Background: an optimization exercise with open tools, aiming at small area and a short achievable clock period. Do not read the settings as production practice. RTL that was checked went through simulation tests only; none was proved equivalent to the original. Not every run is shown, and edits may drop behaviour that the tests do not exercise. Only the layout flow was run in run 6; the RTL was not checked for function there. In runs 5 to 9 the design's own scripts or RTL, not TritonCTS, make the clock network. The clock input has no modelled driver; a real chip could not lean on it and would need a root buffer or a full tree.

File: run.sh
#!/bin/bash
# synth_recipe.tcl (not shown) runs the flow's synth.tcl, then flattens the netlist and writes it again
# the make line also repeats each setting of config.mk as NAME=value (left out here)
make -C /OpenROAD-flow-scripts/flow DESIGN_CONFIG=/design/flow/config.mk WORK_HOME=/design/flow/orfs CLKGATE_MAP_FILE= SYNTH_SCRIPT=/design/flow/synth_recipe.tcl finish
File: config.mk
export PLATFORM = sky130hd
export DESIGN_NAME = PelicanMAC
export DESIGN_NICKNAME = PelicanMAC
export VERILOG_FILES = /design/flow/design.v
export SDC_FILE = /design/flow/constraint.sdc
export NUM_CORES = 4
export LEC_CHECK = 0
export CAP_MARGIN = 20
export CORE_MARGIN = 2
export CORE_UTILIZATION = 40
export SLEW_MARGIN = 20
File: constraint.sdc
create_clock -name core_clock -period 3.5 [get_ports {clk}]
set_input_delay 0.7000 -clock core_clock [delete_from_list [all_inputs] [get_ports {clk}]]
set_output_delay 0.7000 -clock core_clock [all_outputs]
set_load 0.01 [all_outputs]
File: design.v
module XORmessage(a,m,b);
input [127:0] a;
input [127:0] m;
output[127:0] b;
assign b = a ^ m;
endmodule
module GS(a3,a2,a1,a0,sbox_type,
          b3,b2,b1,b0);
input  a3,a2,a1,a0,sbox_type;
output b3,b2,b1,b0;
nand (a0_a2,a0,a2);
xnor (t1,a1,a0_a2);
nand (t1_a3,t1,a3);
xnor (t0,a0,t1_a3);
nor  (t0_t1,t0,t1);
xnor (t2,a2,t0_t1);
xnor (t3,a3,t2);
xnor (s1,t1,t3);
nand (t0_s1,t0,s1);
xnor (s2,t2,t0_s1);
buf  (b3,t0);
buf  (b1,s1);
buf  (b2,s2);
xor  (b0,t3,sbox_type);
endmodule
module SubCells(a0,a1,a2,a3,sbox_type,
                b0,b1,b2,b3);
input [31:0] a0,a1,a2,a3;
input        sbox_type;
output[31:0] b0,b1,b2,b3;
GS u31(a3[31],a2[31],a1[31],a0[31],sbox_type,b3[31],b2[31],b1[31],b0[31]);
GS u30(a3[30],a2[30],a1[30],a0[30],sbox_type,b3[30],b2[30],b1[30],b0[30]);
GS u29(a3[29],a2[29],a1[29],a0[29],sbox_type,b3[29],b2[29],b1[29],b0[29]);
GS u28(a3[28],a2[28],a1[28],a0[28],sbox_type,b3[28],b2[28],b1[28],b0[28]);
GS u27(a3[27],a2[27],a1[27],a0[27],sbox_type,b3[27],b2[27],b1[27],b0[27]);
GS u26(a3[26],a2[26],a1[26],a0[26],sbox_type,b3[26],b2[26],b1[26],b0[26]);
GS u25(a3[25],a2[25],a1[25],a0[25],sbox_type,b3[25],b2[25],b1[25],b0[25]);
GS u24(a3[24],a2[24],a1[24],a0[24],sbox_type,b3[24],b2[24],b1[24],b0[24]);
GS u23(a3[23],a2[23],a1[23],a0[23],sbox_type,b3[23],b2[23],b1[23],b0[23]);
GS u22(a3[22],a2[22],a1[22],a0[22],sbox_type,b3[22],b2[22],b1[22],b0[22]);
GS u21(a3[21],a2[21],a1[21],a0[21],sbox_type,b3[21],b2[21],b1[21],b0[21]);
GS u20(a3[20],a2[20],a1[20],a0[20],sbox_type,b3[20],b2[20],b1[20],b0[20]);
GS u19(a3[19],a2[19],a1[19],a0[19],sbox_type,b3[19],b2[19],b1[19],b0[19]);
GS u18(a3[18],a2[18],a1[18],a0[18],sbox_type,b3[18],b2[18],b1[18],b0[18]);
GS u17(a3[17],a2[17],a1[17],a0[17],sbox_type,b3[17],b2[17],b1[17],b0[17]);
GS u16(a3[16],a2[16],a1[16],a0[16],sbox_type,b3[16],b2[16],b1[16],b0[16]);
GS u15(a3[15],a2[15],a1[15],a0[15],sbox_type,b3[15],b2[15],b1[15],b0[15]);
GS u14(a3[14],a2[14],a1[14],a0[14],sbox_type,b3[14],b2[14],b1[14],b0[14]);
GS u13(a3[13],a2[13],a1[13],a0[13],sbox_type,b3[13],b2[13],b1[13],b0[13]);
GS u12(a3[12],a2[12],a1[12],a0[12],sbox_type,b3[12],b2[12],b1[12],b0[12]);
GS u11(a3[11],a2[11],a1[11],a0[11],sbox_type,b3[11],b2[11],b1[11],b0[11]);
GS u10(a3[10],a2[10],a1[10],a0[10],sbox_type,b3[10],b2[10],b1[10],b0[10]);
GS u09(a3[ 9],a2[ 9],a1[ 9],a0[ 9],sbox_type,b3[ 9],b2[ 9],b1[ 9],b0[ 9]);
GS u08(a3[ 8],a2[ 8],a1[ 8],a0[ 8],sbox_type,b3[ 8],b2[ 8],b1[ 8],b0[ 8]);
GS u07(a3[ 7],a2[ 7],a1[ 7],a0[ 7],sbox_type,b3[ 7],b2[ 7],b1[ 7],b0[ 7]);
GS u06(a3[ 6],a2[ 6],a1[ 6],a0[ 6],sbox_type,b3[ 6],b2[ 6],b1[ 6],b0[ 6]);
GS u05(a3[ 5],a2[ 5],a1[ 5],a0[ 5],sbox_type,b3[ 5],b2[ 5],b1[ 5],b0[ 5]);
GS u04(a3[ 4],a2[ 4],a1[ 4],a0[ 4],sbox_type,b3[ 4],b2[ 4],b1[ 4],b0[ 4]);
GS u03(a3[ 3],a2[ 3],a1[ 3],a0[ 3],sbox_type,b3[ 3],b2[ 3],b1[ 3],b0[ 3]);
GS u02(a3[ 2],a2[ 2],a1[ 2],a0[ 2],sbox_type,b3[ 2],b2[ 2],b1[ 2],b0[ 2]);
GS u01(a3[ 1],a2[ 1],a1[ 1],a0[ 1],sbox_type,b3[ 1],b2[ 1],b1[ 1],b0[ 1]);
GS u00(a3[ 0],a2[ 0],a1[ 0],a0[ 0],sbox_type,b3[ 0],b2[ 0],b1[ 0],b0[ 0]);
endmodule
module PermBits(a0,a1,a2,a3,
                b0,b1,b2,b3);
input [31:0] a0,a1,a2,a3;
output[31:0] b0,b1,b2,b3;
assign b0[0] = a0[0];
assign b0[24] = a0[1];
assign b0[16] = a0[2];
assign b0[8] = a0[3];
assign b0[1] = a0[4];
assign b0[25] = a0[5];
assign b0[17] = a0[6];
assign b0[9] = a0[7];
assign b0[2] = a0[8];
assign b0[26] = a0[9];
assign b0[18] = a0[10];
assign b0[10] = a0[11];
assign b0[3] = a0[12];
assign b0[27] = a0[13];
assign b0[19] = a0[14];
assign b0[11] = a0[15];
assign b0[4] = a0[16];
assign b0[28] = a0[17];
assign b0[20] = a0[18];
assign b0[12] = a0[19];
assign b0[5] = a0[20];
assign b0[29] = a0[21];
assign b0[21] = a0[22];
assign b0[13] = a0[23];
assign b0[6] = a0[24];
assign b0[30] = a0[25];
assign b0[22] = a0[26];
assign b0[14] = a0[27];
assign b0[7] = a0[28];
assign b0[31] = a0[29];
assign b0[23] = a0[30];
assign b0[15] = a0[31];
assign b1[8] = a1[0];
assign b1[0] = a1[1];
assign b1[24] = a1[2];
assign b1[16] = a1[3];
assign b1[9] = a1[4];
assign b1[1] = a1[5];
assign b1[25] = a1[6];
assign b1[17] = a1[7];
assign b1[10] = a1[8];
assign b1[2] = a1[9];
assign b1[26] = a1[10];
assign b1[18] = a1[11];
assign b1[11] = a1[12];
assign b1[3] = a1[13];
assign b1[27] = a1[14];
assign b1[19] = a1[15];
assign b1[12] = a1[16];
assign b1[4] = a1[17];
assign b1[28] = a1[18];
assign b1[20] = a1[19];
assign b1[13] = a1[20];
assign b1[5] = a1[21];
assign b1[29] = a1[22];
assign b1[21] = a1[23];
assign b1[14] = a1[24];
assign b1[6] = a1[25];
assign b1[30] = a1[26];
assign b1[22] = a1[27];
assign b1[15] = a1[28];
assign b1[7] = a1[29];
assign b1[31] = a1[30];
assign b1[23] = a1[31];
assign b2[16] = a2[0];
assign b2[8] = a2[1];
assign b2[0] = a2[2];
assign b2[24] = a2[3];
assign b2[17] = a2[4];
assign b2[9] = a2[5];
assign b2[1] = a2[6];
assign b2[25] = a2[7];
assign b2[18] = a2[8];
assign b2[10] = a2[9];
assign b2[2] = a2[10];
assign b2[26] = a2[11];
assign b2[19] = a2[12];
assign b2[11] = a2[13];
assign b2[3] = a2[14];
assign b2[27] = a2[15];
assign b2[20] = a2[16];
assign b2[12] = a2[17];
assign b2[4] = a2[18];
assign b2[28] = a2[19];
assign b2[21] = a2[20];
assign b2[13] = a2[21];
assign b2[5] = a2[22];
assign b2[29] = a2[23];
assign b2[22] = a2[24];
assign b2[14] = a2[25];
assign b2[6] = a2[26];
assign b2[30] = a2[27];
assign b2[23] = a2[28];
assign b2[15] = a2[29];
assign b2[7] = a2[30];
assign b2[31] = a2[31];
assign b3[24] = a3[0];
assign b3[16] = a3[1];
assign b3[8] = a3[2];
assign b3[0] = a3[3];
assign b3[25] = a3[4];
assign b3[17] = a3[5];
assign b3[9] = a3[6];
assign b3[1] = a3[7];
assign b3[26] = a3[8];
assign b3[18] = a3[9];
assign b3[10] = a3[10];
assign b3[2] = a3[11];
assign b3[27] = a3[12];
assign b3[19] = a3[13];
assign b3[11] = a3[14];
assign b3[3] = a3[15];
assign b3[28] = a3[16];
assign b3[20] = a3[17];
assign b3[12] = a3[18];
assign b3[4] = a3[19];
assign b3[29] = a3[20];
assign b3[21] = a3[21];
assign b3[13] = a3[22];
assign b3[5] = a3[23];
assign b3[30] = a3[24];
assign b3[22] = a3[25];
assign b3[14] = a3[26];
assign b3[6] = a3[27];
assign b3[31] = a3[28];
assign b3[23] = a3[29];
assign b3[15] = a3[30];
assign b3[7] = a3[31];
endmodule
module AddRoundKey(a0,a1,a2,a3,
                   key0,
                   key2,
                   rc,
                   b0,b1,b2,b3);
input [31:0] a0,a1,a2,a3;
input [31:0] key0;
input [31:0] key2;
input [5:0]  rc;
output[31:0] b0,b1,b2,b3;
assign b0 = a0;
assign b1 = a1 ^ key0;
assign b2 = a2 ^ key2;
assign b3[31]   = a3[31] ^ 1'b1;
assign b3[30:6] = a3[30:6];
assign b3[5:0]  = a3[5:0] ^ rc;
endmodule
module RoundFunction(a,
                     key0,
                     key2,
                     rc,
                     sbox_type,
                     b);
input [127:0] a;
input [31:0] key0;
input [31:0] key2;
input [5:0]  rc;
input        sbox_type;
output[127:0] b;
wire [31:0] a0,a1,a2,a3;
wire [31:0] s0,s1,s2,s3;
wire [31:0] p0,p1,p2,p3;
wire [31:0] b0,b1,b2,b3;
assign a0 = {a[124],a[120],a[116],a[112],a[108],a[104],a[100],a[96],a[92],a[88],a[84],a[80],a[76],a[72],a[68],a[64],a[60],a[56],a[52],a[48],a[44],a[40],a[36],a[32],a[28],a[24],a[20],a[16],a[12],a[8],a[4],a[0] };
assign a1 = {a[125],a[121],a[117],a[113],a[109],a[105],a[101],a[97],a[93],a[89],a[85],a[81],a[77],a[73],a[69],a[65],a[61],a[57],a[53],a[49],a[45],a[41],a[37],a[33],a[29],a[25],a[21],a[17],a[13],a[9],a[5],a[1] };
assign a2 = {a[126],a[122],a[118],a[114],a[110],a[106],a[102],a[98],a[94],a[90],a[86],a[82],a[78],a[74],a[70],a[66],a[62],a[58],a[54],a[50],a[46],a[42],a[38],a[34],a[30],a[26],a[22],a[18],a[14],a[10],a[6],a[2]};
assign a3 = {a[127],a[123],a[119],a[115],a[111],a[107],a[103],a[99],a[95],a[91],a[87],a[83],a[79],a[75],a[71],a[67],a[63],a[59],a[55],a[51],a[47],a[43],a[39],a[35],a[31],a[27],a[23],a[19],a[15],a[11],a[7],a[3]};
SubCells sc0(a0,a1,a2,a3,
             sbox_type,
             s0,s1,s2,s3);
PermBits pm0(s0,s1,s2,s3,
             p0,p1,p2,p3);
AddRoundKey ak0(p0,p1,p2,p3,
                key0,
                key2,
                rc,
                b0,b1,b2,b3);
assign b={b3[31],b2[31],b1[31],b0[31],
          b3[30],b2[30],b1[30],b0[30],
          b3[29],b2[29],b1[29],b0[29], 
          b3[28],b2[28],b1[28],b0[28], 
          b3[27],b2[27],b1[27],b0[27], 
          b3[26],b2[26],b1[26],b0[26], 
          b3[25],b2[25],b1[25],b0[25],
          b3[24],b2[24],b1[24],b0[24],
          b3[23],b2[23],b1[23],b0[23],
          b3[22],b2[22],b1[22],b0[22],
          b3[21],b2[21],b1[21],b0[21],
          b3[20],b2[20],b1[20],b0[20],
          b3[19],b2[19],b1[19],b0[19], 
          b3[18],b2[18],b1[18],b0[18], 
          b3[17],b2[17],b1[17],b0[17], 
          b3[16],b2[16],b1[16],b0[16], 
          b3[15],b2[15],b1[15],b0[15],
          b3[14],b2[14],b1[14],b0[14],
          b3[13],b2[13],b1[13],b0[13],
          b3[12],b2[12],b1[12],b0[12],
          b3[11],b2[11],b1[11],b0[11],
          b3[10],b2[10],b1[10],b0[10],
          b3[9] ,b2[9] ,b1[9] ,b0[9] ,
          b3[8] ,b2[8] ,b1[8] ,b0[8] ,
          b3[7] ,b2[7] ,b1[7] ,b0[7] ,
          b3[6] ,b2[6] ,b1[6] ,b0[6] ,
          b3[5] ,b2[5] ,b1[5] ,b0[5] ,
          b3[4] ,b2[4] ,b1[4] ,b0[4] ,
          b3[3] ,b2[3] ,b1[3] ,b0[3] ,
          b3[2] ,b2[2] ,b1[2] ,b0[2] ,
          b3[1] ,b2[1] ,b1[1] ,b0[1] ,
          b3[0] ,b2[0] ,b1[0] ,b0[0] };
endmodule
module LFSR(clk,rst,LFSR_out);
input        clk,rst;
output [5:0] LFSR_out;
reg  [5:0] LFSR_out_r;
wire [5:0] LFSR_out_w;
assign LFSR_out_w[5] = LFSR_out_r[4];
assign LFSR_out_w[4] = LFSR_out_r[3];
assign LFSR_out_w[3] = LFSR_out_r[2];
assign LFSR_out_w[2] = LFSR_out_r[1];
assign LFSR_out_w[1] = LFSR_out_r[0];
assign LFSR_out_w[0] = LFSR_out_r[5] ^ LFSR_out_r[4] ^ 1'b1;
always @(posedge clk) begin
    if(rst) begin
        LFSR_out_r[5] <= 0;
        LFSR_out_r[4] <= 0;
        LFSR_out_r[3] <= 0;
        LFSR_out_r[2] <= 0;
        LFSR_out_r[1] <= 0;
        LFSR_out_r[0] <= 0;
    end
    else begin
        LFSR_out_r[5] <= LFSR_out_w[5];
        LFSR_out_r[4] <= LFSR_out_w[4];
        LFSR_out_r[3] <= LFSR_out_w[3];
        LFSR_out_r[2] <= LFSR_out_w[2];
        LFSR_out_r[1] <= LFSR_out_w[1];
        LFSR_out_r[0] <= LFSR_out_w[0];
    end
end
assign LFSR_out = LFSR_out_w;
endmodule
module KeyUpdate(a,
                 b);
input [127:0] a;
output[127:0] b;
wire [31:0] a0,a1,a2,a3;
wire [31:0] b0,b1,b2,b3;
assign a0 = a[31:0];
assign a1 = a[63:32];
assign a2 = a[95:64];
assign a3 = a[127:96];
assign b3[0] = a0[12];
assign b3[1] = a0[13];
assign b3[2] = a0[14];
assign b3[3] = a0[15];
assign b3[4] = a0[0];
assign b3[5] = a0[1];
assign b3[6] = a0[2];
assign b3[7] = a0[3];
assign b3[8] = a0[4];
assign b3[9] = a0[5];
assign b3[10] = a0[6];
assign b3[11] = a0[7];
assign b3[12] = a0[8];
assign b3[13] = a0[9];
assign b3[14] = a0[10];
assign b3[15] = a0[11];
assign b3[16] = a0[18];
assign b3[17] = a0[19];
assign b3[18] = a0[20];
assign b3[19] = a0[21];
assign b3[20] = a0[22];
assign b3[21] = a0[23];
assign b3[22] = a0[24];
assign b3[23] = a0[25];
assign b3[24] = a0[26];
assign b3[25] = a0[27];
assign b3[26] = a0[28];
assign b3[27] = a0[29];
assign b3[28] = a0[30];
assign b3[29] = a0[31];
assign b3[30] = a0[16];
assign b3[31] = a0[17];
assign b0 = a1;
assign b1 = a2;
assign b2 = a3;
assign b = {b3,b2,b1,b0};
endmodule
module PelicanMAC(clk,rst,
             load_iv,
             load_k,
             load_m,
             din,
             dout,
             done);
input             clk,rst;
input             load_iv;
output reg        load_k;
output reg        load_m;
input     [127:0] din;
output reg[127:0] dout;
output reg        done;
reg [127:0] s;
reg [127:0] k_enc;
reg         sbox_type;
reg  [127:0] xmi;
wire [127:0] xmo;
reg  [127:0] rfi;
wire [127:0] rfo;
reg         rst_lfsr;
wire [5:0]  LFSR_out;
wire [127:0] kuo;
reg [2:0] state;
reg [5:0] cntr,cntr_limit;
reg       cntr_up;
reg [2:0] blok;
reg       blok_up;
always @(posedge clk) begin 
    if(rst) begin
        state <= 3'd4;  
    end
    else begin
        case(state)
        3'd0: state <= (cntr_up) ? 1 : 0;                          
        3'd1: state <= (cntr_up) ? ((blok>3) ? 5 : 3) : 1;  
        3'd2: state <= (cntr_up) ? 3 : 2;                          
        3'd3: state <= (blok_up) ? 0 : 2;                          
        3'd4: state <= 3'd0;                                       
        default: state <= state;                                   
        endcase
    end
end
always @(*) begin
    case(state)
    3'd1   : cntr_limit=39;  
    3'd2   : cntr_limit=25;  
    default: cntr_limit=1;   
    endcase
end
always @(*) begin
    cntr_up = (cntr==cntr_limit);
end
always @(posedge clk) begin
    case(state)
    3'd0,3'd1,3'd2: cntr <= (~cntr_up) ? cntr+1 : 0;
    default       : cntr <= 0; 
    endcase
end
always @(*) begin
    blok_up = (blok==3);
end
always @(posedge clk) begin
    blok <= (rst) ? 0 : blok + (state==3'd3);
end
always @(*) begin 
    load_m = (cntr_up && ~(blok>3) && (state==3'd1 || state==3'd2));
end
always @(*) begin 
    case(state)
    3'd0   : load_k = 1;
    default: load_k = 0;
    endcase
end
always@(*) begin
    done = (state==3'd5);
end
always @(*) begin
    dout <= s;
end
always @(posedge clk) begin
    if(load_iv) begin
        s <= din;
    end
    else begin
        case(state)
        3'd3     : s <= xmo;
        3'd1,3'd2: s <= rfo;
        default  : s <= s;
        endcase
    end
end
always @(posedge clk) begin 
    case(state)
    3'd0   : k_enc <= din;
    default: k_enc <= kuo;
    endcase
end
always @(*) begin
    xmi = s;
    rfi = s;
end
always @(*) begin
    case(state)
    3'd1   : sbox_type = 0;
    default: sbox_type = 1;
    endcase
end
always @(*) begin
    case(state)
    3'd0,3'd3: rst_lfsr = 1;
    default  : rst_lfsr = 0;
    endcase  
end
XORmessage xm0(xmi,
               din,
               xmo);
RoundFunction rf0(rfi,
                  (k_enc[31:0]  & {32{~sbox_type}}),
                  (k_enc[95:64] & {32{~sbox_type}}),
                  LFSR_out,
                  sbox_type,
                  rfo);
LFSR lf0(clk,rst_lfsr,
         LFSR_out);
KeyUpdate ku0(k_enc,
              kuo);
endmodule
Fig. 1: run 1, met1 routing
(2 px per um) Supply wires on this layer in grey.
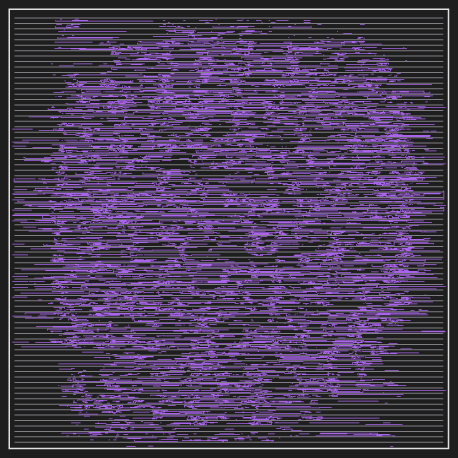
- share of all routed wire: 43%
- wire length on this layer: 28.1 mm
- longest straight run: 84.6 um

Fig. 2: run 1, met2 routing
(2 px per um)
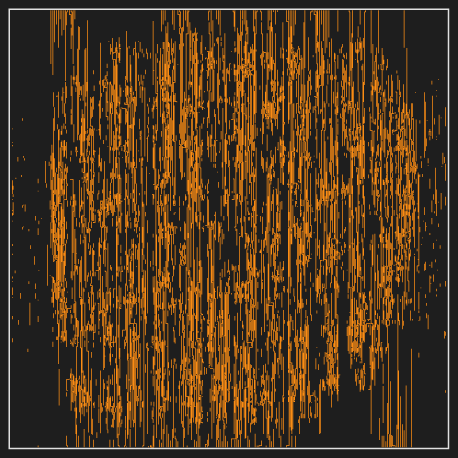
- share of all routed wire: 45%
- longest straight run: 88.7 um
- wire length on this layer: 29.5 mm
- nets with wire on the layer: 1,840
- main direction: vertical

Fig. 3: run 1, signal wires on met3
(2 px per um)
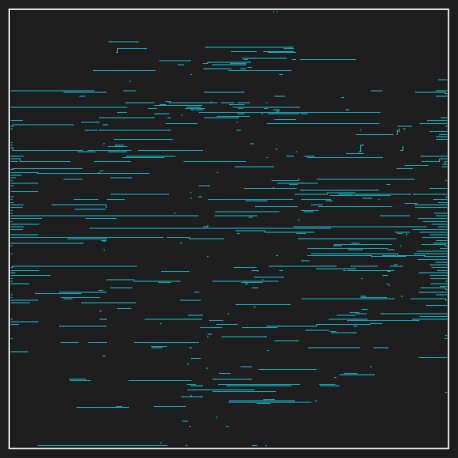
- longest straight run: 121 um
- main direction: horizontal
- nets with wire on the layer: 278

==> flow_metrics.py, run 1 <==
metrics = {
    "routing": {
        "drc_errors": 0,
        "num_vias": 15900,
        "first_pass_iters": 5,
        "wl_met1_um": 28100,
        "drt_iter0_markers": 1909,
        "wirelength_um": 65600,
        "wl_met3_um": 5160,
        "top_layer_used": "met5",
        "ant_nets": 0,
        "wl_met2_um": 29500,
        "wire_per_inst_um": 24.0,
        "avgViaCountPerCell": 5.82,
    },
    "worst_setup_path": {
        "reg2reg_depth": 5,
        "critPathLaunchType": "register",
        "crit_start": "state[0]",
        "r2r_slack_ps": 1120,
        "critPathCaptureType": "output pin",
        "cp_num_cells": 5,
        "worstPathRequired_ps": 2800,
        "cp_data_arrival_time_ps": 2340,
        "crit_slowest_cell": "or3b_1",
        "path_buf_inv": 1,
        "crit_chain": "or3b_1 > mux2i_1 > or2_2 > nor3_1 > dlymetal6s2s_1",
        "path_class": "register to output pin",
        "critPathCapture": "load_m",
        "cp_max_fo": 12,
        "crit_family": "simple AND/OR/NAND/NOR gates",
        "cp_slowest_stage_delay_ps": 440,
        "r2r-end": "s[43]",
        "worstReg2RegStart": "state[0]",
    },
    "flow_run": {
        "drv_cap": 0,
    },
    "timing": {
        "rsz0062_at_grt": "no",
        "worstMarginPinSlew_ps": 1110,
        "finalSetupViolations": 0,
        "clock-skew-final_ps": 15.3,
        "tns_ps": 0,
        "finalMaxSlewViolations": 0,
        "setup_ws_ps": 465,
        "final_hold_viol_count": 0,
        "fin_crit_sh_pct": 86.7,
        "fmax_mhz": 329,
        "worst_slew_margin_rel_pct": 26.2,
        "period_needed_ps": 3040,
    },
    "clock_network": {
        "path_clk_slew_ps": 60,
        "cts_setup_buffers": 0,
        "clock-sinks": 274,
        "cts_root_buffer": "clkbuf_16",
        "clk_path_buf_depth": 3,
        "htreeDepth": 1,
        "ctsHoldBuffers": 0,
        "cts_tree": "done",
        "cts_buffers": 31,
        "clk_latency_ps": 590,
    },
    "outcome": {
        "outcome": "no timing/DRC/antenna violations",
    },
    "synth": {
        "async_flop_share_pct": 0,
        "synthCells": 2050,
        "syn_area_um2": 18500,
        "ys_ff_latch": 274,
        "ys_warn_count": 12,
        "ys_types": 54,
        "ys.flop_type": "dfxtp_1",
        "seq_area_frac_synth_pct": 36.6,
        "synth.avg_cell_area_um2": 9.01,
        "synth_edf_count": 128,
    },
    "place": {
        "post-place-ws_ps": 477,
        "placed_cells": 2670,
        "dp_hpwl_um": 44900,
        "port_buffers": 261,
        "gp_congestion": 0.833,
        "place_area_um2": 20600,
    },
    "global_route": {
        "grt_pass1_vias": 14800,
        "grt_overflow": 0,
        "grt_max_degree": 206,
        "grt_pass1_wl_um": 96100,
        "antenna_found_initial": 10,
        "grt_usage_pct": 26.6,
    },
    "die": {
        "die_x_um": 219,
        "coreArea_um2": 45500,
        "die-area_um2": 47900,
        "ios": 262,
        "initial_core_util_pct": 40.6,
        "dieHeight_um": 219,
        "row_count": 78,
    },
    "worst_hold_path": {
        "hp-class": "register to register",
        "whs_path_depth": 1,
        "min-delay-start": "k_enc[56]",
        "worstHoldEndpoint": "k_enc[24]",
    },
    "final_layout": {
        "top_regs": "k_enc x128, s x128",
        "nets": 2237,
        "area_growth_pct": 17.4,
        "final_util_pct": 47.7,
        "instances_no_fill": 2731,
        "design_area_um2": 21700,
        "final_common_cell": "clkdlybuf4s50_1",
        "final_cell_mix": "clkdlybuf4s50_1, nand2_1, mux2_2, o21ai_0, dfxtp_1",
        "drive_gt1_share_pct": 11.2,
    },
}
==> run 1: Yosys cell counts, types with 2 or more instances <==
cell type,number,area [um2]
a211oi_1,28,210
a21oi_1,18,90.1
a221oi_1,22,193
and2_1,33,206
and3_1,3,18.8
and4b_1,6,60.1
buf_2,32,160
buf_4,134,1010
buf_6,7,78.8
clkbuf_1,84,315
clkbuf_2,3,15.0
dfxtp_1,146,2920
edfxtp_1,128,3840
ha_1,3,37.5
inv_1,26,97.6
mux2_2,150,1690
mux2i_1,34,340
nand2_1,222,833
nand2b_1,4,25.0
nand3_1,35,175
nand3b_1,5,37.5
nand4_1,64,400
nor2_1,78,293
nor2_2,2,12.5
nor2b_1,142,888
nor3_1,61,305
nor3b_1,133,998
o2111ai_1,62,543
o211ai_1,8,60.1
o21a_1,32,240
o21ai_0,150,751
o22ai_1,2,12.5
o32a_1,2,20.0
o41ai_1,2,17.5
or3b_1,2,17.5
or4_1,62,465
xnor2_1,102,893
xor2_1,7,61.3
==> run 1: repair_timing <==
action,CTS,global route
endpoints found under the setup margin,1,1
gates resized for setup,3,1
hold endpoints to repair,0,0
==> run 1: layer usage <==
layer | vias to the layer above | global-route usage, %
met1 | 7684 | 36.1
met4 | 12 | 11.0
met3 | 137 | 4.84
li1 | 7449 | -
met2 | 621 | 41.7
met5 | - | 0
==> run 1: per-stage QoR <==
| step | hold WS [ps] |
|---|---|
| 6_report | 455 |
| 5_1_grt | 466 |
| 4_1_cts | 457 |
| 3_5_place_dp | 442 |
| 3_3_place_gp | 438 |
| 2_1_floorplan | 434 |
==> run 1: logic make-up (layout without fill, tap and decap cells) <==
logic type | Yosys count | count (layout) | share of synthesized area, %
simple gates | 860 | 860 | 26.0
flops | 274 | 274 | 36.6
fa+ha+maj | 3 | 3 | 0.203
mux | 184 | 184 | 11.0
other cells | 0 | 4 | 0
xor+xnor | 110 | 110 | 5.26
compound gates | 331 | 331 | 11.8
buf+inv | 288 | 365 | 9.10
==> run 1: final cells by class <==
type / count / area (um2)
inverters: 27 / 101
multi-input cells: 1488 / 10100
repair buffers: 281 / 2890
well taps: 600 / 751
flip-flops and latches: 274 / 6770
clock inverters: 6 / 58.8
fillers: 4341 / 23800
clock buffers: 51 / 1040
diodes: 4 / 10.0
--- run 2 (changed files replaced; the others as in run 1) ---
==> design.v <==
module GS(a3,a2,a1,a0,
          b3,b2,b1,b0);
input  a3,a2,a1,a0;
output b3,b2,b1,b0;
wire t0,t1,t2,t3,s1,s2;
assign t1 = a1 ^ ~(a0 & a2) ^ 1'b1;
assign t0 = a0 ^ ~(t1 & a3) ^ 1'b1;
assign t2 = a2 ^ ~(t0 | t1) ^ 1'b1;
assign t3 = ~(a3 ^ t2);
assign s1 = ~(t1 ^ t3);
assign s2 = t2 ^ ~(t0 & s1) ^ 1'b1;
assign b3 = t0;
assign b1 = s1;
assign b2 = s2;
assign b0 = t3;
endmodule
module SubCells(a0,a1,a2,a3,
                b0,b1,b2,b3);
input [31:0] a0,a1,a2,a3;
output[31:0] b0,b1,b2,b3;
genvar i;
generate
for (i = 0; i < 32; i = i + 1) begin : sb
    GS u(a3[i],a2[i],a1[i],a0[i],b3[i],b2[i],b1[i],b0[i]);
end
endgenerate
endmodule
module PermBits(a0,a1,a2,a3,
                b0,b1,b2,b3);
input [31:0] a0,a1,a2,a3;
output[31:0] b0,b1,b2,b3;
assign b0[0] = a0[0];
assign b0[24] = a0[1];
assign b0[16] = a0[2];
assign b0[8] = a0[3];
assign b0[1] = a0[4];
assign b0[25] = a0[5];
assign b0[17] = a0[6];
assign b0[9] = a0[7];
assign b0[2] = a0[8];
assign b0[26] = a0[9];
assign b0[18] = a0[10];
assign b0[10] = a0[11];
assign b0[3] = a0[12];
assign b0[27] = a0[13];
assign b0[19] = a0[14];
assign b0[11] = a0[15];
assign b0[4] = a0[16];
assign b0[28] = a0[17];
assign b0[20] = a0[18];
assign b0[12] = a0[19];
assign b0[5] = a0[20];
assign b0[29] = a0[21];
assign b0[21] = a0[22];
assign b0[13] = a0[23];
assign b0[6] = a0[24];
assign b0[30] = a0[25];
assign b0[22] = a0[26];
assign b0[14] = a0[27];
assign b0[7] = a0[28];
assign b0[31] = a0[29];
assign b0[23] = a0[30];
assign b0[15] = a0[31];
assign b1[8] = a1[0];
assign b1[0] = a1[1];
assign b1[24] = a1[2];
assign b1[16] = a1[3];
assign b1[9] = a1[4];
assign b1[1] = a1[5];
assign b1[25] = a1[6];
assign b1[17] = a1[7];
assign b1[10] = a1[8];
assign b1[2] = a1[9];
assign b1[26] = a1[10];
assign b1[18] = a1[11];
assign b1[11] = a1[12];
assign b1[3] = a1[13];
assign b1[27] = a1[14];
assign b1[19] = a1[15];
assign b1[12] = a1[16];
assign b1[4] = a1[17];
assign b1[28] = a1[18];
assign b1[20] = a1[19];
assign b1[13] = a1[20];
assign b1[5] = a1[21];
assign b1[29] = a1[22];
assign b1[21] = a1[23];
assign b1[14] = a1[24];
assign b1[6] = a1[25];
assign b1[30] = a1[26];
assign b1[22] = a1[27];
assign b1[15] = a1[28];
assign b1[7] = a1[29];
assign b1[31] = a1[30];
assign b1[23] = a1[31];
assign b2[16] = a2[0];
assign b2[8] = a2[1];
assign b2[0] = a2[2];
assign b2[24] = a2[3];
assign b2[17] = a2[4];
assign b2[9] = a2[5];
assign b2[1] = a2[6];
assign b2[25] = a2[7];
assign b2[18] = a2[8];
assign b2[10] = a2[9];
assign b2[2] = a2[10];
assign b2[26] = a2[11];
assign b2[19] = a2[12];
assign b2[11] = a2[13];
assign b2[3] = a2[14];
assign b2[27] = a2[15];
assign b2[20] = a2[16];
assign b2[12] = a2[17];
assign b2[4] = a2[18];
assign b2[28] = a2[19];
assign b2[21] = a2[20];
assign b2[13] = a2[21];
assign b2[5] = a2[22];
assign b2[29] = a2[23];
assign b2[22] = a2[24];
assign b2[14] = a2[25];
assign b2[6] = a2[26];
assign b2[30] = a2[27];
assign b2[23] = a2[28];
assign b2[15] = a2[29];
assign b2[7] = a2[30];
assign b2[31] = a2[31];
assign b3[24] = a3[0];
assign b3[16] = a3[1];
assign b3[8] = a3[2];
assign b3[0] = a3[3];
assign b3[25] = a3[4];
assign b3[17] = a3[5];
assign b3[9] = a3[6];
assign b3[1] = a3[7];
assign b3[26] = a3[8];
assign b3[18] = a3[9];
assign b3[10] = a3[10];
assign b3[2] = a3[11];
assign b3[27] = a3[12];
assign b3[19] = a3[13];
assign b3[11] = a3[14];
assign b3[3] = a3[15];
assign b3[28] = a3[16];
assign b3[20] = a3[17];
assign b3[12] = a3[18];
assign b3[4] = a3[19];
assign b3[29] = a3[20];
assign b3[21] = a3[21];
assign b3[13] = a3[22];
assign b3[5] = a3[23];
assign b3[30] = a3[24];
assign b3[22] = a3[25];
assign b3[14] = a3[26];
assign b3[6] = a3[27];
assign b3[31] = a3[28];
assign b3[23] = a3[29];
assign b3[15] = a3[30];
assign b3[7] = a3[31];
endmodule
module RoundFunction(a,
                     b);
input [127:0] a;
output[127:0] b;
wire [31:0] a0,a1,a2,a3;
wire [31:0] s0,s1,s2,s3;
wire [31:0] p0,p1,p2,p3;
genvar i;
generate
for (i = 0; i < 32; i = i + 1) begin : sl
    assign a0[i] = a[4*i];
    assign a1[i] = a[4*i+1];
    assign a2[i] = a[4*i+2];
    assign a3[i] = a[4*i+3];
    assign b[4*i]   = p0[i];
    assign b[4*i+1] = p1[i];
    assign b[4*i+2] = p2[i];
    assign b[4*i+3] = p3[i];
end
endgenerate
SubCells sc0(a0,a1,a2,a3,
             s0,s1,s2,s3);
PermBits pm0(s0,s1,s2,s3,
             p0,p1,p2,p3);
endmodule
module KeyUpdate(a,
                 b);
input [127:0] a;
output[127:0] b;
wire [31:0] a0,a1,a2,a3;
wire [31:0] b0,b1,b2,b3;
assign a0 = a[31:0];
assign a1 = a[63:32];
assign a2 = a[95:64];
assign a3 = a[127:96];
assign b3[0] = a0[12];
assign b3[1] = a0[13];
assign b3[2] = a0[14];
assign b3[3] = a0[15];
assign b3[4] = a0[0];
assign b3[5] = a0[1];
assign b3[6] = a0[2];
assign b3[7] = a0[3];
assign b3[8] = a0[4];
assign b3[9] = a0[5];
assign b3[10] = a0[6];
assign b3[11] = a0[7];
assign b3[12] = a0[8];
assign b3[13] = a0[9];
assign b3[14] = a0[10];
assign b3[15] = a0[11];
assign b3[16] = a0[18];
assign b3[17] = a0[19];
assign b3[18] = a0[20];
assign b3[19] = a0[21];
assign b3[20] = a0[22];
assign b3[21] = a0[23];
assign b3[22] = a0[24];
assign b3[23] = a0[25];
assign b3[24] = a0[26];
assign b3[25] = a0[27];
assign b3[26] = a0[28];
assign b3[27] = a0[29];
assign b3[28] = a0[30];
assign b3[29] = a0[31];
assign b3[30] = a0[16];
assign b3[31] = a0[17];
assign b0 = a1;
assign b1 = a2;
assign b2 = a3;
assign b = {b3,b2,b1,b0};
endmodule
module PelicanMAC(clk,rst,
             load_iv,
             load_k,
             load_m,
             din,
             dout,
             done);
input             clk,rst;
input             load_iv;
output            load_k;
output            load_m;
input     [127:0] din;
output    [127:0] dout;
output            done;
reg st_i, st_k, st_e, st_p, st_x, st_d;    
reg st_r, st_h;                            
reg kc;                                    
reg [1:0] blok;                            
reg second;                                
reg last;                                  
reg lm;                                    
reg [5:0] q;                               
wire last_n = (st_e & (q == 6'd45)) | (st_p & (q == 6'd33));
wire b3     = (blok == 2'd3);
wire n_i = rst;
wire n_k = ~rst & (st_i | (st_k & ~kc) | (st_x & b3));
wire n_e = ~rst & ((st_k & kc) | (st_e & ~last));
wire n_x = ~rst & ((st_e & last & ~second) | (st_p & last));
wire n_p = ~rst & ((st_x & ~b3) | (st_p & ~last));
wire n_d = ~rst & (st_d | (st_e & last & second));
always @(posedge clk) begin
    st_i   <= n_i;
    st_k   <= n_k;
    st_e   <= n_e;
    st_p   <= n_p;
    st_x   <= n_x;
    st_d   <= n_d;
    st_r   <= n_e | n_p;
    st_h   <= n_i | n_k | n_x | n_d;
    kc     <= ~rst & st_k & ~kc;
    blok   <= rst ? 2'd0 : blok + {1'b0, st_x};
    second <= ~rst & (second | (st_x & b3));
    last   <= ~rst & last_n;
    lm     <= ~rst & ((st_e & (q == 6'd45) & ~second) | (st_p & (q == 6'd33)));
    q      <= (st_k | st_x) ? 6'd1 : {q[4:0], ~(q[5] ^ q[4])};
end
assign load_k = st_k;
assign load_m = lm;
assign done   = st_d;
reg  [127:0] s;
reg  [127:0] k;
wire [127:0] sp;
wire [127:0] kuo;
wire rl = st_r & ~load_iv;       
wire hl = st_h & ~load_iv;       
wire xl = st_x | load_iv;        
wire el = st_e & ~load_iv;       
wire pl = st_p & ~load_iv;       
RoundFunction rf0(s, sp);
KeyUpdate ku0(k, kuo);
reg [127:0] t;
integer m;
always @(*) begin
    t = 128'd0;
    for (m = 0; m < 32; m = m + 1) begin
        t[4*m]   = pl;
        t[4*m+1] = k[m]    & el;
        t[4*m+2] = k[64+m] & el;
    end
    for (m = 0; m < 6; m = m + 1)
        t[4*m+3] = q[m] & rl;
    t[127] = rl;
end
always @(posedge clk) begin
    s <= ((sp & {128{rl}}) | (s & {128{hl}})) ^ (din & {128{xl}}) ^ t;
    k <= st_k ? din : kuo;
end
assign dout = s;
endmodule
==> config.mk <==
export PLATFORM = sky130hd
export DESIGN_NAME = PelicanMAC
export DESIGN_NICKNAME = PelicanMAC
export VERILOG_FILES = /design/flow/design.v
export SDC_FILE = /design/flow/constraint.sdc
export NUM_CORES = 4
export LEC_CHECK = 0
export CAP_MARGIN = 20
export CORE_MARGIN = 2
export CORE_UTILIZATION = 40
export SETUP_SLACK_MARGIN = 2.0
export SLEW_MARGIN = 20
==> run 2 against run 1 <==
Final area rose by 16%; die area fell by 6.5%; sequential share of layout area fell by 7.2 points; synthesized area fell by 6.6%; critical endpoint is now dout[106]; via count rose by 4.0%; still clean; count of clock-buffer cells in the layout fell by 6; utilization rose by 11 points; wire length rose by 13%; non-clock buffer count rose by 243.
==> flow_metrics.py, run 2 <==
metrics = {
    "timing": {
        "fin_crit_sh_pct": 52.5,
        "finalMaxSlewViolations": 0,
        "tns_ps": 0,
        "fmax_mhz": 544,
        "final_hold_viol_count": 0,
        "period_needed_ps": 1840,
        "worst_slew_margin_rel_pct": 67.2,
        "rsz0062_at_grt": "yes",
        "clock-skew-final_ps": 19.4,
    },
    "synth": {
        "ys_warn_count": 1,
        "syn_area_um2": 17200,
        "yosysTopAreaCellShare_pct": 32.0,
        "synthTopCellsByCount": "dfxtp_1, nand2_1, xnor2_1",
        "ys_types": 48,
        "synth_edf_count": 0,
        "synthCells": 1957,
        "ys.flop_type": "dfxtp_1",
        "async_flop_share_pct": 0,
        "seq_area_frac_synth_pct": 32.0,
        "synth.avg_cell_area_um2": 8.81,
        "synthTopCellsByArea": "dfxtp_1, mux2_2, xnor2_1",
        "ys_ff_latch": 276,
        "yosysMostFrequentCell": "dfxtp_1",
        "synth_top_area_cell": "dfxtp_1",
    },
    "global_route": {
        "grt_max_degree": 72,
        "grt_pass1_wl_um": 101000,
        "grt_pass1_vias": 15100,
        "grt_usage_pct": 31.0,
        "antenna_found_initial": 0,
        "grt_overflow": 0,
    },
    "worst_hold_path": {
        "whs_path_depth": 1,
        "min-delay-start": "k[58]",
        "worstHoldEndpoint": "k[26]",
        "hp-class": "register to register",
    },
    "clock_network": {
        "path_clk_slew_ps": 60,
        "clock-sinks": 276,
        "htreeDepth": 1,
        "clk_latency_ps": 590,
        "clk_path_buf_depth": 3,
        "cts_buffers": 31,
        "cts_tree": "done",
    },
    "worst_setup_path": {
        "r2r_slack_ps": 1770,
        "crit_family": "flip-flops",
        "cp_max_fo": 2,
        "crit_chain": "buf_6 > buf_6",
        "cp_data_arrival_time_ps": 1140,
        "worstReg2RegStart": "st_r",
        "cp_slowest_stage_delay_ps": 310,
        "reg2reg_depth": 9,
        "crit_slowest_cell": "dfxtp_1",
        "worstPathRequired_ps": 2800,
        "critPathLaunchType": "register",
        "path_buf_inv": 2,
        "critPathCaptureType": "output pin",
        "path_class": "register to output pin",
    },
    "die": {
        "die_x_um": 212,
        "row_count": 76,
        "coreArea_um2": 42800,
        "initial_core_util_pct": 40.3,
        "ios": 262,
        "die-area_um2": 44800,
        "dieHeight_um": 212,
    },
    "final_layout": {
        "nets": 2340,
        "top_regs": "k x128, s x128, q x6",
        "final_cell_mix": "nand2_1, buf_4, buf_6, dfxtp_1, xnor2_1",
        "drive_gt1_share_pct": 45.3,
        "final_common_cell": "nand2_1",
        "nFillCells": 3591,
        "final_util_pct": 58.6,
        "area_growth_pct": 45.4,
        "antenna_cells": 0,
        "instances_no_fill": 2777,
    },
    "place": {
        "dp_hpwl_um": 46700,
        "placed_cells": 2474,
        "port_buffers": 261,
        "gp_congestion": 0.900,
    },
    "routing": {
        "drt_iter0_markers": 1674,
        "ant_nets": 0,
        "avgViaCountPerCell": 5.96,
        "first_pass_iters": 5,
        "num_vias": 16500,
        "wirelength_um": 74100,
        "wire_per_inst_um": 26.7,
        "drc_errors": 0,
    },
    "outcome": {
        "outcome": "no timing/DRC/antenna violations",
    },
    "flow_run": {
        "drv_cap": 0,
    },
}
## run 2: cell type report
cell class	count	area [um2]	share of cell area (%)
Multi-Input combinational cell	1371	11500	45.9
Clock buffer	45	928	3.70
Tap cell	546	683	2.72
Inverter	3	11.3	0.0449
Timing Repair Buffer	524	5800	23.1
Clock inverter	12	139	0.554
Sequential cell	276	6020	24.0
## run 2: kinds of logic after synthesis
| kind of cell | count (synthesis) | synth area share (%) |
|---|---|---|
| AND/OR/NAND/NOR | 577 | 18.2 |
| AO/OA/AOI/OAI | 450 | 20.0 |
| buffers and inverters | 315 | 10.6 |
| flip-flops | 276 | 32.0 |
| XOR/XNOR | 207 | 10.5 |
| multiplexers | 130 | 8.49 |
| adder cells (fa/ha/maj) | 2 | 0.145 |
## run 2: routing by layer
metal / GRT usage (%) / routed length [um] / up-vias
li1: - / - / 7323
met1: 40.6 / 29900 / 8106
met2: 49.2 / 33500 / 943
met3: 7.64 / 7470 / 168
met4: 11.5 / 3120 / 0
met5: 0 / 0 / -
## run 2: what timing repair did
| item | in CTS | in global routing |
|---|---|---|
| hold buffers | 0 | 0 |
| resized for setup | 1092 | 127 |
| cloned | 22 | 8 |
| buffers inserted | 176 | 40 |
| pin swaps | 73 | 75 |
| endpoints found under the setup margin | 276 | 318 |
## run 2: through the flow
stage	setup slack [ps]	instance area, um2	hold WS (ps)
2_1_floorplan	1830	18200	425
3_3_place_gp	1050	19600	436
3_5_place_dp	1010	19600	440
4_1_cts	1660	24000	445
5_1_grt	1650	25100	462
6_report	1660	25100	451
## run 2: worst max path at each step
stage,from,end,slack [ps],depth (start not counted)
4_1_cts,s[106],dout[106],1660,2
3_5_place_dp,load_iv,s[126],1010,6
5_1_grt,s[106],dout[106],1650,2
2_1_floorplan,load_iv,s[105],1830,6
6_report,s[106],dout[106],1660,2
3_3_place_gp,load_iv,s[126],1050,6
## run 2: worst register-to-register path: cells and delay by family, from the launching register on
family | cells | cell delay, ps
AOI/OAI and AO/OA | 1 | 170
and+or+nand+nor | 1 | 140
DFF | 1 | 320
xor gates and xnor gates | 1 | 230
buffers and inverters | 6 | 780
Fig. 4: run 2, met2 routing
(2 px per um)
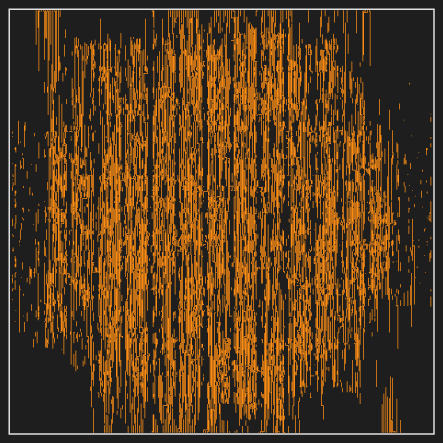
- wire length on this layer: 33.5 mm
- share of all routed wire: 45%

Fig. 5: run 2, M4 wires
(3 px per um) Supply wires on this layer in grey.
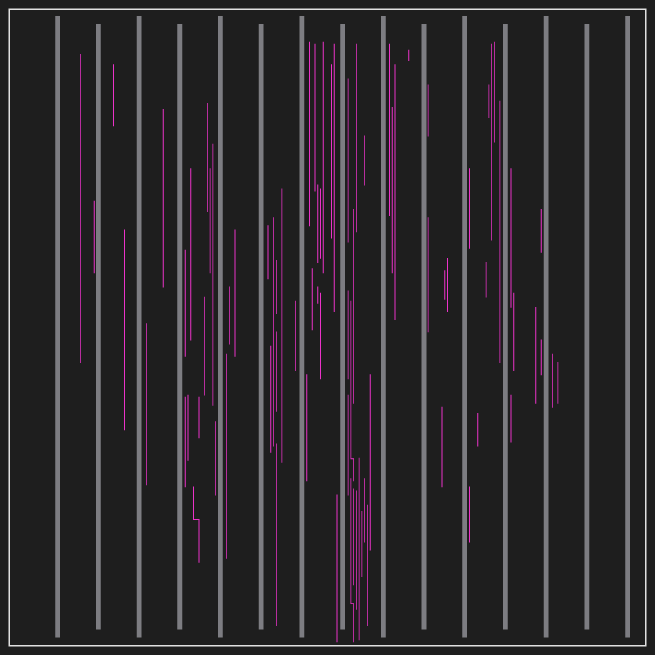
- wire length on this layer: 3,120 um
- main direction: vertical
- longest straight run: 103 um
- nets with wire on the layer: 66
- share of all routed wire: 4.2%

Fig. 6: run 2, signal wires on met3
(3 px per um)
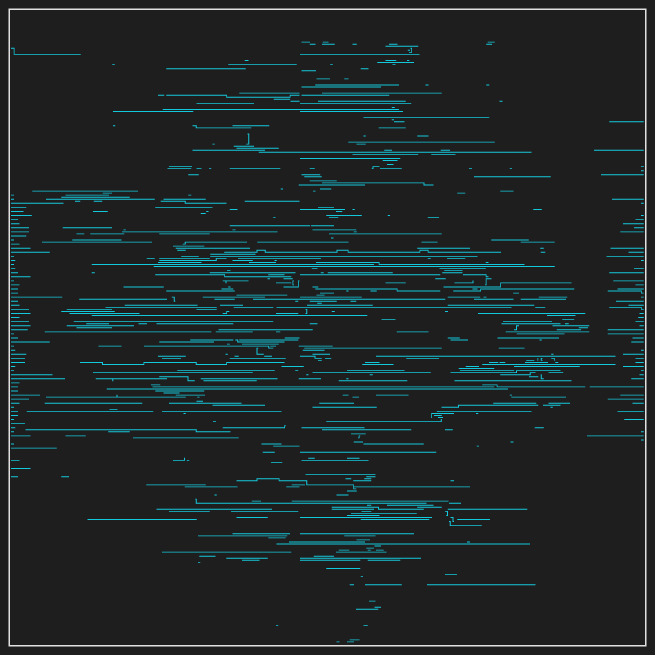

## Run 3: what changed since run 2
--- a/config.mk
+++ b/config.mk
@@ -9,4 +9,3 @@
 export CORE_MARGIN = 2
 export CORE_UTILIZATION = 40
-export SETUP_SLACK_MARGIN = 2.0
 export SLEW_MARGIN = 20
Fig. 7: run 3, signal wires on met3
(3 px per um)
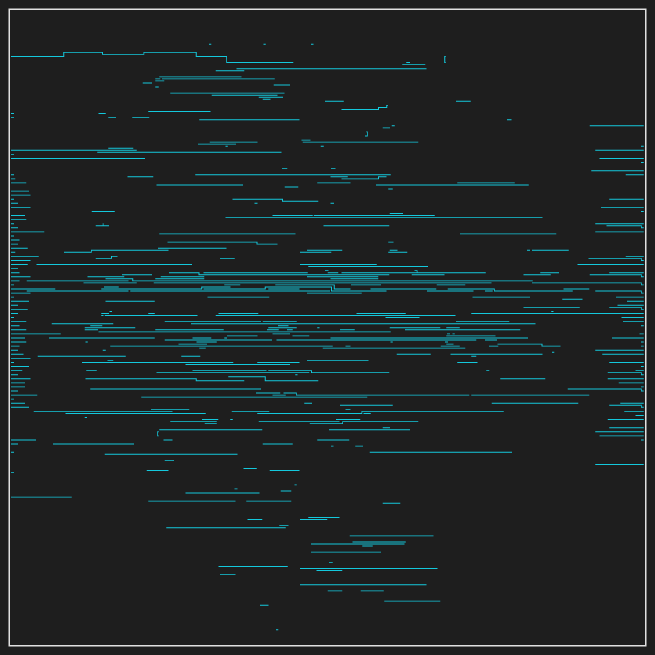
final WL: 61,400 um
GRT met3 Usage: 6.54%

Fig. 8: run 3, M4 wires
(3 px per um) Supply wires on this layer in grey.
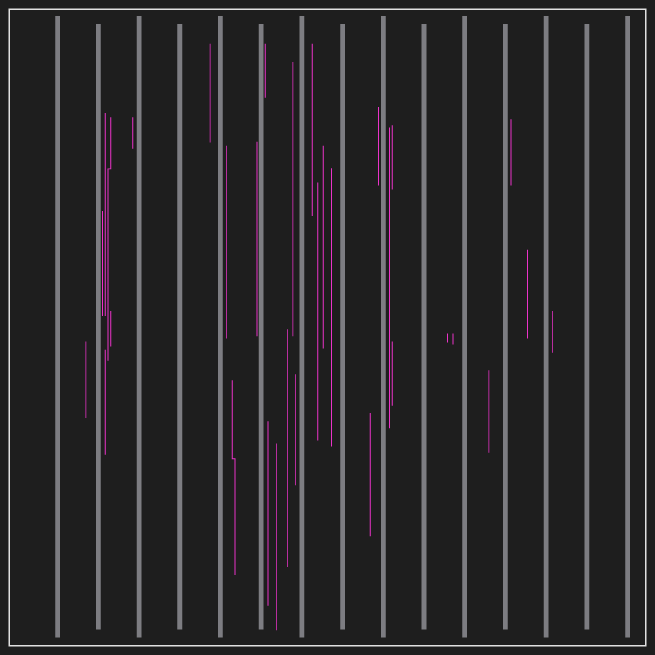
- wire length on this layer: 1,450 um
- share of all routed wire: 2.4%
- nets with wire on the layer: 26

==> run 3 against run 2 <==
Wire length is 17% lower; first-iteration DRC count is 5.3% lower; maximum frequency is 29% lower; non-clock buffer count is 233 lower; clock skew is 1.8 ps higher; sequential cell count stayed put; utilization is 12 points lower; synthesized cell count stayed put; sequential share of layout area is 3.5 points higher; critical path type unchanged; largest cell class unchanged; highest routed layer unchanged.
==> flow_metrics.py, run 3 <==
metrics = {
    "worst_setup_path": {
        "worstPathRequired_ps": 2800,
        "crit_slowest_cell": "clkdlybuf4s50_1",
        "crit_chain": "clkdlybuf4s50_1",
        "cp_slowest_stage_delay_ps": 680,
        "path_class": "register to output pin",
        "cp_max_fo": 10,
        "cp_data_arrival_time_ps": 1880,
        "critPathLaunchType": "register",
        "critPathCaptureType": "output pin",
        "path_buf_inv": 1,
        "crit_family": "buffers and inverters",
    },
    "timing": {
        "final_hold_viol_count": 0,
        "rsz0062_at_grt": "no",
        "setup_ws_ps": 919,
        "fmax_mhz": 388,
        "finalSetupViolations": 0,
        "fin_crit_sh_pct": 73.7,
        "clock-skew-final_ps": 21.1,
        "period_needed_ps": 2580,
        "whs_ps": 450,
        "worstMarginPinSlew_ps": 915,
        "worst_slew_margin_rel_pct": 38.9,
        "finalMaxSlewViolations": 0,
        "tns_ps": 0,
    },
    "flow_run": {
        "drv_cap": 0,
    },
    "clock_network": {
        "cts_root_buffer": "clkbuf_16",
        "clk_latency_ps": 530,
        "cts_tree": "done",
        "clk_path_buf_depth": 3,
        "ctsHoldBuffers": 0,
        "cts-resized-gates": 0,
        "htreeDepth": 2,
        "path_clk_slew_ps": 60,
        "cts_setup_buffers": 0,
        "cts_buffers": 35,
        "clock-sinks": 276,
    },
    "synth": {
        "yosysMostFrequentCell": "dfxtp_1",
        "ys_ff_latch": 276,
        "synthCells": 1957,
        "async_flop_share_pct": 0,
        "synthTopCellsByArea": "dfxtp_1, mux2_2, xnor2_1",
        "ys.flop_type": "dfxtp_1",
        "ys_warn_count": 1,
        "synth_edf_count": 0,
        "yosysTopAreaCellShare_pct": 32.0,
        "ys_types": 48,
        "synth.avg_cell_area_um2": 8.81,
        "synth_top_area_cell": "dfxtp_1",
        "synthTopCellsByCount": "dfxtp_1, nand2_1, xnor2_1",
        "syn_area_um2": 17200,
        "seq_area_frac_synth_pct": 32.0,
    },
    "global_route": {
        "grt_overflow": 0,
        "grt_pass1_wl_um": 88000,
        "grt_max_degree": 134,
        "grt_pass1_vias": 13300,
        "antenna_found_initial": 0,
        "grt_usage_pct": 26.7,
    },
    "die": {
        "dieHeight_um": 212,
        "coreArea_um2": 42800,
        "ios": 262,
        "row_count": 76,
        "die_x_um": 212,
        "die-area_um2": 44800,
        "initial_core_util_pct": 40.3,
    },
    "place": {
        "dp_hpwl_um": 47300,
        "place_area_um2": 19000,
        "placed_cells": 2482,
        "post-place-ws_ps": 913,
        "port_buffers": 261,
        "gp_congestion": 0.897,
    },
    "final_layout": {
        "area_growth_pct": 16.7,
        "top_regs": "k x128, s x128, q x6",
        "nets": 2106,
        "final_cell_mix": "dfxtp_1, clkdlybuf4s50_1, nand2_1, xnor2_1, mux2_2",
        "instances_no_fill": 2542,
        "final_common_cell": "dfxtp_1",
        "antenna_cells": 0,
        "final_util_pct": 47.0,
        "drive_gt1_share_pct": 15.8,
        "design_area_um2": 20100,
    },
    "routing": {
        "wl_met1_um": 27100,
        "top_layer_used": "met4",
        "num_vias": 14600,
        "wl_met2_um": 26800,
        "wl_met3_um": 5990,
        "drc_errors": 0,
        "drt_iter0_markers": 1585,
        "wire_per_inst_um": 24.1,
        "ant_nets": 0,
        "avgViaCountPerCell": 5.75,
        "first_pass_iters": 6,
    },
    "outcome": {
        "outcome": "no timing/DRC/antenna violations",
    },
    "worst_hold_path": {
        "hp-class": "register to register",
    },
}
## run 3: cell count changes in the layout (fill, tap and decap cells not counted), moves of 21 or more
cell | previous run | this run
buf_6 | 166 | 0
buf_4 | 168 | 26
clkdlybuf4s50_1 | 128 | 260
dfxtp_1 | 143 | 273
dfxtp_4 | 131 | 2
a22oi_1 | 6 | 69
a22oi_2 | 63 | 0
o21ai_0 | 70 | 113
o21ai_1 | 35 | 1
nor4b_4 | 32 | 0
nor4b_2 | 0 | 30
buf_16 | 21 | 0
## run 3: metal layers
| layer | vias up | GRT usage, % |
|---|---|---|
| li1 | 6829 | - |
| met1 | 7081 | 37.9 |
| met2 | 619 | 40.4 |
| met3 | 76 | 6.54 |
| met4 | 0 | 6.70 |
| met5 | - | 0 |
## run 3: kinds of logic (layout without fill, tap and decap cells)
family	Yosys count	after routing	synth area share [%]
xor gates and xnor gates	207	207	10.5
adders and majority gates	2	2	0.145
muxes	130	130	8.49
AOI/OAI and AO/OA	450	450	20.0
DFF	276	276	32.0
and+or+nand+nor	577	577	18.2
buffers and inverters	315	354	10.6
## run 3: final timing paths
kind	end	start	cells past startpoint	slack [ps]
worst max-delay path	dout[110]	s[110]	1	920
worst min-delay path	k[79]	k[111]	1	450
worst max register to register	s[97]	st_e	3	1000
worst min register to register	k[79]	k[111]	1	450
## run 3: cell type report
cell class / instances / area (um2)
clock inverters: 9 / 60.1
clock buffers: 51 / 1030
repair buffers: 291 / 2900
inverters: 3 / 11.3
well taps: 546 / 683
multi-input cells: 1366 / 9920
flip-flops and latches: 276 / 5530
fillers: 4087 / 22700
Fig. 9: run 3, met2 routing
(2 px per um)
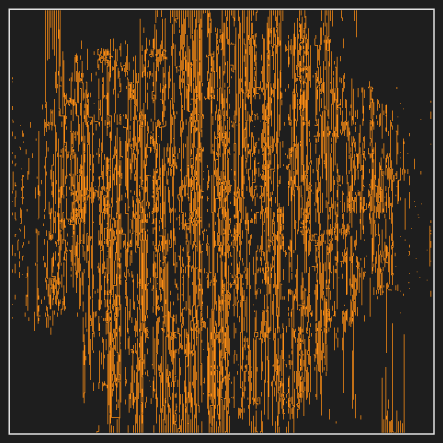

## Run 4: what changed since run 3
==> flow/run.sh (new file) <==
#!/bin/bash
# Standard ORFS layout, with plain buf_1 cells as the port buffers (the
# resizer still upsizes them where timing or slew needs it).
set -euo pipefail
export BUFFER_PORTS_ARGS="-buffer_cell sky130_fd_sc_hd__buf_1"
bash standard.sh > standard.log 2>&1
==> standard.sh (new file) <==
#!/bin/bash
# synth_recipe.tcl (not shown) runs the flow's synth.tcl, then flattens the netlist and writes it again
# the make line also repeats each setting of config.mk as NAME=value (left out here)
make -C /OpenROAD-flow-scripts/flow DESIGN_CONFIG=/design/flow/config.mk WORK_HOME=/design/flow/orfs CLKGATE_MAP_FILE= SYNTH_SCRIPT=/design/flow/synth_recipe.tcl "${@:-finish}"
--- a/config.mk
+++ b/config.mk
@@ -9,3 +9,6 @@
 export CORE_MARGIN = 2
 export CORE_UTILIZATION = 40
+export CTS_BUF_LIST = sky130_fd_sc_hd__clkbuf_8
+export CTS_CLUSTER_SIZE = 20
+export SETUP_SLACK_MARGIN = 1.5
 export SLEW_MARGIN = 20
removed: run.sh
Fig. 10: run 4, met2 routing
(2 px per um)
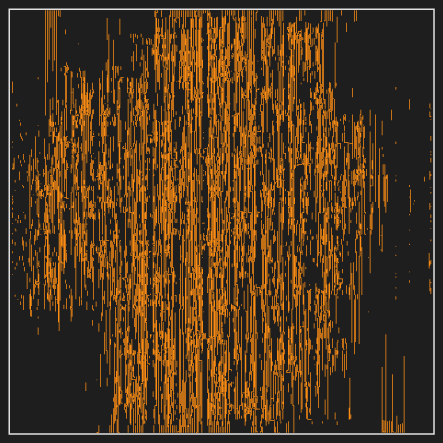
- share of all routed wire: 45%
- longest straight run: 127 um
- main direction: vertical
- wire length on this layer: 27.4 mm

==> run 4 against run 3 <==
First-iteration DRC count is 13% lower; maximum frequency up 31%; utilization shrank 2.8 points; sequential share of layout area up 3.2 points; die area is the same; final area is 5.9% lower; largest cell class unchanged; critical path type unchanged; clock skew about the same; via count grew 1.1%; count of clock-buffer cells in the layout grew 16; setup slack better by 610 ps; final cell count up 1.2%; hold slack got worse by 99 ps.
==> flow_metrics.py, run 4 <==
metrics = {
    "global_route": {
        "grt_usage_pct": 26.6,
        "grt_pass1_vias": 13500,
        "antenna_found_initial": 0,
        "grt_max_degree": 103,
        "grt_pass1_wl_um": 88000,
    },
    "routing": {
        "wirelength_um": 61200,
        "avgViaCountPerCell": 5.74,
        "ant_nets": 0,
        "num_vias": 14800,
        "first_pass_iters": 6,
        "drc_errors": 0,
        "drt_iter0_markers": 1383,
        "wire_per_inst_um": 23.8,
    },
    "timing": {
        "finalMaxSlewViolations": 0,
        "worst_slew_margin_rel_pct": 54.4,
        "finalSetupViolations": 0,
        "fin_crit_sh_pct": 56.4,
        "fmax_mhz": 507,
        "rsz0062_at_grt": "no",
        "clock-skew-final_ps": 21.1,
        "tns_ps": 0,
        "period_needed_ps": 1970,
    },
    "final_layout": {
        "nets": 2126,
        "final_common_cell": "buf_1",
        "nFillCells": 4190,
        "register_area_um2": 5820,
        "multi_input_comb_area_um2": 9960,
        "final_cell_mix": "buf_1, nand2_1, dfxtp_1, xnor2_1, mux2_2",
        "antenna_cells": 0,
        "instances_no_fill": 2572,
        "drive_gt1_share_pct": 26.2,
        "area_growth_pct": 9.87,
        "top_regs": "k x128, s x128, q x6",
        "design_area_um2": 19000,
    },
    "die": {
        "row_count": 76,
        "initial_core_util_pct": 40.3,
        "die-area_um2": 44800,
        "ios": 262,
        "dieHeight_um": 212,
        "coreArea_um2": 42800,
        "die_x_um": 212,
    },
    "clock_network": {
        "cts_buffers": 50,
        "cts_tree": "done",
        "htreeDepth": 2,
        "cts_root_buffer": "clkbuf_8",
        "clk_path_buf_depth": 3,
        "clock-sinks": 276,
        "clk_latency_ps": 630,
        "path_clk_slew_ps": 60,
    },
    "synth": {
        "synthTopCellsByArea": "dfxtp_1, mux2_2, xnor2_1",
        "yosysMostFrequentCell": "dfxtp_1",
        "yosysTopAreaCellShare_pct": 32.0,
        "ys_warn_count": 1,
        "syn_area_um2": 17200,
        "synthCells": 1957,
        "seq_area_frac_synth_pct": 32.0,
        "synth_top_area_cell": "dfxtp_1",
        "synth.avg_cell_area_um2": 8.81,
        "synthTopCellsByCount": "dfxtp_1, nand2_1, xnor2_1",
        "synth_edf_count": 0,
        "async_flop_share_pct": 0,
        "ys_ff_latch": 276,
        "ys_types": 48,
        "ys.flop_type": "dfxtp_1",
    },
    "flow_run": {
        "drv_cap": 0,
    },
    "worst_setup_path": {
        "worstPathRequired_ps": 2800,
        "cp_max_fo": 10,
        "critPathLaunchType": "register",
        "cp_data_arrival_time_ps": 1270,
        "crit_slowest_cell": "dfxtp_2",
        "path_buf_inv": 1,
        "cp_slowest_stage_delay_ps": 450,
        "path_class": "register to output pin",
        "critPathCaptureType": "output pin",
        "crit_family": "flip-flops",
        "crit_chain": "buf_2",
    },
    "place": {
        "port_buffers": 261,
        "gp_congestion": 0.899,
        "placed_cells": 2475,
        "place_area_um2": 17400,
        "dp_hpwl_um": 46800,
    },
    "outcome": {
        "outcome": "no timing/DRC/antenna violations",
    },
    "worst_hold_path": {
        "hp-class": "primary input to register",
    },
}
Fig. 11: run 4, signal wires on met3
(3 px per um)
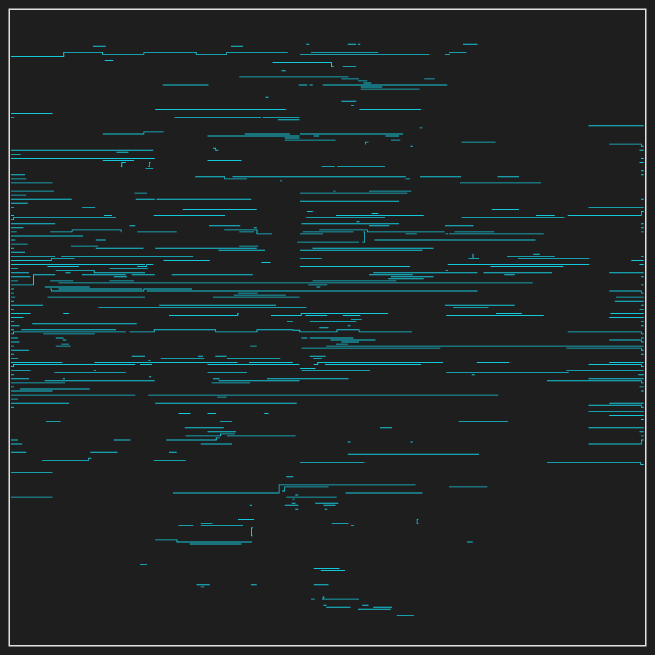
- wire length on this layer: 5,470 um
- nets with wire on the layer: 295
- longest straight run: 158 um
- share of all routed wire: 9.0%

[run 4: cells by family after synthesis]
group                    Yosys count  share of synthesized area (%)
AND/OR/NAND/NOR                  577                           18.2
AO/OA/AOI/OAI                    450                           20.0
buffers and inverters            315                           10.6
flip-flops                       276                           32.0
XOR/XNOR                         207                           10.5
multiplexers                     130                           8.49
adder cells (fa/ha/maj)            2                          0.145
[run 4: cell type report]
| class | count | area share [%] |
|---|---|---|
| flip-flops and latches | 276 | 30.7 |
| multi-input cells | 1368 | 52.6 |
| inverters | 3 | 0.0594 |
| well taps | 546 | 3.60 |
| clock buffers | 67 | 4.87 |
| clock inverters | 18 | 0.462 |
| repair buffers | 294 | 7.71 |
[run 4: worst min-delay path: stages]
cell     delay [ps]
buf_1            90
nand2_1          70
xnor2_1          70
[run 4: metal layers]
metal | global-route usage [%] | vias up | wire length [um]
met5 | 0 | - | 0
met4 | 7.14 | 0 | 1370
met3 | 5.28 | 77 | 5470
met2 | 41.6 | 650 | 27400
met1 | 37.3 | 7156 | 26900
li1 | - | 6888 | -
[run 4: per-stage QoR]
stage                     utilization (%)  setup slack (ps)  hold WS, ps
after floorplan                         -              1740          425
after global placement               40.6               865          436
final                                44.3              1530          351
after global routing                 44.3              1500          346
after detailed placement             40.6               895          442
after CTS                            43.9              1500          304
[run 4: final timing paths]
path	start	to	slack (ps)	cells past startpoint
worst max-delay path	s[112]	dout[112]	1530	1
worst min-delay path	din[63]	s[63]	350	3
worst max register to register	st_e	s[105]	1570	6
worst min register to register	k[44]	k[12]	450	1
[run 4: timing repair]
action,in CTS,in global routing
setup endpoints to repair,227,64
pin swaps,0,0
setup buffers,5,5
hold endpoints to repair,0,0
resized for setup,203,43
gates cloned,1,1
hold buffers,0,0
## Run 5: what changed since run 4
==> flow/run.sh (replaced) <==
#!/bin/bash
# ORFS layout through standard.sh, with
#  - plain buf_1 cells as port buffers (the resizer upsizes where needed),
#  - a hand-built two-level clock tree (flow/cts_hook.tcl) in place of
#    TritonCTS, for a low clock insertion delay.
set -euo pipefail
here=$(cd "$(dirname "$0")" && pwd)
export BUFFER_PORTS_ARGS="-buffer_cell sky130_fd_sc_hd__buf_1"
export PRE_CTS_TCL="$here/cts_hook.tcl"
export MCTS_RLEV=2 MCTS_LLEV=2
export MCTS_ROOT=sky130_fd_sc_hd__clkbuf_16 MCTS_LEAF=sky130_fd_sc_hd__clkbuf_16
bash standard.sh > standard.log 2>&1
==> flow/cts_hook.tcl (new file) <==
# PRE_CTS hook: build a shallow, balanced clock tree by hand (see mancts.tcl)
# in place of TritonCTS; the rest of ORFS's CTS step (legalisation, timing
# repair) runs as usual.
source [file join [file dirname [info script]] mancts.tcl]
man_cts $::env(MCTS_RLEV) $::env(MCTS_LLEV) $::env(MCTS_ROOT) $::env(MCTS_LEAF)
set_propagated_clock [all_clocks]
rename clock_tree_synthesis ""
proc clock_tree_synthesis {args} {
  puts "clock_tree_synthesis skipped: clock tree built by cts_hook.tcl"
}
==> flow/mancts.tcl (new file) <==
# Manual clock tree: the flip-flops are split by balanced recursive bisection
# of their placed positions into 2^(rlev+llev) groups; each group gets a leaf
# buffer at its centre, and each 2^llev neighbouring leaves a root buffer
# driven by the clock port (2^rlev roots). With llev 0 the roots drive the
# flip-flops directly.
proc man_cts {rlev llev rootcell leafcell} {
  set block [ord::get_db_block]
  set db [ord::get_db]
  set clknet [$block findNet clk]
  set sinks {}
  foreach it [$clknet getITerms] {
    lappend sinks $it
  }
  # positions
  set pts {}
  foreach it $sinks {
    set inst [$it getInst]
    set bb [$inst getBBox]
    lappend pts [list [expr {([$bb xMin]+[$bb xMax])/2}] [expr {([$bb yMin]+[$bb yMax])/2}]]
  }
  # balanced recursive bisection: split along the wider spread
  proc bisect {items levels} {
    if {$levels == 0} { return [list $items] }
    set xs {}; set ys {}
    foreach it $items { lappend xs [lindex $it 0]; lappend ys [lindex $it 1] }
    set xs [lsort -integer $xs]; set ys [lsort -integer $ys]
    set ax [expr {([lindex $xs end] - [lindex $xs 0]) >= ([lindex $ys end] - [lindex $ys 0]) ? 0 : 1}]
    set s [lsort -integer -index $ax $items]
    set h [expr {[llength $s] / 2}]
    return [concat [bisect [lrange $s 0 [expr {$h-1}]] [expr {$levels-1}]] [bisect [lrange $s $h end] [expr {$levels-1}]]]
  }
  proc centre {items} {
    set sx 0; set sy 0
    foreach it $items { incr sx [lindex $it 0]; incr sy [lindex $it 1] }
    set n [llength $items]
    return [list [expr {$sx / $n}] [expr {$sy / $n}]]
  }
  set items {}
  set i 0
  foreach p $pts { lappend items [list [lindex $p 0] [lindex $p 1] $i]; incr i }
  set groups [bisect $items [expr {$rlev + $llev}]]
  set lasg [lrepeat [llength $pts] 0]
  set lcs {}
  set g 0
  foreach grp $groups {
    lappend lcs [centre $grp]
    foreach it $grp { lset lasg [lindex $it 2] $g }
    incr g
  }
  set nleaf [expr {$llev > 0 ? [llength $groups] : 0}]
  set nroot [expr {1 << $rlev}]
  set per [expr {1 << $llev}]
  set rcs {}; set rasg {}
  for {set r 0} {$r < $nroot} {incr r} {
    set sub {}
    for {set l [expr {$r*$per}]} {$l < ($r+1)*$per} {incr l} { lappend sub [lindex $lcs $l]; lappend rasg $r }
    lappend rcs [centre $sub]
  }
  set rootm [$db findMaster $rootcell]
  set leafm [$db findMaster $leafcell]
  # root buffers
  set rnets {}
  for {set r 0} {$r < $nroot} {incr r} {
    set inst [odb::dbInst_create $block $rootm "mcts_root_$r"]
    $inst setLocation [lindex $rcs $r 0] [lindex $rcs $r 1]
    $inst setPlacementStatus PLACED
    set net [odb::dbNet_create $block "mcts_rnet_$r"]
    $net setSigType CLOCK
    [$inst findITerm A] connect $clknet
    [$inst findITerm X] connect $net
    lappend rnets $net
  }
  set dnets $rnets
  if {$nleaf > 0} {
    set dnets {}
    for {set l 0} {$l < $nleaf} {incr l} {
      set inst [odb::dbInst_create $block $leafm "mcts_leaf_$l"]
      $inst setLocation [lindex $lcs $l 0] [lindex $lcs $l 1]
      $inst setPlacementStatus PLACED
      set net [odb::dbNet_create $block "mcts_lnet_$l"]
      $net setSigType CLOCK
      [$inst findITerm A] connect [lindex $rnets [lindex $rasg $l]]
      [$inst findITerm X] connect $net
      lappend dnets $net
    }
  }
  set i 0
  foreach it $sinks {
    $it disconnect
    $it connect [lindex $dnets [lindex $lasg $i]]
    incr i
  }
}
--- a/config.mk
+++ b/config.mk
@@ -9,6 +9,4 @@
 export CORE_MARGIN = 2
 export CORE_UTILIZATION = 40
-export CTS_BUF_LIST = sky130_fd_sc_hd__clkbuf_8
-export CTS_CLUSTER_SIZE = 20
-export SETUP_SLACK_MARGIN = 1.5
+export SETUP_SLACK_MARGIN = 1.8
 export SLEW_MARGIN = 20
==> run 5 against run 4 <==
First-iteration DRC count up 14%; global-route usage increased by 0.89 points; sequential share of layout area up 0.14 points; die area stayed put; critical endpoint is now s[121]; maximum frequency increased by 15%; critical path type is now primary input to register; wire length up 7.0%.
==> flow_metrics.py, run 5 <==
metrics = {
    "outcome": {
        "outcome": "no timing/DRC/antenna violations",
    },
    "synth": {
        "yosysTopAreaCellShare_pct": 32.0,
        "synth_edf_count": 0,
        "synthTopCellsByArea": "dfxtp_1, mux2_2, xnor2_1",
        "synth.avg_cell_area_um2": 8.81,
        "synthTopCellsByCount": "dfxtp_1, nand2_1, xnor2_1",
        "ys.flop_type": "dfxtp_1",
        "synth_top_area_cell": "dfxtp_1",
        "seq_area_frac_synth_pct": 32.0,
        "async_flop_share_pct": 0,
        "syn_area_um2": 17200,
        "ys_types": 48,
    },
    "place": {
        "gp_congestion": 0.910,
        "place_area_um2": 17400,
        "port_buffers": 261,
        "dp_hpwl_um": 47900,
    },
    "routing": {
        "num_vias": 15000,
        "avgViaCountPerCell": 5.91,
        "drc_errors": 0,
        "ant_nets": 0,
        "wirelength_um": 65400,
        "drt_iter0_markers": 1577,
        "first_pass_iters": 6,
    },
    "global_route": {
        "grt_pass1_vias": 13300,
        "grt_pass1_wl_um": 91100,
        "grt_overflow": 0,
        "antenna_found_initial": 2,
        "grt_usage_pct": 27.5,
        "grt_max_degree": 80,
    },
    "worst_setup_path": {
        "cp_data_arrival_time_ps": 1910,
        "cp_slowest_stage_delay_ps": 510,
        "crit_chain": "clkbuf_16 > buf_4 > a21o_1 > a32oi_1 > xor2_1",
        "critPathLaunchType": "primary input",
        "worstPathRequired_ps": 3690,
        "path_class": "primary input to register",
        "crit_slowest_cell": "a32oi_1",
        "cp_max_fo": 22,
    },
    "die": {
        "ios": 262,
        "die-area_um2": 44800,
        "row_count": 76,
        "coreArea_um2": 42800,
        "initial_core_util_pct": 40.3,
        "dieHeight_um": 212,
    },
    "final_layout": {
        "drive_gt1_share_pct": 24.1,
        "top_regs": "k x128, s x128, q x6",
        "final_common_cell": "buf_1",
        "nets": 2118,
        "nFillCells": 4238,
    },
    "timing": {
        "rsz0062_at_grt": "yes",
        "period_needed_ps": 1710,
        "tns_ps": 0,
        "worstMarginPinSlew_ps": 680,
        "final_hold_viol_count": 0,
        "setup_ws_ps": 1790,
        "fmax_mhz": 584,
        "finalSetupViolations": 0,
    },
    "flow_run": {
        "drv_cap": 0,
    },
    "clock_network": {
        "path_clk_slew_ps": 90,
    },
    "worst_hold_path": {
        "hp-class": "register to register",
    },
}
-- run 5: routing by layer --
layer	track usage, %	up-vias	wire length [um]
met3	5.83	79	6580
li1	-	6847	-
met4	6.61	0	1800
met1	39.5	7303	28500
met5	0	-	0
met2	41.9	726	28600
-- run 5: through the flow --
step	cells	util, %	hold WS [ps]
after detailed placement	2481	40.7	442
after global routing	2530	44.1	471
final	2531	44.1	448
after floorplan	1957	-	425
after global placement	2481	40.7	437
after CTS	2520	43.4	450
-- run 5: worst paths after layout --
| check | start | endpoint | slack (ps) | cells past startpoint |
|---|---|---|---|---|
| setup / recovery | load_iv | s[121] | 1790 | 5 |
| hold / removal | k[104] | k[72] | 450 | 1 |
| setup reg to reg | st_e | s[33] | 1820 | 5 |
| hold reg to reg | k[104] | k[72] | 450 | 1 |
-- run 5: final cells by class --
cell class                 count  area [um2]  share of cell area, %
tap                          546         683                   3.62
inverter                       3        11.3                 0.0597
multi-input combinational   1367       10100                   53.5
antenna                        2        5.00                 0.0265
buffer                        20         500                   2.65
timing repair buffer         317        1750                   9.28
sequential                   276        5820                   30.9
-- run 5: what timing repair did --
action                                 CTS  global route
setup endpoints to repair              319            83
endpoints found under the hold margin    0             0
cloned                                   5             4
gates resized for setup                200            60
pin swaps                                1             5
hold buffers                             0             0
setup buffers                           14             5
-- run 5: logic make-up (layout without fill, tap and decap cells) --
| group | after synthesis | count (layout) | share of synthesized area (%) |
|---|---|---|---|
| AO/OA/AOI/OAI | 450 | 450 | 20.0 |
| adder cells (fa/ha/maj) | 2 | 2 | 0.145 |
| XOR/XNOR | 207 | 207 | 10.5 |
| multiplexers | 130 | 130 | 8.49 |
| buffers and inverters | 315 | 340 | 10.6 |
| AND/OR/NAND/NOR | 577 | 578 | 18.2 |
| flip-flops | 276 | 276 | 32.0 |
| other | 0 | 2 | 0 |
Fig. 12: run 5, M4 wires
(3 px per um) Supply wires on this layer in grey.
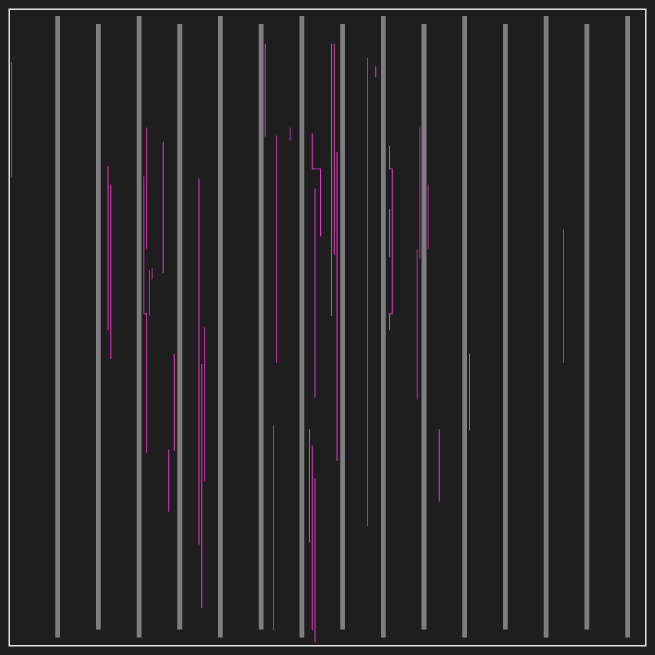
- share of all routed wire: 2.8%
- main direction: vertical
- longest straight run: 156 um

Fig. 13: run 5, met1 routing
(3 px per um) Supply wires on this layer in grey.
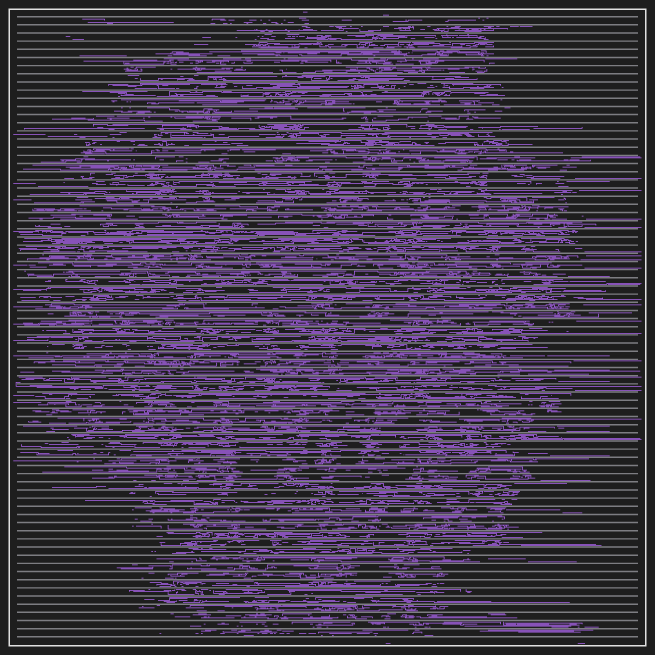
- share of all routed wire: 43%
- longest straight run: 82.3 um
- main direction: horizontal
- nets with wire on the layer: 1,921

Fig. 14: run 5, signal wires on met3
(3 px per um)
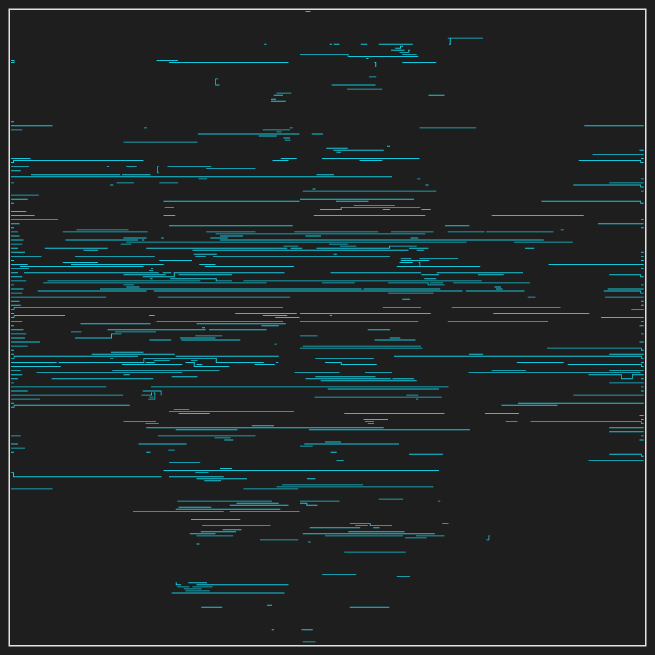

## Run 6: what changed since run 5
--- a/design.v
+++ b/design.v
@@ -1,2 +1,14 @@
+module XORmessage(f,s,d,k,r,h,x,e,
+                  y);
+input  f,s,d,k,r,h,x,e;
+output y;
+assign y = ((f & r) | (s & h)) ^ ((d & x) | (k & e));
+endmodule
+module XORmessage0(f,s,d,r,h,x,
+                   y);
+input  f,s,d,r,h,x;
+output y;
+assign y = ((f & r) | (s & h)) ^ (d & x);
+endmodule
 module GS(a3,a2,a1,a0,
           b3,b2,b1,b0);
@@ -159,4 +171,10 @@
 assign b3[7] = a3[31];
 endmodule
+module AddRoundKey(d,u,l,nl,
+                   y);
+input  d,u,l,nl;
+output y;
+assign y = (d & l) | (u & nl);
+endmodule
 module RoundFunction(a,
                      b);
@@ -246,5 +264,5 @@
 output            done;
 reg st_i, st_k, st_e, st_p, st_x, st_d;    
-reg st_r, st_h;                            
+reg st_r, st_h, st_nk;                     
 reg kc;                                    
 reg [1:0] blok;                            
@@ -270,4 +288,5 @@
     st_r   <= n_e | n_p;
     st_h   <= n_i | n_k | n_x | n_d;
+    st_nk  <= ~n_k;
     kc     <= ~rst & st_k & ~kc;
     blok   <= rst ? 2'd0 : blok + {1'b0, st_x};
@@ -291,20 +310,34 @@
 RoundFunction rf0(s, sp);
 KeyUpdate ku0(k, kuo);
-reg [127:0] t;
+reg [127:0] kt, ke;
 integer m;
 always @(*) begin
-    t = 128'd0;
+    kt = 128'd0;
+    ke = 128'd0;
     for (m = 0; m < 32; m = m + 1) begin
-        t[4*m]   = pl;
-        t[4*m+1] = k[m]    & el;
-        t[4*m+2] = k[64+m] & el;
+        kt[4*m]   = 1'b1;     ke[4*m]   = pl;
+        kt[4*m+1] = k[m];     ke[4*m+1] = el;
+        kt[4*m+2] = k[64+m];  ke[4*m+2] = el;
+    end
+    for (m = 0; m < 6; m = m + 1) begin
+        kt[4*m+3] = q[m];     ke[4*m+3] = rl;
     end
-    for (m = 0; m < 6; m = m + 1)
-        t[4*m+3] = q[m] & rl;
-    t[127] = rl;
+    kt[127] = 1'b1;           ke[127] = rl;
 end
+wire [127:0] sn, kn;
+genvar j;
+generate
+for (j = 0; j < 128; j = j + 1) begin : sb
+    if ((j % 4 == 3) && (j / 4 >= 6) && (j != 127)) begin : nc
+        XORmessage0 mx(sp[j], s[j], din[j], rl, hl, xl, sn[j]);
+    end else begin : wc
+        XORmessage  mx(sp[j], s[j], din[j], kt[j], rl, hl, xl, ke[j], sn[j]);
+    end
+    AddRoundKey km(din[j], kuo[j], st_k, st_nk, kn[j]);
+end
+endgenerate
 always @(posedge clk) begin
-    s <= ((sp & {128{rl}}) | (s & {128{hl}})) ^ (din & {128{xl}}) ^ t;
-    k <= st_k ? din : kuo;
+    s <= sn;
+    k <= kn;
 end
 assign dout = s;
--- a/config.mk
+++ b/config.mk
@@ -11,2 +11,4 @@
 export SETUP_SLACK_MARGIN = 1.8
 export SLEW_MARGIN = 20
+export SYNTH_HIERARCHICAL = 1
+export SYNTH_MINIMUM_KEEP_SIZE = 0
Fig. 15: run 6, signal wires on met3
(3 px per um)
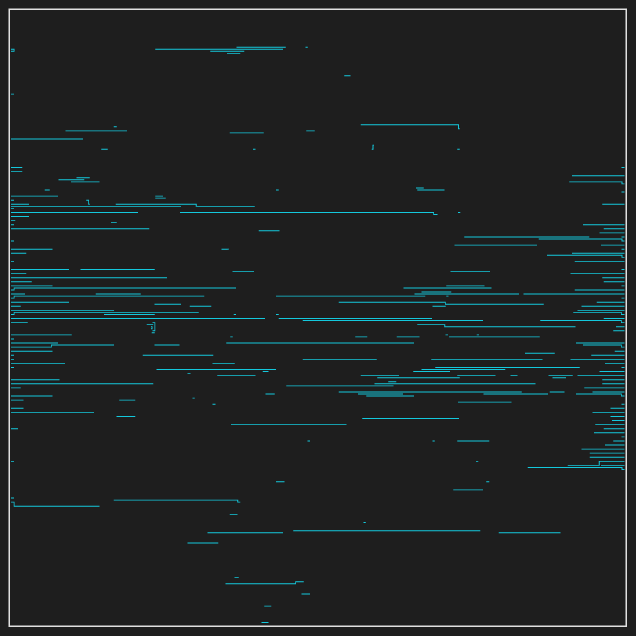
- share of all routed wire: 6.6%
- wire length on this layer: 3,410 um
- longest straight run: 84.4 um
- main direction: horizontal
- nets with wire on the layer: 188

==> run 6 against run 5 <==
Still clean on timing, DRC and antenna; via count is 20% lower; synthesized area is 6.1% lower; die area is 6.0% lower; first-iteration DRC count is 48% lower; register-to-register slack better by 90 ps; utilization is 1.3 points lower; largest cell class unchanged.
==> flow_metrics.py, run 6 <==
metrics = {
    "outcome": {
        "outcome": "no timing/DRC/antenna violations",
    },
    "place": {
        "gp_congestion": 0.818,
        "dp_hpwl_um": 37200,
        "placed_cells": 2121,
        "port_buffers": 261,
    },
    "routing": {
        "ant_nets": 0,
        "drc_errors": 0,
        "first_pass_iters": 5,
        "avgViaCountPerCell": 5.55,
        "drt_iter0_markers": 823,
        "wire_per_inst_um": 24.0,
    },
    "synth": {
        "synth_edf_count": 0,
        "yosysTopAreaCellShare_pct": 34.3,
        "ys_types": 30,
        "ys_ff_latch": 277,
        "syn_area_um2": 16200,
        "yosysMostFrequentCell": "buf_4",
        "seq_area_frac_synth_pct": 34.3,
        "async_flop_share_pct": 0,
        "ys.flop_type": "dfxtp_1",
        "synthTopCellsByArea": "dfxtp_1, a22oi_2, buf_4",
        "ys_warn_count": 7,
        "synth.avg_cell_area_um2": 10.3,
        "synthCells": 1573,
        "synth_top_area_cell": "dfxtp_1",
        "synthTopCellsByCount": "buf_4, dfxtp_1, a22oi_2",
    },
    "final_layout": {
        "final_util_pct": 42.8,
        "area_growth_pct": 5.27,
        "top_regs": "k x128, s x128, q x6",
        "nFillCells": 3964,
        "instances_no_fill": 2157,
        "nets": 1763,
        "final_cell_mix": "buf_1, a22oi_2, dfxtp_1, a22o_1, xor2_1",
        "register_area_um2": 5780,
        "multi_input_comb_area_um2": 8630,
        "drive_gt1_share_pct": 27.3,
        "final_common_cell": "buf_1",
    },
    "worst_setup_path": {
        "crit_slowest_cell": "dfxtp_2",
        "reg2reg_depth": 4,
        "critPathCaptureType": "output pin",
        "path_class": "register to output pin",
        "crit_chain": "buf_1",
        "cp_slowest_stage_delay_ps": 480,
        "cp_num_cells": 1,
        "cp_max_fo": 9,
        "critPathLaunchType": "register",
        "path_buf_inv": 1,
        "cp_data_arrival_time_ps": 990,
        "worstPathRequired_ps": 2800,
        "crit_family": "flip-flops",
    },
    "die": {
        "dieHeight_um": 205,
        "die-area_um2": 42100,
        "coreArea_um2": 39800,
        "die_x_um": 205,
        "row_count": 73,
        "ios": 262,
        "initial_core_util_pct": 40.7,
    },
    "global_route": {
        "grt_max_degree": 75,
        "grt_usage_pct": 23.4,
        "grt_overflow": 0,
        "grt_pass1_vias": 11100,
        "grt_pass1_wl_um": 73900,
        "antenna_found_initial": 6,
    },
    "clock_network": {
        "path_clk_slew_ps": 80,
        "clk_latency_ps": 310,
        "ctsHoldBuffers": 0,
    },
    "timing": {
        "whs_ps": 438,
        "finalSetupViolations": 0,
        "worst_slew_margin_rel_pct": 55.3,
        "fmax_mhz": 592,
        "clock-skew-final_ps": 12.6,
        "final_hold_viol_count": 0,
        "finalMaxSlewViolations": 0,
        "fin_crit_sh_pct": 48.3,
        "rsz0062_at_grt": "yes",
        "period_needed_ps": 1690,
        "worstMarginPinSlew_ps": 670,
        "tns_ps": 0,
    },
    "flow_run": {
        "drv_cap": 0,
    },
    "worst_hold_path": {
        "hp-class": "register to register",
        "whs_path_depth": 1,
    },
}
Fig. 16: run 6, met1 routing
(3 px per um) Supply wires on this layer in grey.
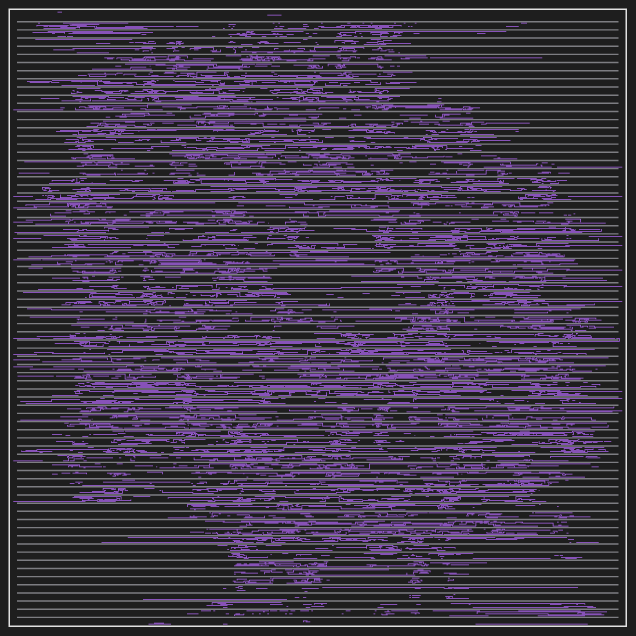
final WL: 51,700 um
M1 GR Usage: 31.9%
DR vias: 12,000

[run 6: area by class of cell]
cell class | count | share of cell area (%)
antenna | 4 | 0.0587
buffer | 20 | 2.94
inverter | 1 | 0.0220
multi-input combinational | 1038 | 50.6
sequential | 277 | 33.9
tap | 525 | 3.85
timing repair buffer | 292 | 8.63
[run 6: cells by family after synthesis]
kind of cell / share of synthesized area, %
AO/OA/AOI/OAI: 29.6
XOR/XNOR: 12.2
flip-flops: 34.3
AND/OR/NAND/NOR: 6.40
buffers and inverters: 13.4
multiplexers: 3.96
adder cells (fa/ha/maj): 0.155
other: 0.0232
[run 6: path summary, 6_finish.rpt]
kind,from,end,slack [ps]
setup / recovery,s[68],dout[68],1810
hold / removal,k[115],k[83],440
setup reg to reg,st_x,s[54],1910
hold reg to reg,k[115],k[83],440
[run 6: metal layers]
| layer | GRT usage [%] | wire (um) | vias up |
|---|---|---|---|
| li1 | - | - | 5586 |
| met1 | 31.9 | 23100 | 6007 |
| met2 | 38.8 | 24100 | 313 |
| met3 | 4.34 | 3410 | 59 |
| met4 | 4.75 | 1060 | 4 |
| met5 | 0 | 27 | - |
[run 6: timing repair]
action	in CTS	in global routing
hold endpoints to repair	0	0
endpoints found under the setup margin	295	96
gates resized for setup	141	40
pin swaps	2	1
setup buffers	9	3
[run 6: Yosys stat by module, one instance, submodules excluded, a selection]
module	copies in the design	flip-flops and latches	cells
PermBits	1	0	128
PelicanMAC	1	277	325
AddRoundKey	128	0	1
XORmessage	103	0	3
GS	32	0	15
XORmessage0	25	0	3
KeyUpdate	1	0	128
[run 6: per-stage QoR]
step,cell area [um2],setup WS [ps]
after floorplan,16300,-371
after global placement,16100,1110
final,17000,1810
after detailed placement,16100,1080
after global routing,17000,1760
after CTS,16900,1600
## Run 7: what changed since run 6
--- a/design.v
+++ b/design.v
@@ -11,4 +11,10 @@
 assign y = ((f & r) | (s & h)) ^ (d & x);
 endmodule
+module XORmessage1(f,s,d,r,h,x,e,
+                   y);
+input  f,s,d,r,h,x,e;
+output y;
+assign y = ((f & r) | (s & h)) ^ ((d & x) | e);
+endmodule
 module GS(a3,a2,a1,a0,
           b3,b2,b1,b0);
@@ -316,5 +322,4 @@
     ke = 128'd0;
     for (m = 0; m < 32; m = m + 1) begin
-        kt[4*m]   = 1'b1;     ke[4*m]   = pl;
         kt[4*m+1] = k[m];     ke[4*m+1] = el;
         kt[4*m+2] = k[64+m];  ke[4*m+2] = el;
@@ -323,5 +328,4 @@
         kt[4*m+3] = q[m];     ke[4*m+3] = rl;
     end
-    kt[127] = 1'b1;           ke[127] = rl;
 end
 wire [127:0] sn, kn;
@@ -329,5 +333,9 @@
 generate
 for (j = 0; j < 128; j = j + 1) begin : sb
-    if ((j % 4 == 3) && (j / 4 >= 6) && (j != 127)) begin : nc
+    if (j % 4 == 0) begin : c1
+        XORmessage1 mx(sp[j], s[j], din[j], rl, hl, xl, pl, sn[j]);
+    end else if (j == 127) begin : c2
+        XORmessage1 mx(sp[j], s[j], din[j], rl, hl, xl, rl, sn[j]);
+    end else if ((j % 4 == 3) && (j / 4 >= 6)) begin : nc
         XORmessage0 mx(sp[j], s[j], din[j], rl, hl, xl, sn[j]);
     end else begin : wc
--- a/flow/run.sh
+++ b/flow/run.sh
@@ -1,4 +1,5 @@
 #!/bin/bash
 # ORFS layout through standard.sh, with
+#  - the standard flow's synthesis script, but ABC mapping for area (flow/synth.tcl),
 #  - plain buf_1 cells as port buffers (the resizer upsizes where needed),
 #  - a hand-built two-level clock tree (flow/cts_hook.tcl) in place of
@@ -10,3 +11,3 @@
 export MCTS_RLEV=2 MCTS_LLEV=2
 export MCTS_ROOT=sky130_fd_sc_hd__clkbuf_16 MCTS_LEAF=sky130_fd_sc_hd__clkbuf_16
-bash standard.sh > standard.log 2>&1
+bash standard.sh SYNTH_SCRIPT="$here/synth.tcl" > standard.log 2>&1
==> flow/abc_area.script (new file) <==
strash
dch
map -a
==> flow/synth.tcl (new file) <==
# The standard synthesis script (synth_recipe.tcl), except that ABC maps
# with flow/abc_area.script: area-oriented mapping without ABC's own
# buffering and sizing, which the placer's timing repair does instead.
# Registers, flattening and renaming are exactly as in synth_recipe.tcl.
set ::abc_area_script [file join [file dirname [info script]] abc_area.script]
proc synth {args} { yosys synth -nofsm -noshare {*}$args }
proc abc {args} {
  set i [lsearch -exact $args -script]
  if {$i >= 0} { lset args [expr {$i + 1}] $::abc_area_script }
  yosys abc {*}$args
}
source $::env(SCRIPTS_DIR)/synth.tcl
# left out here: clear keep_hierarchy, flatten, clean up, hide names made inside functions, write 1_2_yosys.v
--- a/config.mk
+++ b/config.mk
@@ -9,5 +9,5 @@
 export CORE_MARGIN = 2
 export CORE_UTILIZATION = 40
-export SETUP_SLACK_MARGIN = 1.8
+export SETUP_SLACK_MARGIN = 2.0
 export SLEW_MARGIN = 20
 export SYNTH_HIERARCHICAL = 1
Fig. 17: run 7, met1 routing
(3 px per um) Supply wires on this layer in grey.
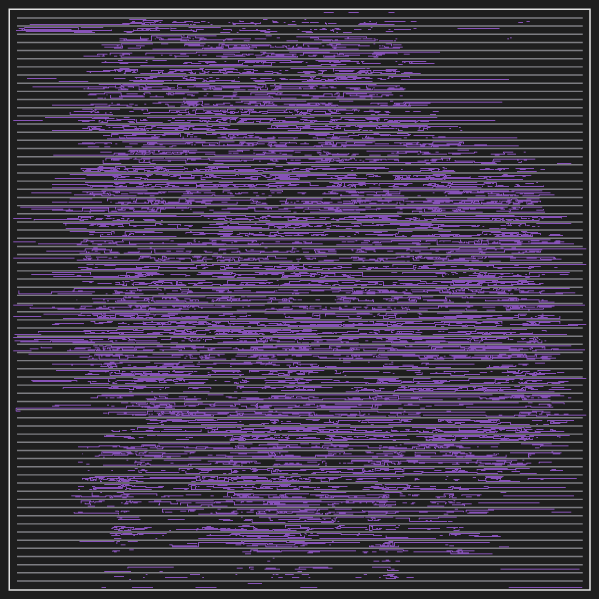
M1 GR Usage: 38.4%
DR vias: 13,100
final WL: 60,600 um

Fig. 18: run 7, signal wires on met3
(3 px per um)
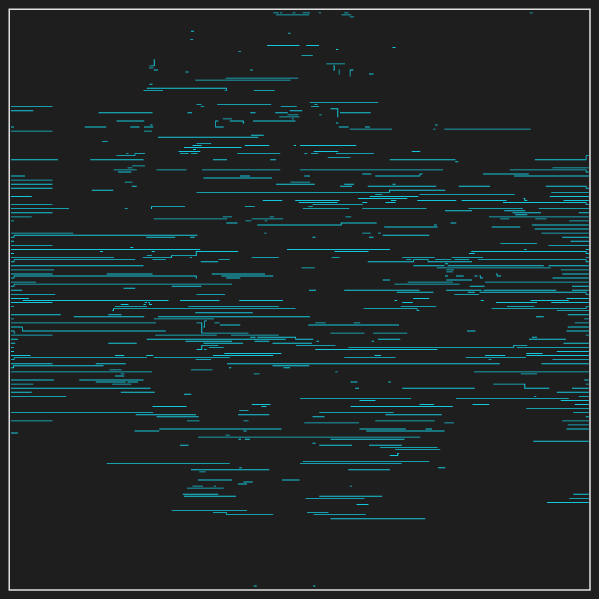
GRT met3 Usage: 5.56%

==> run 7 against run 6 <==
Still clean; final cell count increased by 9.6%; setup slack got worse by 800 ps; maximum frequency decreased by 32%.
==> flow_metrics.py, run 7 <==
metrics = {
    "die": {
        "ios": 262,
        "die-area_um2": 37300,
        "coreArea_um2": 35400,
        "dieHeight_um": 193,
        "initial_core_util_pct": 40.4,
        "row_count": 69,
        "die_x_um": 193,
    },
    "worst_setup_path": {
        "crit_slowest_cell": "dfxtp_4",
        "path_buf_inv": 0,
        "cp_num_cells": 12,
        "r2r-end": "s[50]",
        "path_class": "register to register",
        "critPathLaunchType": "register",
        "reg2reg_depth": 12,
        "worstPathRequired_ps": 3730,
        "crit_start": "s[68]",
        "crit_family": "XOR/XNOR gates",
        "crit_chain": "nand2_4 > xnor2_4 > nand2_2 > xor2_2 > nand2_1 > xor2_2 > xnor2_2 > xor2_1 > nand2_1 > xnor2_2 > a22oi_2 > xor2_1",
        "cp_data_arrival_time_ps": 2720,
        "critPathCapture": "s[50]",
        "critPathCaptureType": "register",
        "r2r_slack_ps": 1010,
        "cp_max_fo": 2,
        "cp_slowest_stage_delay_ps": 410,
        "worstReg2RegStart": "s[68]",
    },
    "timing": {
        "worstMarginPinSlew_ps": 691,
        "final_hold_viol_count": 0,
        "rsz0062_at_grt": "yes",
        "worst_slew_margin_rel_pct": 53.9,
        "fin_crit_sh_pct": 71.3,
        "period_needed_ps": 2490,
        "fmax_mhz": 401,
        "tns_ps": 0,
        "finalMaxSlewViolations": 0,
        "clock-skew-final_ps": 12.2,
        "finalSetupViolations": 0,
    },
    "final_layout": {
        "drive_gt1_share_pct": 59.1,
        "design_area_um2": 21400,
        "instances_no_fill": 2363,
        "top_regs": "k x128, s x128, q x6",
        "final_common_cell": "buf_4",
        "nFillCells": 2735,
        "nets": 2036,
        "final_util_pct": 60.6,
        "area_growth_pct": 50.0,
        "register_area_um2": 6000,
        "final_cell_mix": "buf_4, buf_6, xor2_1, dfxtp_1, buf_1",
        "multi_input_comb_area_um2": 8530,
    },
    "synth": {
        "yosysMostFrequentCell": "dfxtp_1",
        "synthTopCellsByCount": "dfxtp_1, buf_4, xor2_1",
        "synth_edf_count": 0,
        "ys_ff_latch": 277,
        "ys.flop_type": "dfxtp_1",
        "synthCells": 1487,
        "synth_top_area_cell": "dfxtp_1",
        "seq_area_frac_synth_pct": 38.8,
        "syn_area_um2": 14300,
        "ys_warn_count": 7,
        "synthTopCellsByArea": "dfxtp_1, xor2_1, buf_4",
        "yosysTopAreaCellShare_pct": 38.8,
        "synth.avg_cell_area_um2": 9.61,
        "async_flop_share_pct": 0,
        "ys_types": 18,
    },
    "routing": {
        "drc_errors": 0,
        "wire_per_inst_um": 25.6,
        "avgViaCountPerCell": 5.56,
        "first_pass_iters": 5,
        "drt_iter0_markers": 1141,
        "ant_nets": 0,
    },
    "global_route": {
        "grt_pass1_vias": 12400,
        "grt_max_degree": 85,
        "grt_usage_pct": 29.2,
        "grt_overflow": 0,
        "grt_pass1_wl_um": 80500,
        "antenna_found_initial": 4,
    },
    "place": {
        "port_buffers": 261,
        "placed_cells": 1975,
        "dp_hpwl_um": 34800,
        "place_area_um2": 14200,
        "gp_congestion": 0.888,
    },
    "clock_network": {
        "path_clk_slew_ps": 80,
        "clk_latency_ps": 310,
    },
    "outcome": {
        "outcome": "no timing/DRC/antenna violations",
    },
    "worst_hold_path": {
        "hp-class": "register to register",
        "min-delay-start": "k[125]",
        "worstHoldEndpoint": "k[93]",
        "whs_path_depth": 1,
    },
    "flow_run": {
        "drv_cap": 0,
    },
}
-- run 7: cell types whose count changed in the layout (fill, tap and decap cells not counted), sizes merged, moves of 11 or more --
cell	previous run	this run
buf	279	648
xor2	128	224
clkinv	0	65
mux2i	64	0
nand2	91	154
nand3	34	0
conb	33	0
o21ai	33	0
nand3b	32	0
o211ai	32	0
a21oi	68	37
a22oi	231	200
nor2	40	22
clkbuf	33	22
-- run 7: cell families (layout without fill, tap and decap cells) --
| logic type | count (synthesis) | in the layout | synth area share, % |
|---|---|---|---|
| AO/OA/AOI/OAI | 368 | 368 | 20.9 |
| buffers and inverters | 335 | 749 | 15.5 |
| XOR/XNOR | 320 | 320 | 19.6 |
| flip-flops | 277 | 277 | 38.8 |
| AND/OR/NAND/NOR | 185 | 185 | 5.00 |
| adder cells (fa/ha/maj) | 2 | 2 | 0.175 |
| other | 0 | 1 | 0 |
-- run 7: per-module statistics from Yosys, one instance, submodules excluded, a selection --
module,copies in the design,flops+latches,cells inside,cell area [um2]
XORmessage,70,0,3,23.8
PermBits,1,0,128,961
KeyUpdate,1,0,128,961
AddRoundKey,128,0,1,10.0
PelicanMAC,1,277,335,5820
GS,32,0,12,75.1
XORmessage0,25,0,3,20.0
XORmessage1,33,0,3,21.3
-- run 7: cell type report --
type | instances | area share, %
Timing Repair Buffer | 650 | 25.4
Inverter | 79 | 1.76
Tap cell | 461 | 2.69
Antenna cell | 1 | 0.0117
Multi-Input combinational cell | 875 | 39.8
Buffer | 20 | 2.33
Sequential cell | 277 | 28.0
-- run 7: routing by layer --
layer  vias to the layer above  routed length, um  global-route usage [%]
li1                       5678                  -                       -
met1                      6505              23600                    38.4
met2                       765              28400                    48.5
met3                       177               5730                    5.56
met4                         6               2850                    8.89
met5                         -                 37                       0
-- run 7: per-stage QoR --
stage	hold slack, ps	setup slack [ps]
finish	442	1010
global route	451	919
CTS	443	1100
detailed placement	429	565
global placement	429	601
floorplan	416	761
-- run 7: timing repair --
action,4_1_cts,5_1_grt
endpoints found under the setup margin,342,258
pin swaps,259,289
setup buffers,229,128
gates resized for setup,753,253
gates cloned,8,2
hold buffers,0,0
## Run 8: what changed since run 7
--- a/config.mk
+++ b/config.mk
@@ -9,5 +9,5 @@
 export CORE_MARGIN = 2
 export CORE_UTILIZATION = 40
-export SETUP_SLACK_MARGIN = 2.0
+export SETUP_SLACK_MARGIN = 1.8
 export SLEW_MARGIN = 20
 export SYNTH_HIERARCHICAL = 1
Fig. 19: run 8, met1 routing
(3 px per um) Supply wires on this layer in grey.
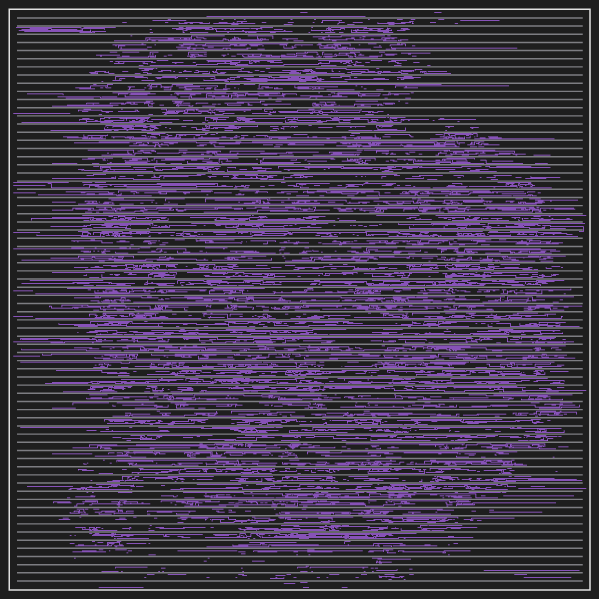
- main direction: horizontal
- nets with wire on the layer: 1,769

Fig. 20: run 8, M4 wires
(3 px per um) Supply wires on this layer in grey.
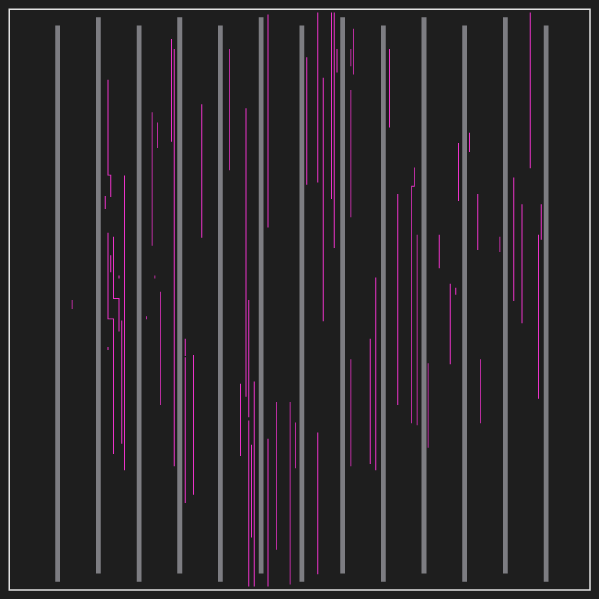
- main direction: vertical
- wire length on this layer: 2,460 um
- nets with wire on the layer: 52
- longest straight run: 139 um
- share of all routed wire: 4.3%

==> run 8 against run 7 <==
Still clean; global-route usage down 1.0 points; hold slack lost 1.5 ps; synthesized area unchanged; sequential cell count did not move; largest cell class unchanged; highest routed layer unchanged.
==> flow_metrics.py, run 8 <==
metrics = {
    "outcome": {
        "outcome": "no timing/DRC/antenna violations",
    },
    "final_layout": {
        "top_regs": "k x128, s x128, q x6",
        "nets": 1985,
        "instances_no_fill": 2317,
        "nFillCells": 2992,
        "multi_input_comb_area_um2": 8570,
        "final_cell_mix": "buf_4, buf_1, dfxtp_1, xor2_1, a22o_2",
    },
    "die": {
        "ios": 262,
        "initial_core_util_pct": 40.4,
        "die_x_um": 193,
        "die-area_um2": 37300,
        "row_count": 69,
    },
    "synth": {
        "synthCells": 1487,
        "synthSimpleGateAreaFrac_pct": 5.00,
        "synth_top_family_by_area": "compound AO/OA/AOI/OAI gates",
        "yosysTopAreaCellShare_pct": 38.8,
        "seq_area_frac_synth_pct": 38.8,
        "muxShareOfSynthArea_pct": 0,
        "synthAdderAreaFrac_pct": 0.175,
        "ys_types": 18,
        "ys.flop_type": "dfxtp_1",
        "synth_xor_area_share_pct": 19.6,
        "synthTopCellsByCount": "dfxtp_1, buf_4, xor2_1",
        "synthTopCellsByArea": "dfxtp_1, xor2_1, buf_4",
        "synth_compound_area_share_pct": 20.9,
        "synth.avg_cell_area_um2": 9.61,
        "async_flop_share_pct": 0,
        "yosysMostFrequentCell": "dfxtp_1",
        "ys_warn_count": 7,
        "ys_ff_latch": 277,
    },
    "worst_setup_path": {
        "crit_family": "XOR/XNOR gates",
        "crit_slowest_cell": "dfxtp_4",
        "path_class": "register to register",
        "cp_slowest_stage_delay_ps": 390,
        "critPathLaunchType": "register",
        "worstPathRequired_ps": 3730,
        "crit_chain": "nand2_4 > xnor2_4 > nand2_2 > xor2_2 > nand2_2 > xor2_2 > xnor2_2 > xor2_1 > nand2_2 > xnor2_4 > a22oi_1 > xor2_1",
        "cp_data_arrival_time_ps": 2720,
        "critPathCaptureType": "register",
    },
    "routing": {
        "ant_nets": 0,
        "wire_per_inst_um": 24.7,
        "num_vias": 12500,
        "drc_errors": 0,
        "avgViaCountPerCell": 5.38,
        "wirelength_um": 57200,
        "first_pass_iters": 5,
    },
    "timing": {
        "fmax_mhz": 402,
        "final_hold_viol_count": 0,
        "clock-skew-final_ps": 11.9,
        "fin_crit_sh_pct": 71.1,
        "worst_slew_margin_rel_pct": 45.1,
        "tns_ps": 0,
        "whs_ps": 441,
        "rsz0062_at_grt": "yes",
        "finalMaxSlewViolations": 0,
    },
    "global_route": {
        "grt_max_degree": 71,
        "grt_overflow": 0,
        "use_met3_pct": 6.39,
        "grt_use_met2_pct": 46.3,
        "grt_usage_pct": 28.1,
        "grt_pass1_vias": 12200,
        "antenna_found_initial": 10,
    },
    "place": {
        "dp_hpwl_um": 34800,
        "gp_congestion": 0.851,
        "placed_cells": 1971,
        "port_buffers": 261,
    },
    "clock_network": {
        "path_clk_slew_ps": 80,
        "clk_latency_ps": 310,
        "ctsHoldBuffers": 0,
    },
}
==> run 8: cell counts after synthesis <==
Identical to the previous run, type by type.
==> run 8: cells by family after synthesis <==
kind of cell,count (synthesis)
AOI/OAI and AO/OA,368
xor gates and xnor gates,320
adders and majority gates,2
buffers and inverters,335
DFF,277
and+or+nand+nor,185
==> run 8: what timing repair did <==
item	4_1_cts	5_1_grt
pin swaps	215	256
gates resized for setup	350	271
endpoints found under the hold margin	0	0
setup buffers	244	70
gates cloned	3	3
setup endpoints to repair	155	178
==> run 8: worst register-to-register path: stages (launching register included) <==
cell and delay [ps]:
dfxtp_4 390, nand2_4 70, xnor2_4 140, nand2_2 90
xor2_2 190, nand2_2 90, xor2_2 250, xnor2_2 180
xor2_1 290, nand2_2 140, xnor2_4 170, a22oi_1 210
xor2_1 190
==> run 8: per-stage QoR <==
| step | cell area [um2] | setup WS, ps |
|---|---|---|
| 6_report | 19800 | 1010 |
| 2_1_floorplan | 14300 | 761 |
| 5_1_grt | 19700 | 971 |
| 3_5_place_dp | 14200 | 508 |
| 4_1_cts | 18000 | 1110 |
| 3_3_place_gp | 14200 | 554 |
==> run 8: worst paths after layout <==
check	from	end	cells past startpoint
worst min-delay path	k[37]	k[5]	1
worst max-delay path	s[44]	s[106]	12
worst min register to register	k[37]	k[5]	1
worst max register to register	s[44]	s[106]	12
==> run 8: metal layers <==
metal	wire [um]	vias up
met3	5160	137
met1	22800	6169
met5	87	-
li1	-	5577
met2	26700	569
met4	2460	12
==> run 8: layout make-up <==
class                      count  area share, %
tap                          461           2.92
multi-input combinational    877           43.4
antenna                        6         0.0760
timing repair buffer         597           20.0
inverter                      79           1.71
buffer                        20           2.53
sequential                   277           29.4
Fig. 21: run 8, signal wires on met3
(3 px per um)
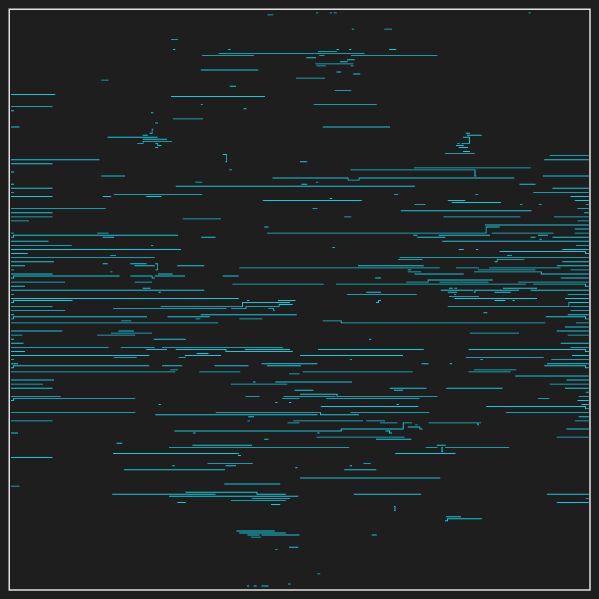

## Run 9: what changed since run 8
==> flow/synth.tcl (replaced) <==
# The standard synthesis script (synth_recipe.tcl), except that ABC maps
# the S-box module GS first with ORFS's speed script, then everything else
# with flow/abc_area.script: area-oriented mapping without ABC's own buffering
# and sizing, which the placer's timing repair does instead. Registers,
# flattening and renaming are exactly as in synth_recipe.tcl.
set ::abc_area_script [file join [file dirname [info script]] abc_area.script]
proc synth {args} { yosys synth -nofsm -noshare {*}$args }
proc abc {args} {
  set i [lsearch -exact $args -script]
  if {$i >= 0} {
    yosys abc {*}$args GS
    lset args [expr {$i + 1}] $::abc_area_script
  }
  yosys abc {*}$args
}
source $::env(SCRIPTS_DIR)/synth.tcl
# left out here: clear keep_hierarchy, flatten, clean up, hide names made inside functions, write 1_2_yosys.v
--- a/config.mk
+++ b/config.mk
@@ -9,5 +9,5 @@
 export CORE_MARGIN = 2
 export CORE_UTILIZATION = 40
-export SETUP_SLACK_MARGIN = 1.8
+export SETUP_SLACK_MARGIN = 2.0
 export SLEW_MARGIN = 20
 export SYNTH_HIERARCHICAL = 1
Fig. 22: run 9, signal wires on met3
(3 px per um)
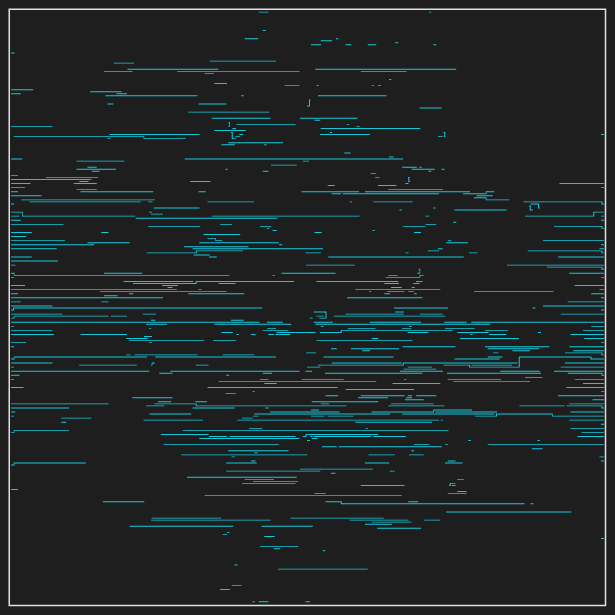
- main direction: horizontal
- wire length on this layer: 6,130 um
- share of all routed wire: 9.6%

Fig. 23: run 9, met1 routing
(3 px per um) Supply wires on this layer in grey.
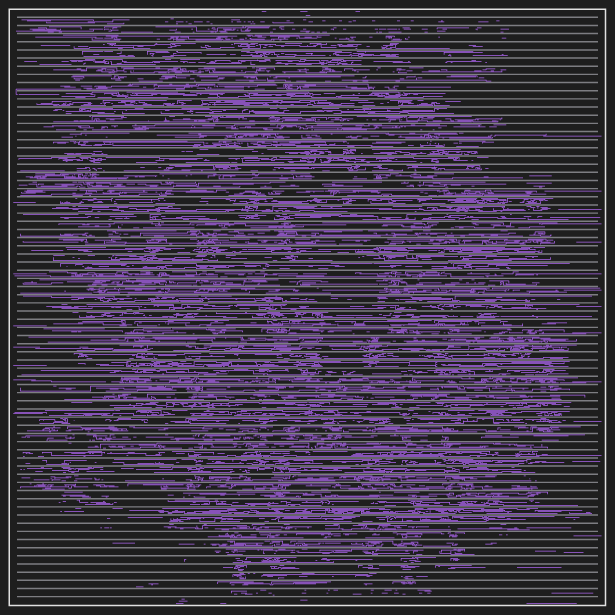
final WL: 63,800 um
M1 GR Usage: 36.3%
DR vias: 13,500

==> run 9 against run 8 <==
Critical path depth decreased by 5; final area grew 0.46%; final cell count fell by 0.56%; sequential share of layout area increased by 0.94 points; first-iteration DRC count is 33% higher; synthesized cell count increased by 6.5%; critical path type is now primary input to register; largest cell class unchanged.
==> flow_metrics.py, run 9 <==
metrics = {
    "die": {
        "die_x_um": 198,
        "ios": 262,
        "coreArea_um2": 37400,
        "initial_core_util_pct": 40.4,
        "dieHeight_um": 198,
        "row_count": 71,
        "die-area_um2": 39300,
    },
    "worst_setup_path": {
        "path_class": "primary input to register",
        "worstPathRequired_ps": 3740,
        "cp_max_fo": 8,
        "cp_slowest_stage_delay_ps": 240,
        "reg2reg_depth": 5,
        "critPathCaptureType": "register",
        "critPathLaunchType": "primary input",
        "cp_data_arrival_time_ps": 1900,
        "crit_chain": "buf_12 > or2_4 > buf_12 > buf_12 > buf_16 > a22oi_2 > xor2_1",
        "crit_family": "buffers and inverters",
        "cpMostUsedCell": "buf_12",
        "crit_slowest_cell": "or2_4",
        "cp_num_cells": 7,
        "path_buf_inv": 4,
    },
    "timing": {
        "period_needed_ps": 1660,
        "fmax_mhz": 601,
        "finalSetupViolations": 0,
        "tns_ps": 0,
        "worstMarginPinSlew_ps": 533,
        "clock-skew-final_ps": 16.3,
        "whs_ps": 443,
        "final_hold_viol_count": 0,
        "worst_slew_margin_rel_pct": 64.3,
        "finalMaxSlewViolations": 0,
        "rsz0062_at_grt": "yes",
        "fin_crit_sh_pct": 47.6,
    },
    "final_layout": {
        "nFillCells": 3353,
        "area_growth_pct": 31.5,
        "final_cell_mix": "dfxtp_1, buf_4, buf_1, xor2_1, a22o_2",
        "drive_gt1_share_pct": 43.1,
        "nets": 1922,
        "top_regs": "k x128, s x128, q x6",
        "instances_no_fill": 2304,
    },
    "routing": {
        "avgViaCountPerCell": 5.87,
        "ant_nets": 0,
        "drc_errors": 0,
        "first_pass_iters": 6,
        "wire_per_inst_um": 27.7,
        "drt_iter0_markers": 1266,
    },
    "global_route": {
        "grt_max_degree": 72,
        "grt_pass1_wl_um": 82600,
        "grt_overflow": 0,
        "antenna_found_initial": 8,
        "grt_pass1_vias": 12300,
        "grt_usage_pct": 28.8,
    },
    "synth": {
        "async_flop_share_pct": 0,
        "seq_area_frac_synth_pct": 36.7,
        "ys_types": 23,
        "syn_area_um2": 15100,
        "ys.flop_type": "dfxtp_1",
        "ys_warn_count": 7,
        "synth_top_area_cell": "dfxtp_1",
        "synthTopCellsByArea": "dfxtp_1, buf_4, a22oi_1",
        "synth_edf_count": 0,
        "yosysTopAreaCellShare_pct": 36.7,
        "ys_ff_latch": 277,
        "synthCells": 1583,
        "synth.avg_cell_area_um2": 9.54,
        "yosysMostFrequentCell": "buf_4",
        "synthTopCellsByCount": "buf_4, dfxtp_1, a22oi_1",
    },
    "outcome": {
        "outcome": "no timing/DRC/antenna violations",
    },
    "clock_network": {
        "path_clk_slew_ps": 80,
        "clk_latency_ps": 320,
        "ctsHoldBuffers": 0,
        "cts_setup_buffers": 144,
        "cts-resized-gates": 532,
    },
    "flow_run": {
        "drv_cap": 0,
    },
    "worst_hold_path": {
        "whs_path_depth": 1,
        "hp-class": "register to register",
    },
    "place": {
        "port_buffers": 261,
        "dp_hpwl_um": 34400,
        "placed_cells": 2076,
        "gp_congestion": 0.833,
    },
}
[run 9: changes by cell type after synthesis, sizes merged, moves of 64 or more]
cell	change
mux2i	+64
nand2	-64
xor2	-96
a21oi	+64
clkinv	-64
[run 9: worst paths after layout]
kind | from | end | slack [ps]
min reg2reg | kc | kc | 440
min | kc | kc | 440
max | load_iv | s[46] | 1840
max reg2reg | s[47] | s[106] | 1930
[run 9: cells by family (layout without fill, tap and decap cells)]
family                   after synthesis  in the layout  share of synthesized area, %
AO/OA/AOI/OAI                        496            496                          24.6
buffers and inverters                303            507                          14.7
flip-flops                           277            277                          36.7
XOR/XNOR                             224            224                          13.0
AND/OR/NAND/NOR                      217            217                          6.59
multiplexers                          64             64                          4.24
adder cells (fa/ha/maj)                2              2                         0.166
other                                  0              6                             0
[run 9: layout make-up]
type                    instances  area, um2  area share [%]
repair buffers                472       4490            22.6
diodes                          6       15.0          0.0756
inverters                      15       57.6           0.290
flip-flops and latches        277       6020            30.3
multi-input cells            1003       8130            41.0
well taps                     511        639            3.22
plain buffers                  20        500            2.52
[run 9: per-stage QoR]
stage / instance area, um2 / setup slack (ps) / util [%]
floorplan: 15100 / 761 / -
global placement: 14700 / 1170 / 39.4
detailed placement: 14700 / 1110 / 39.4
CTS: 18200 / 1860 / 48.6
global route: 19800 / 1820 / 53.1
finish: 19900 / 1840 / 53.1
[run 9: worst register-to-register path, delay by kind of cell (launching register included)]
kind	cells	cell delay [ps]
AO/OA/AOI/OAI	2	630
XOR/XNOR	1	180
buffers and inverters	1	160
flip-flops	1	350
multiplexers	1	140
[run 9: routing by layer]
| layer | track usage [%] | part of all wire (%) |
|---|---|---|
| met3 | 6.95 | 9.6 |
| met4 | 13.9 | 6.1 |
| met2 | 46.0 | 45 |
| met1 | 36.3 | 39 |
| met5 | 0 | 0.066 |

==> gallery <==
Met1 routing.
(3 px per um) Supply wires on this layer in grey.
shot_01.png
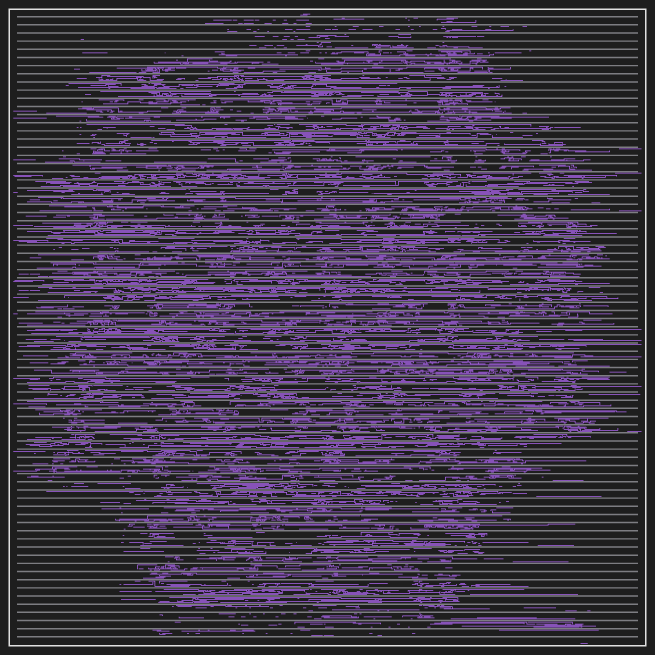
shot_02.png
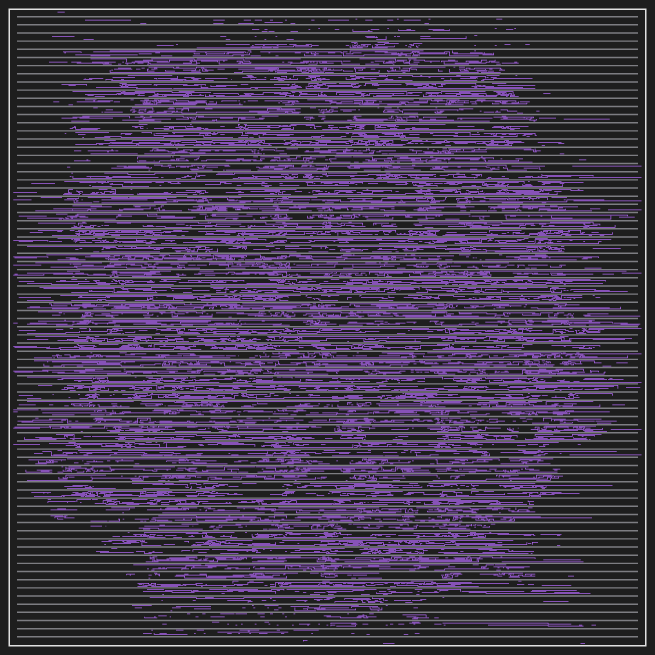
- run 2 = shot_02.png
- run 3 = shot_01.png


==> layout pictures side by side <==
Met2 routing.
(2 px per um)
picture 1
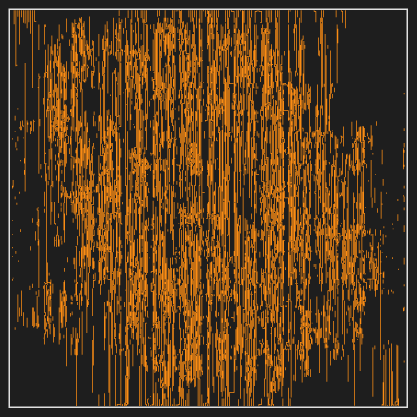
picture 2
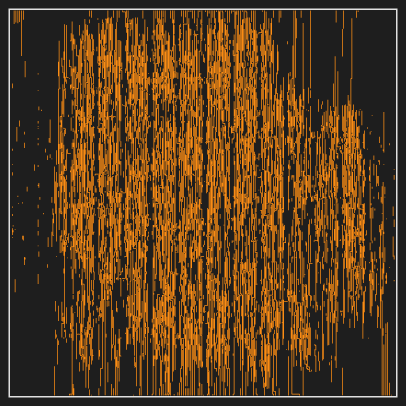
picture 3
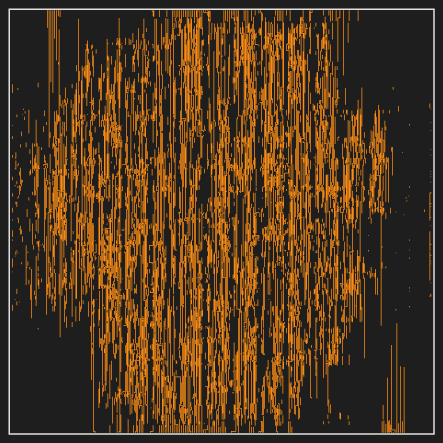
- picture 1 = run 9
- picture 2 = run 7
- picture 3 = run 5

Key to picture 1:
- main direction: vertical
- nets with wire on the layer: 1,705
- share of all routed wire: 45%
- wire length on this layer: 28.7 mm

## what the ideal ports hide
In the flow no input, the clock included, has a driving cell. The finished layouts below were timed again as built, in two steps. Step 1: set_driving_cell puts a clkbuf_16 on clk and a buf_2 on each other input, an assumption about the parent block. Step 2, shift: input delay + t, output delay - t, t = (earliest + latest rising clock arrival at the registers) / 2. This alone moves slack from input paths to output paths. Slacks: ideal ports / drivers / drivers and shift; pairs: ideal ports / drivers.
run	t (ns)	setup WS [ns]	worst setup path after step 2
run 1	0.634	0.465 / 0.411 / 0.977	input to register
run 2	0.644	1.662 / 1.602 / 1.216	input to register
run 3	0.574	0.919 / 0.862 / 0.826	input to register
run 4	0.667	1.526 / 1.475 / 0.988	input to register
run 5	0.429	1.788 / 1.694 / 1.316	input to register
run 6	0.414	1.810 / 1.702 / 1.466	input to register
run 7	0.419	1.006 / 1.006 / 1.006	register to register
run 8	0.417	1.011 / 1.011 / 1.011	register to register
run 9	0.424	1.835 / 1.749 / 1.462	input to register
After both steps setup and hold are still met in every run listed. The setup slack of run 4, which loses most, moves by -0.051 ns with the drivers and by -0.538 ns with both steps.
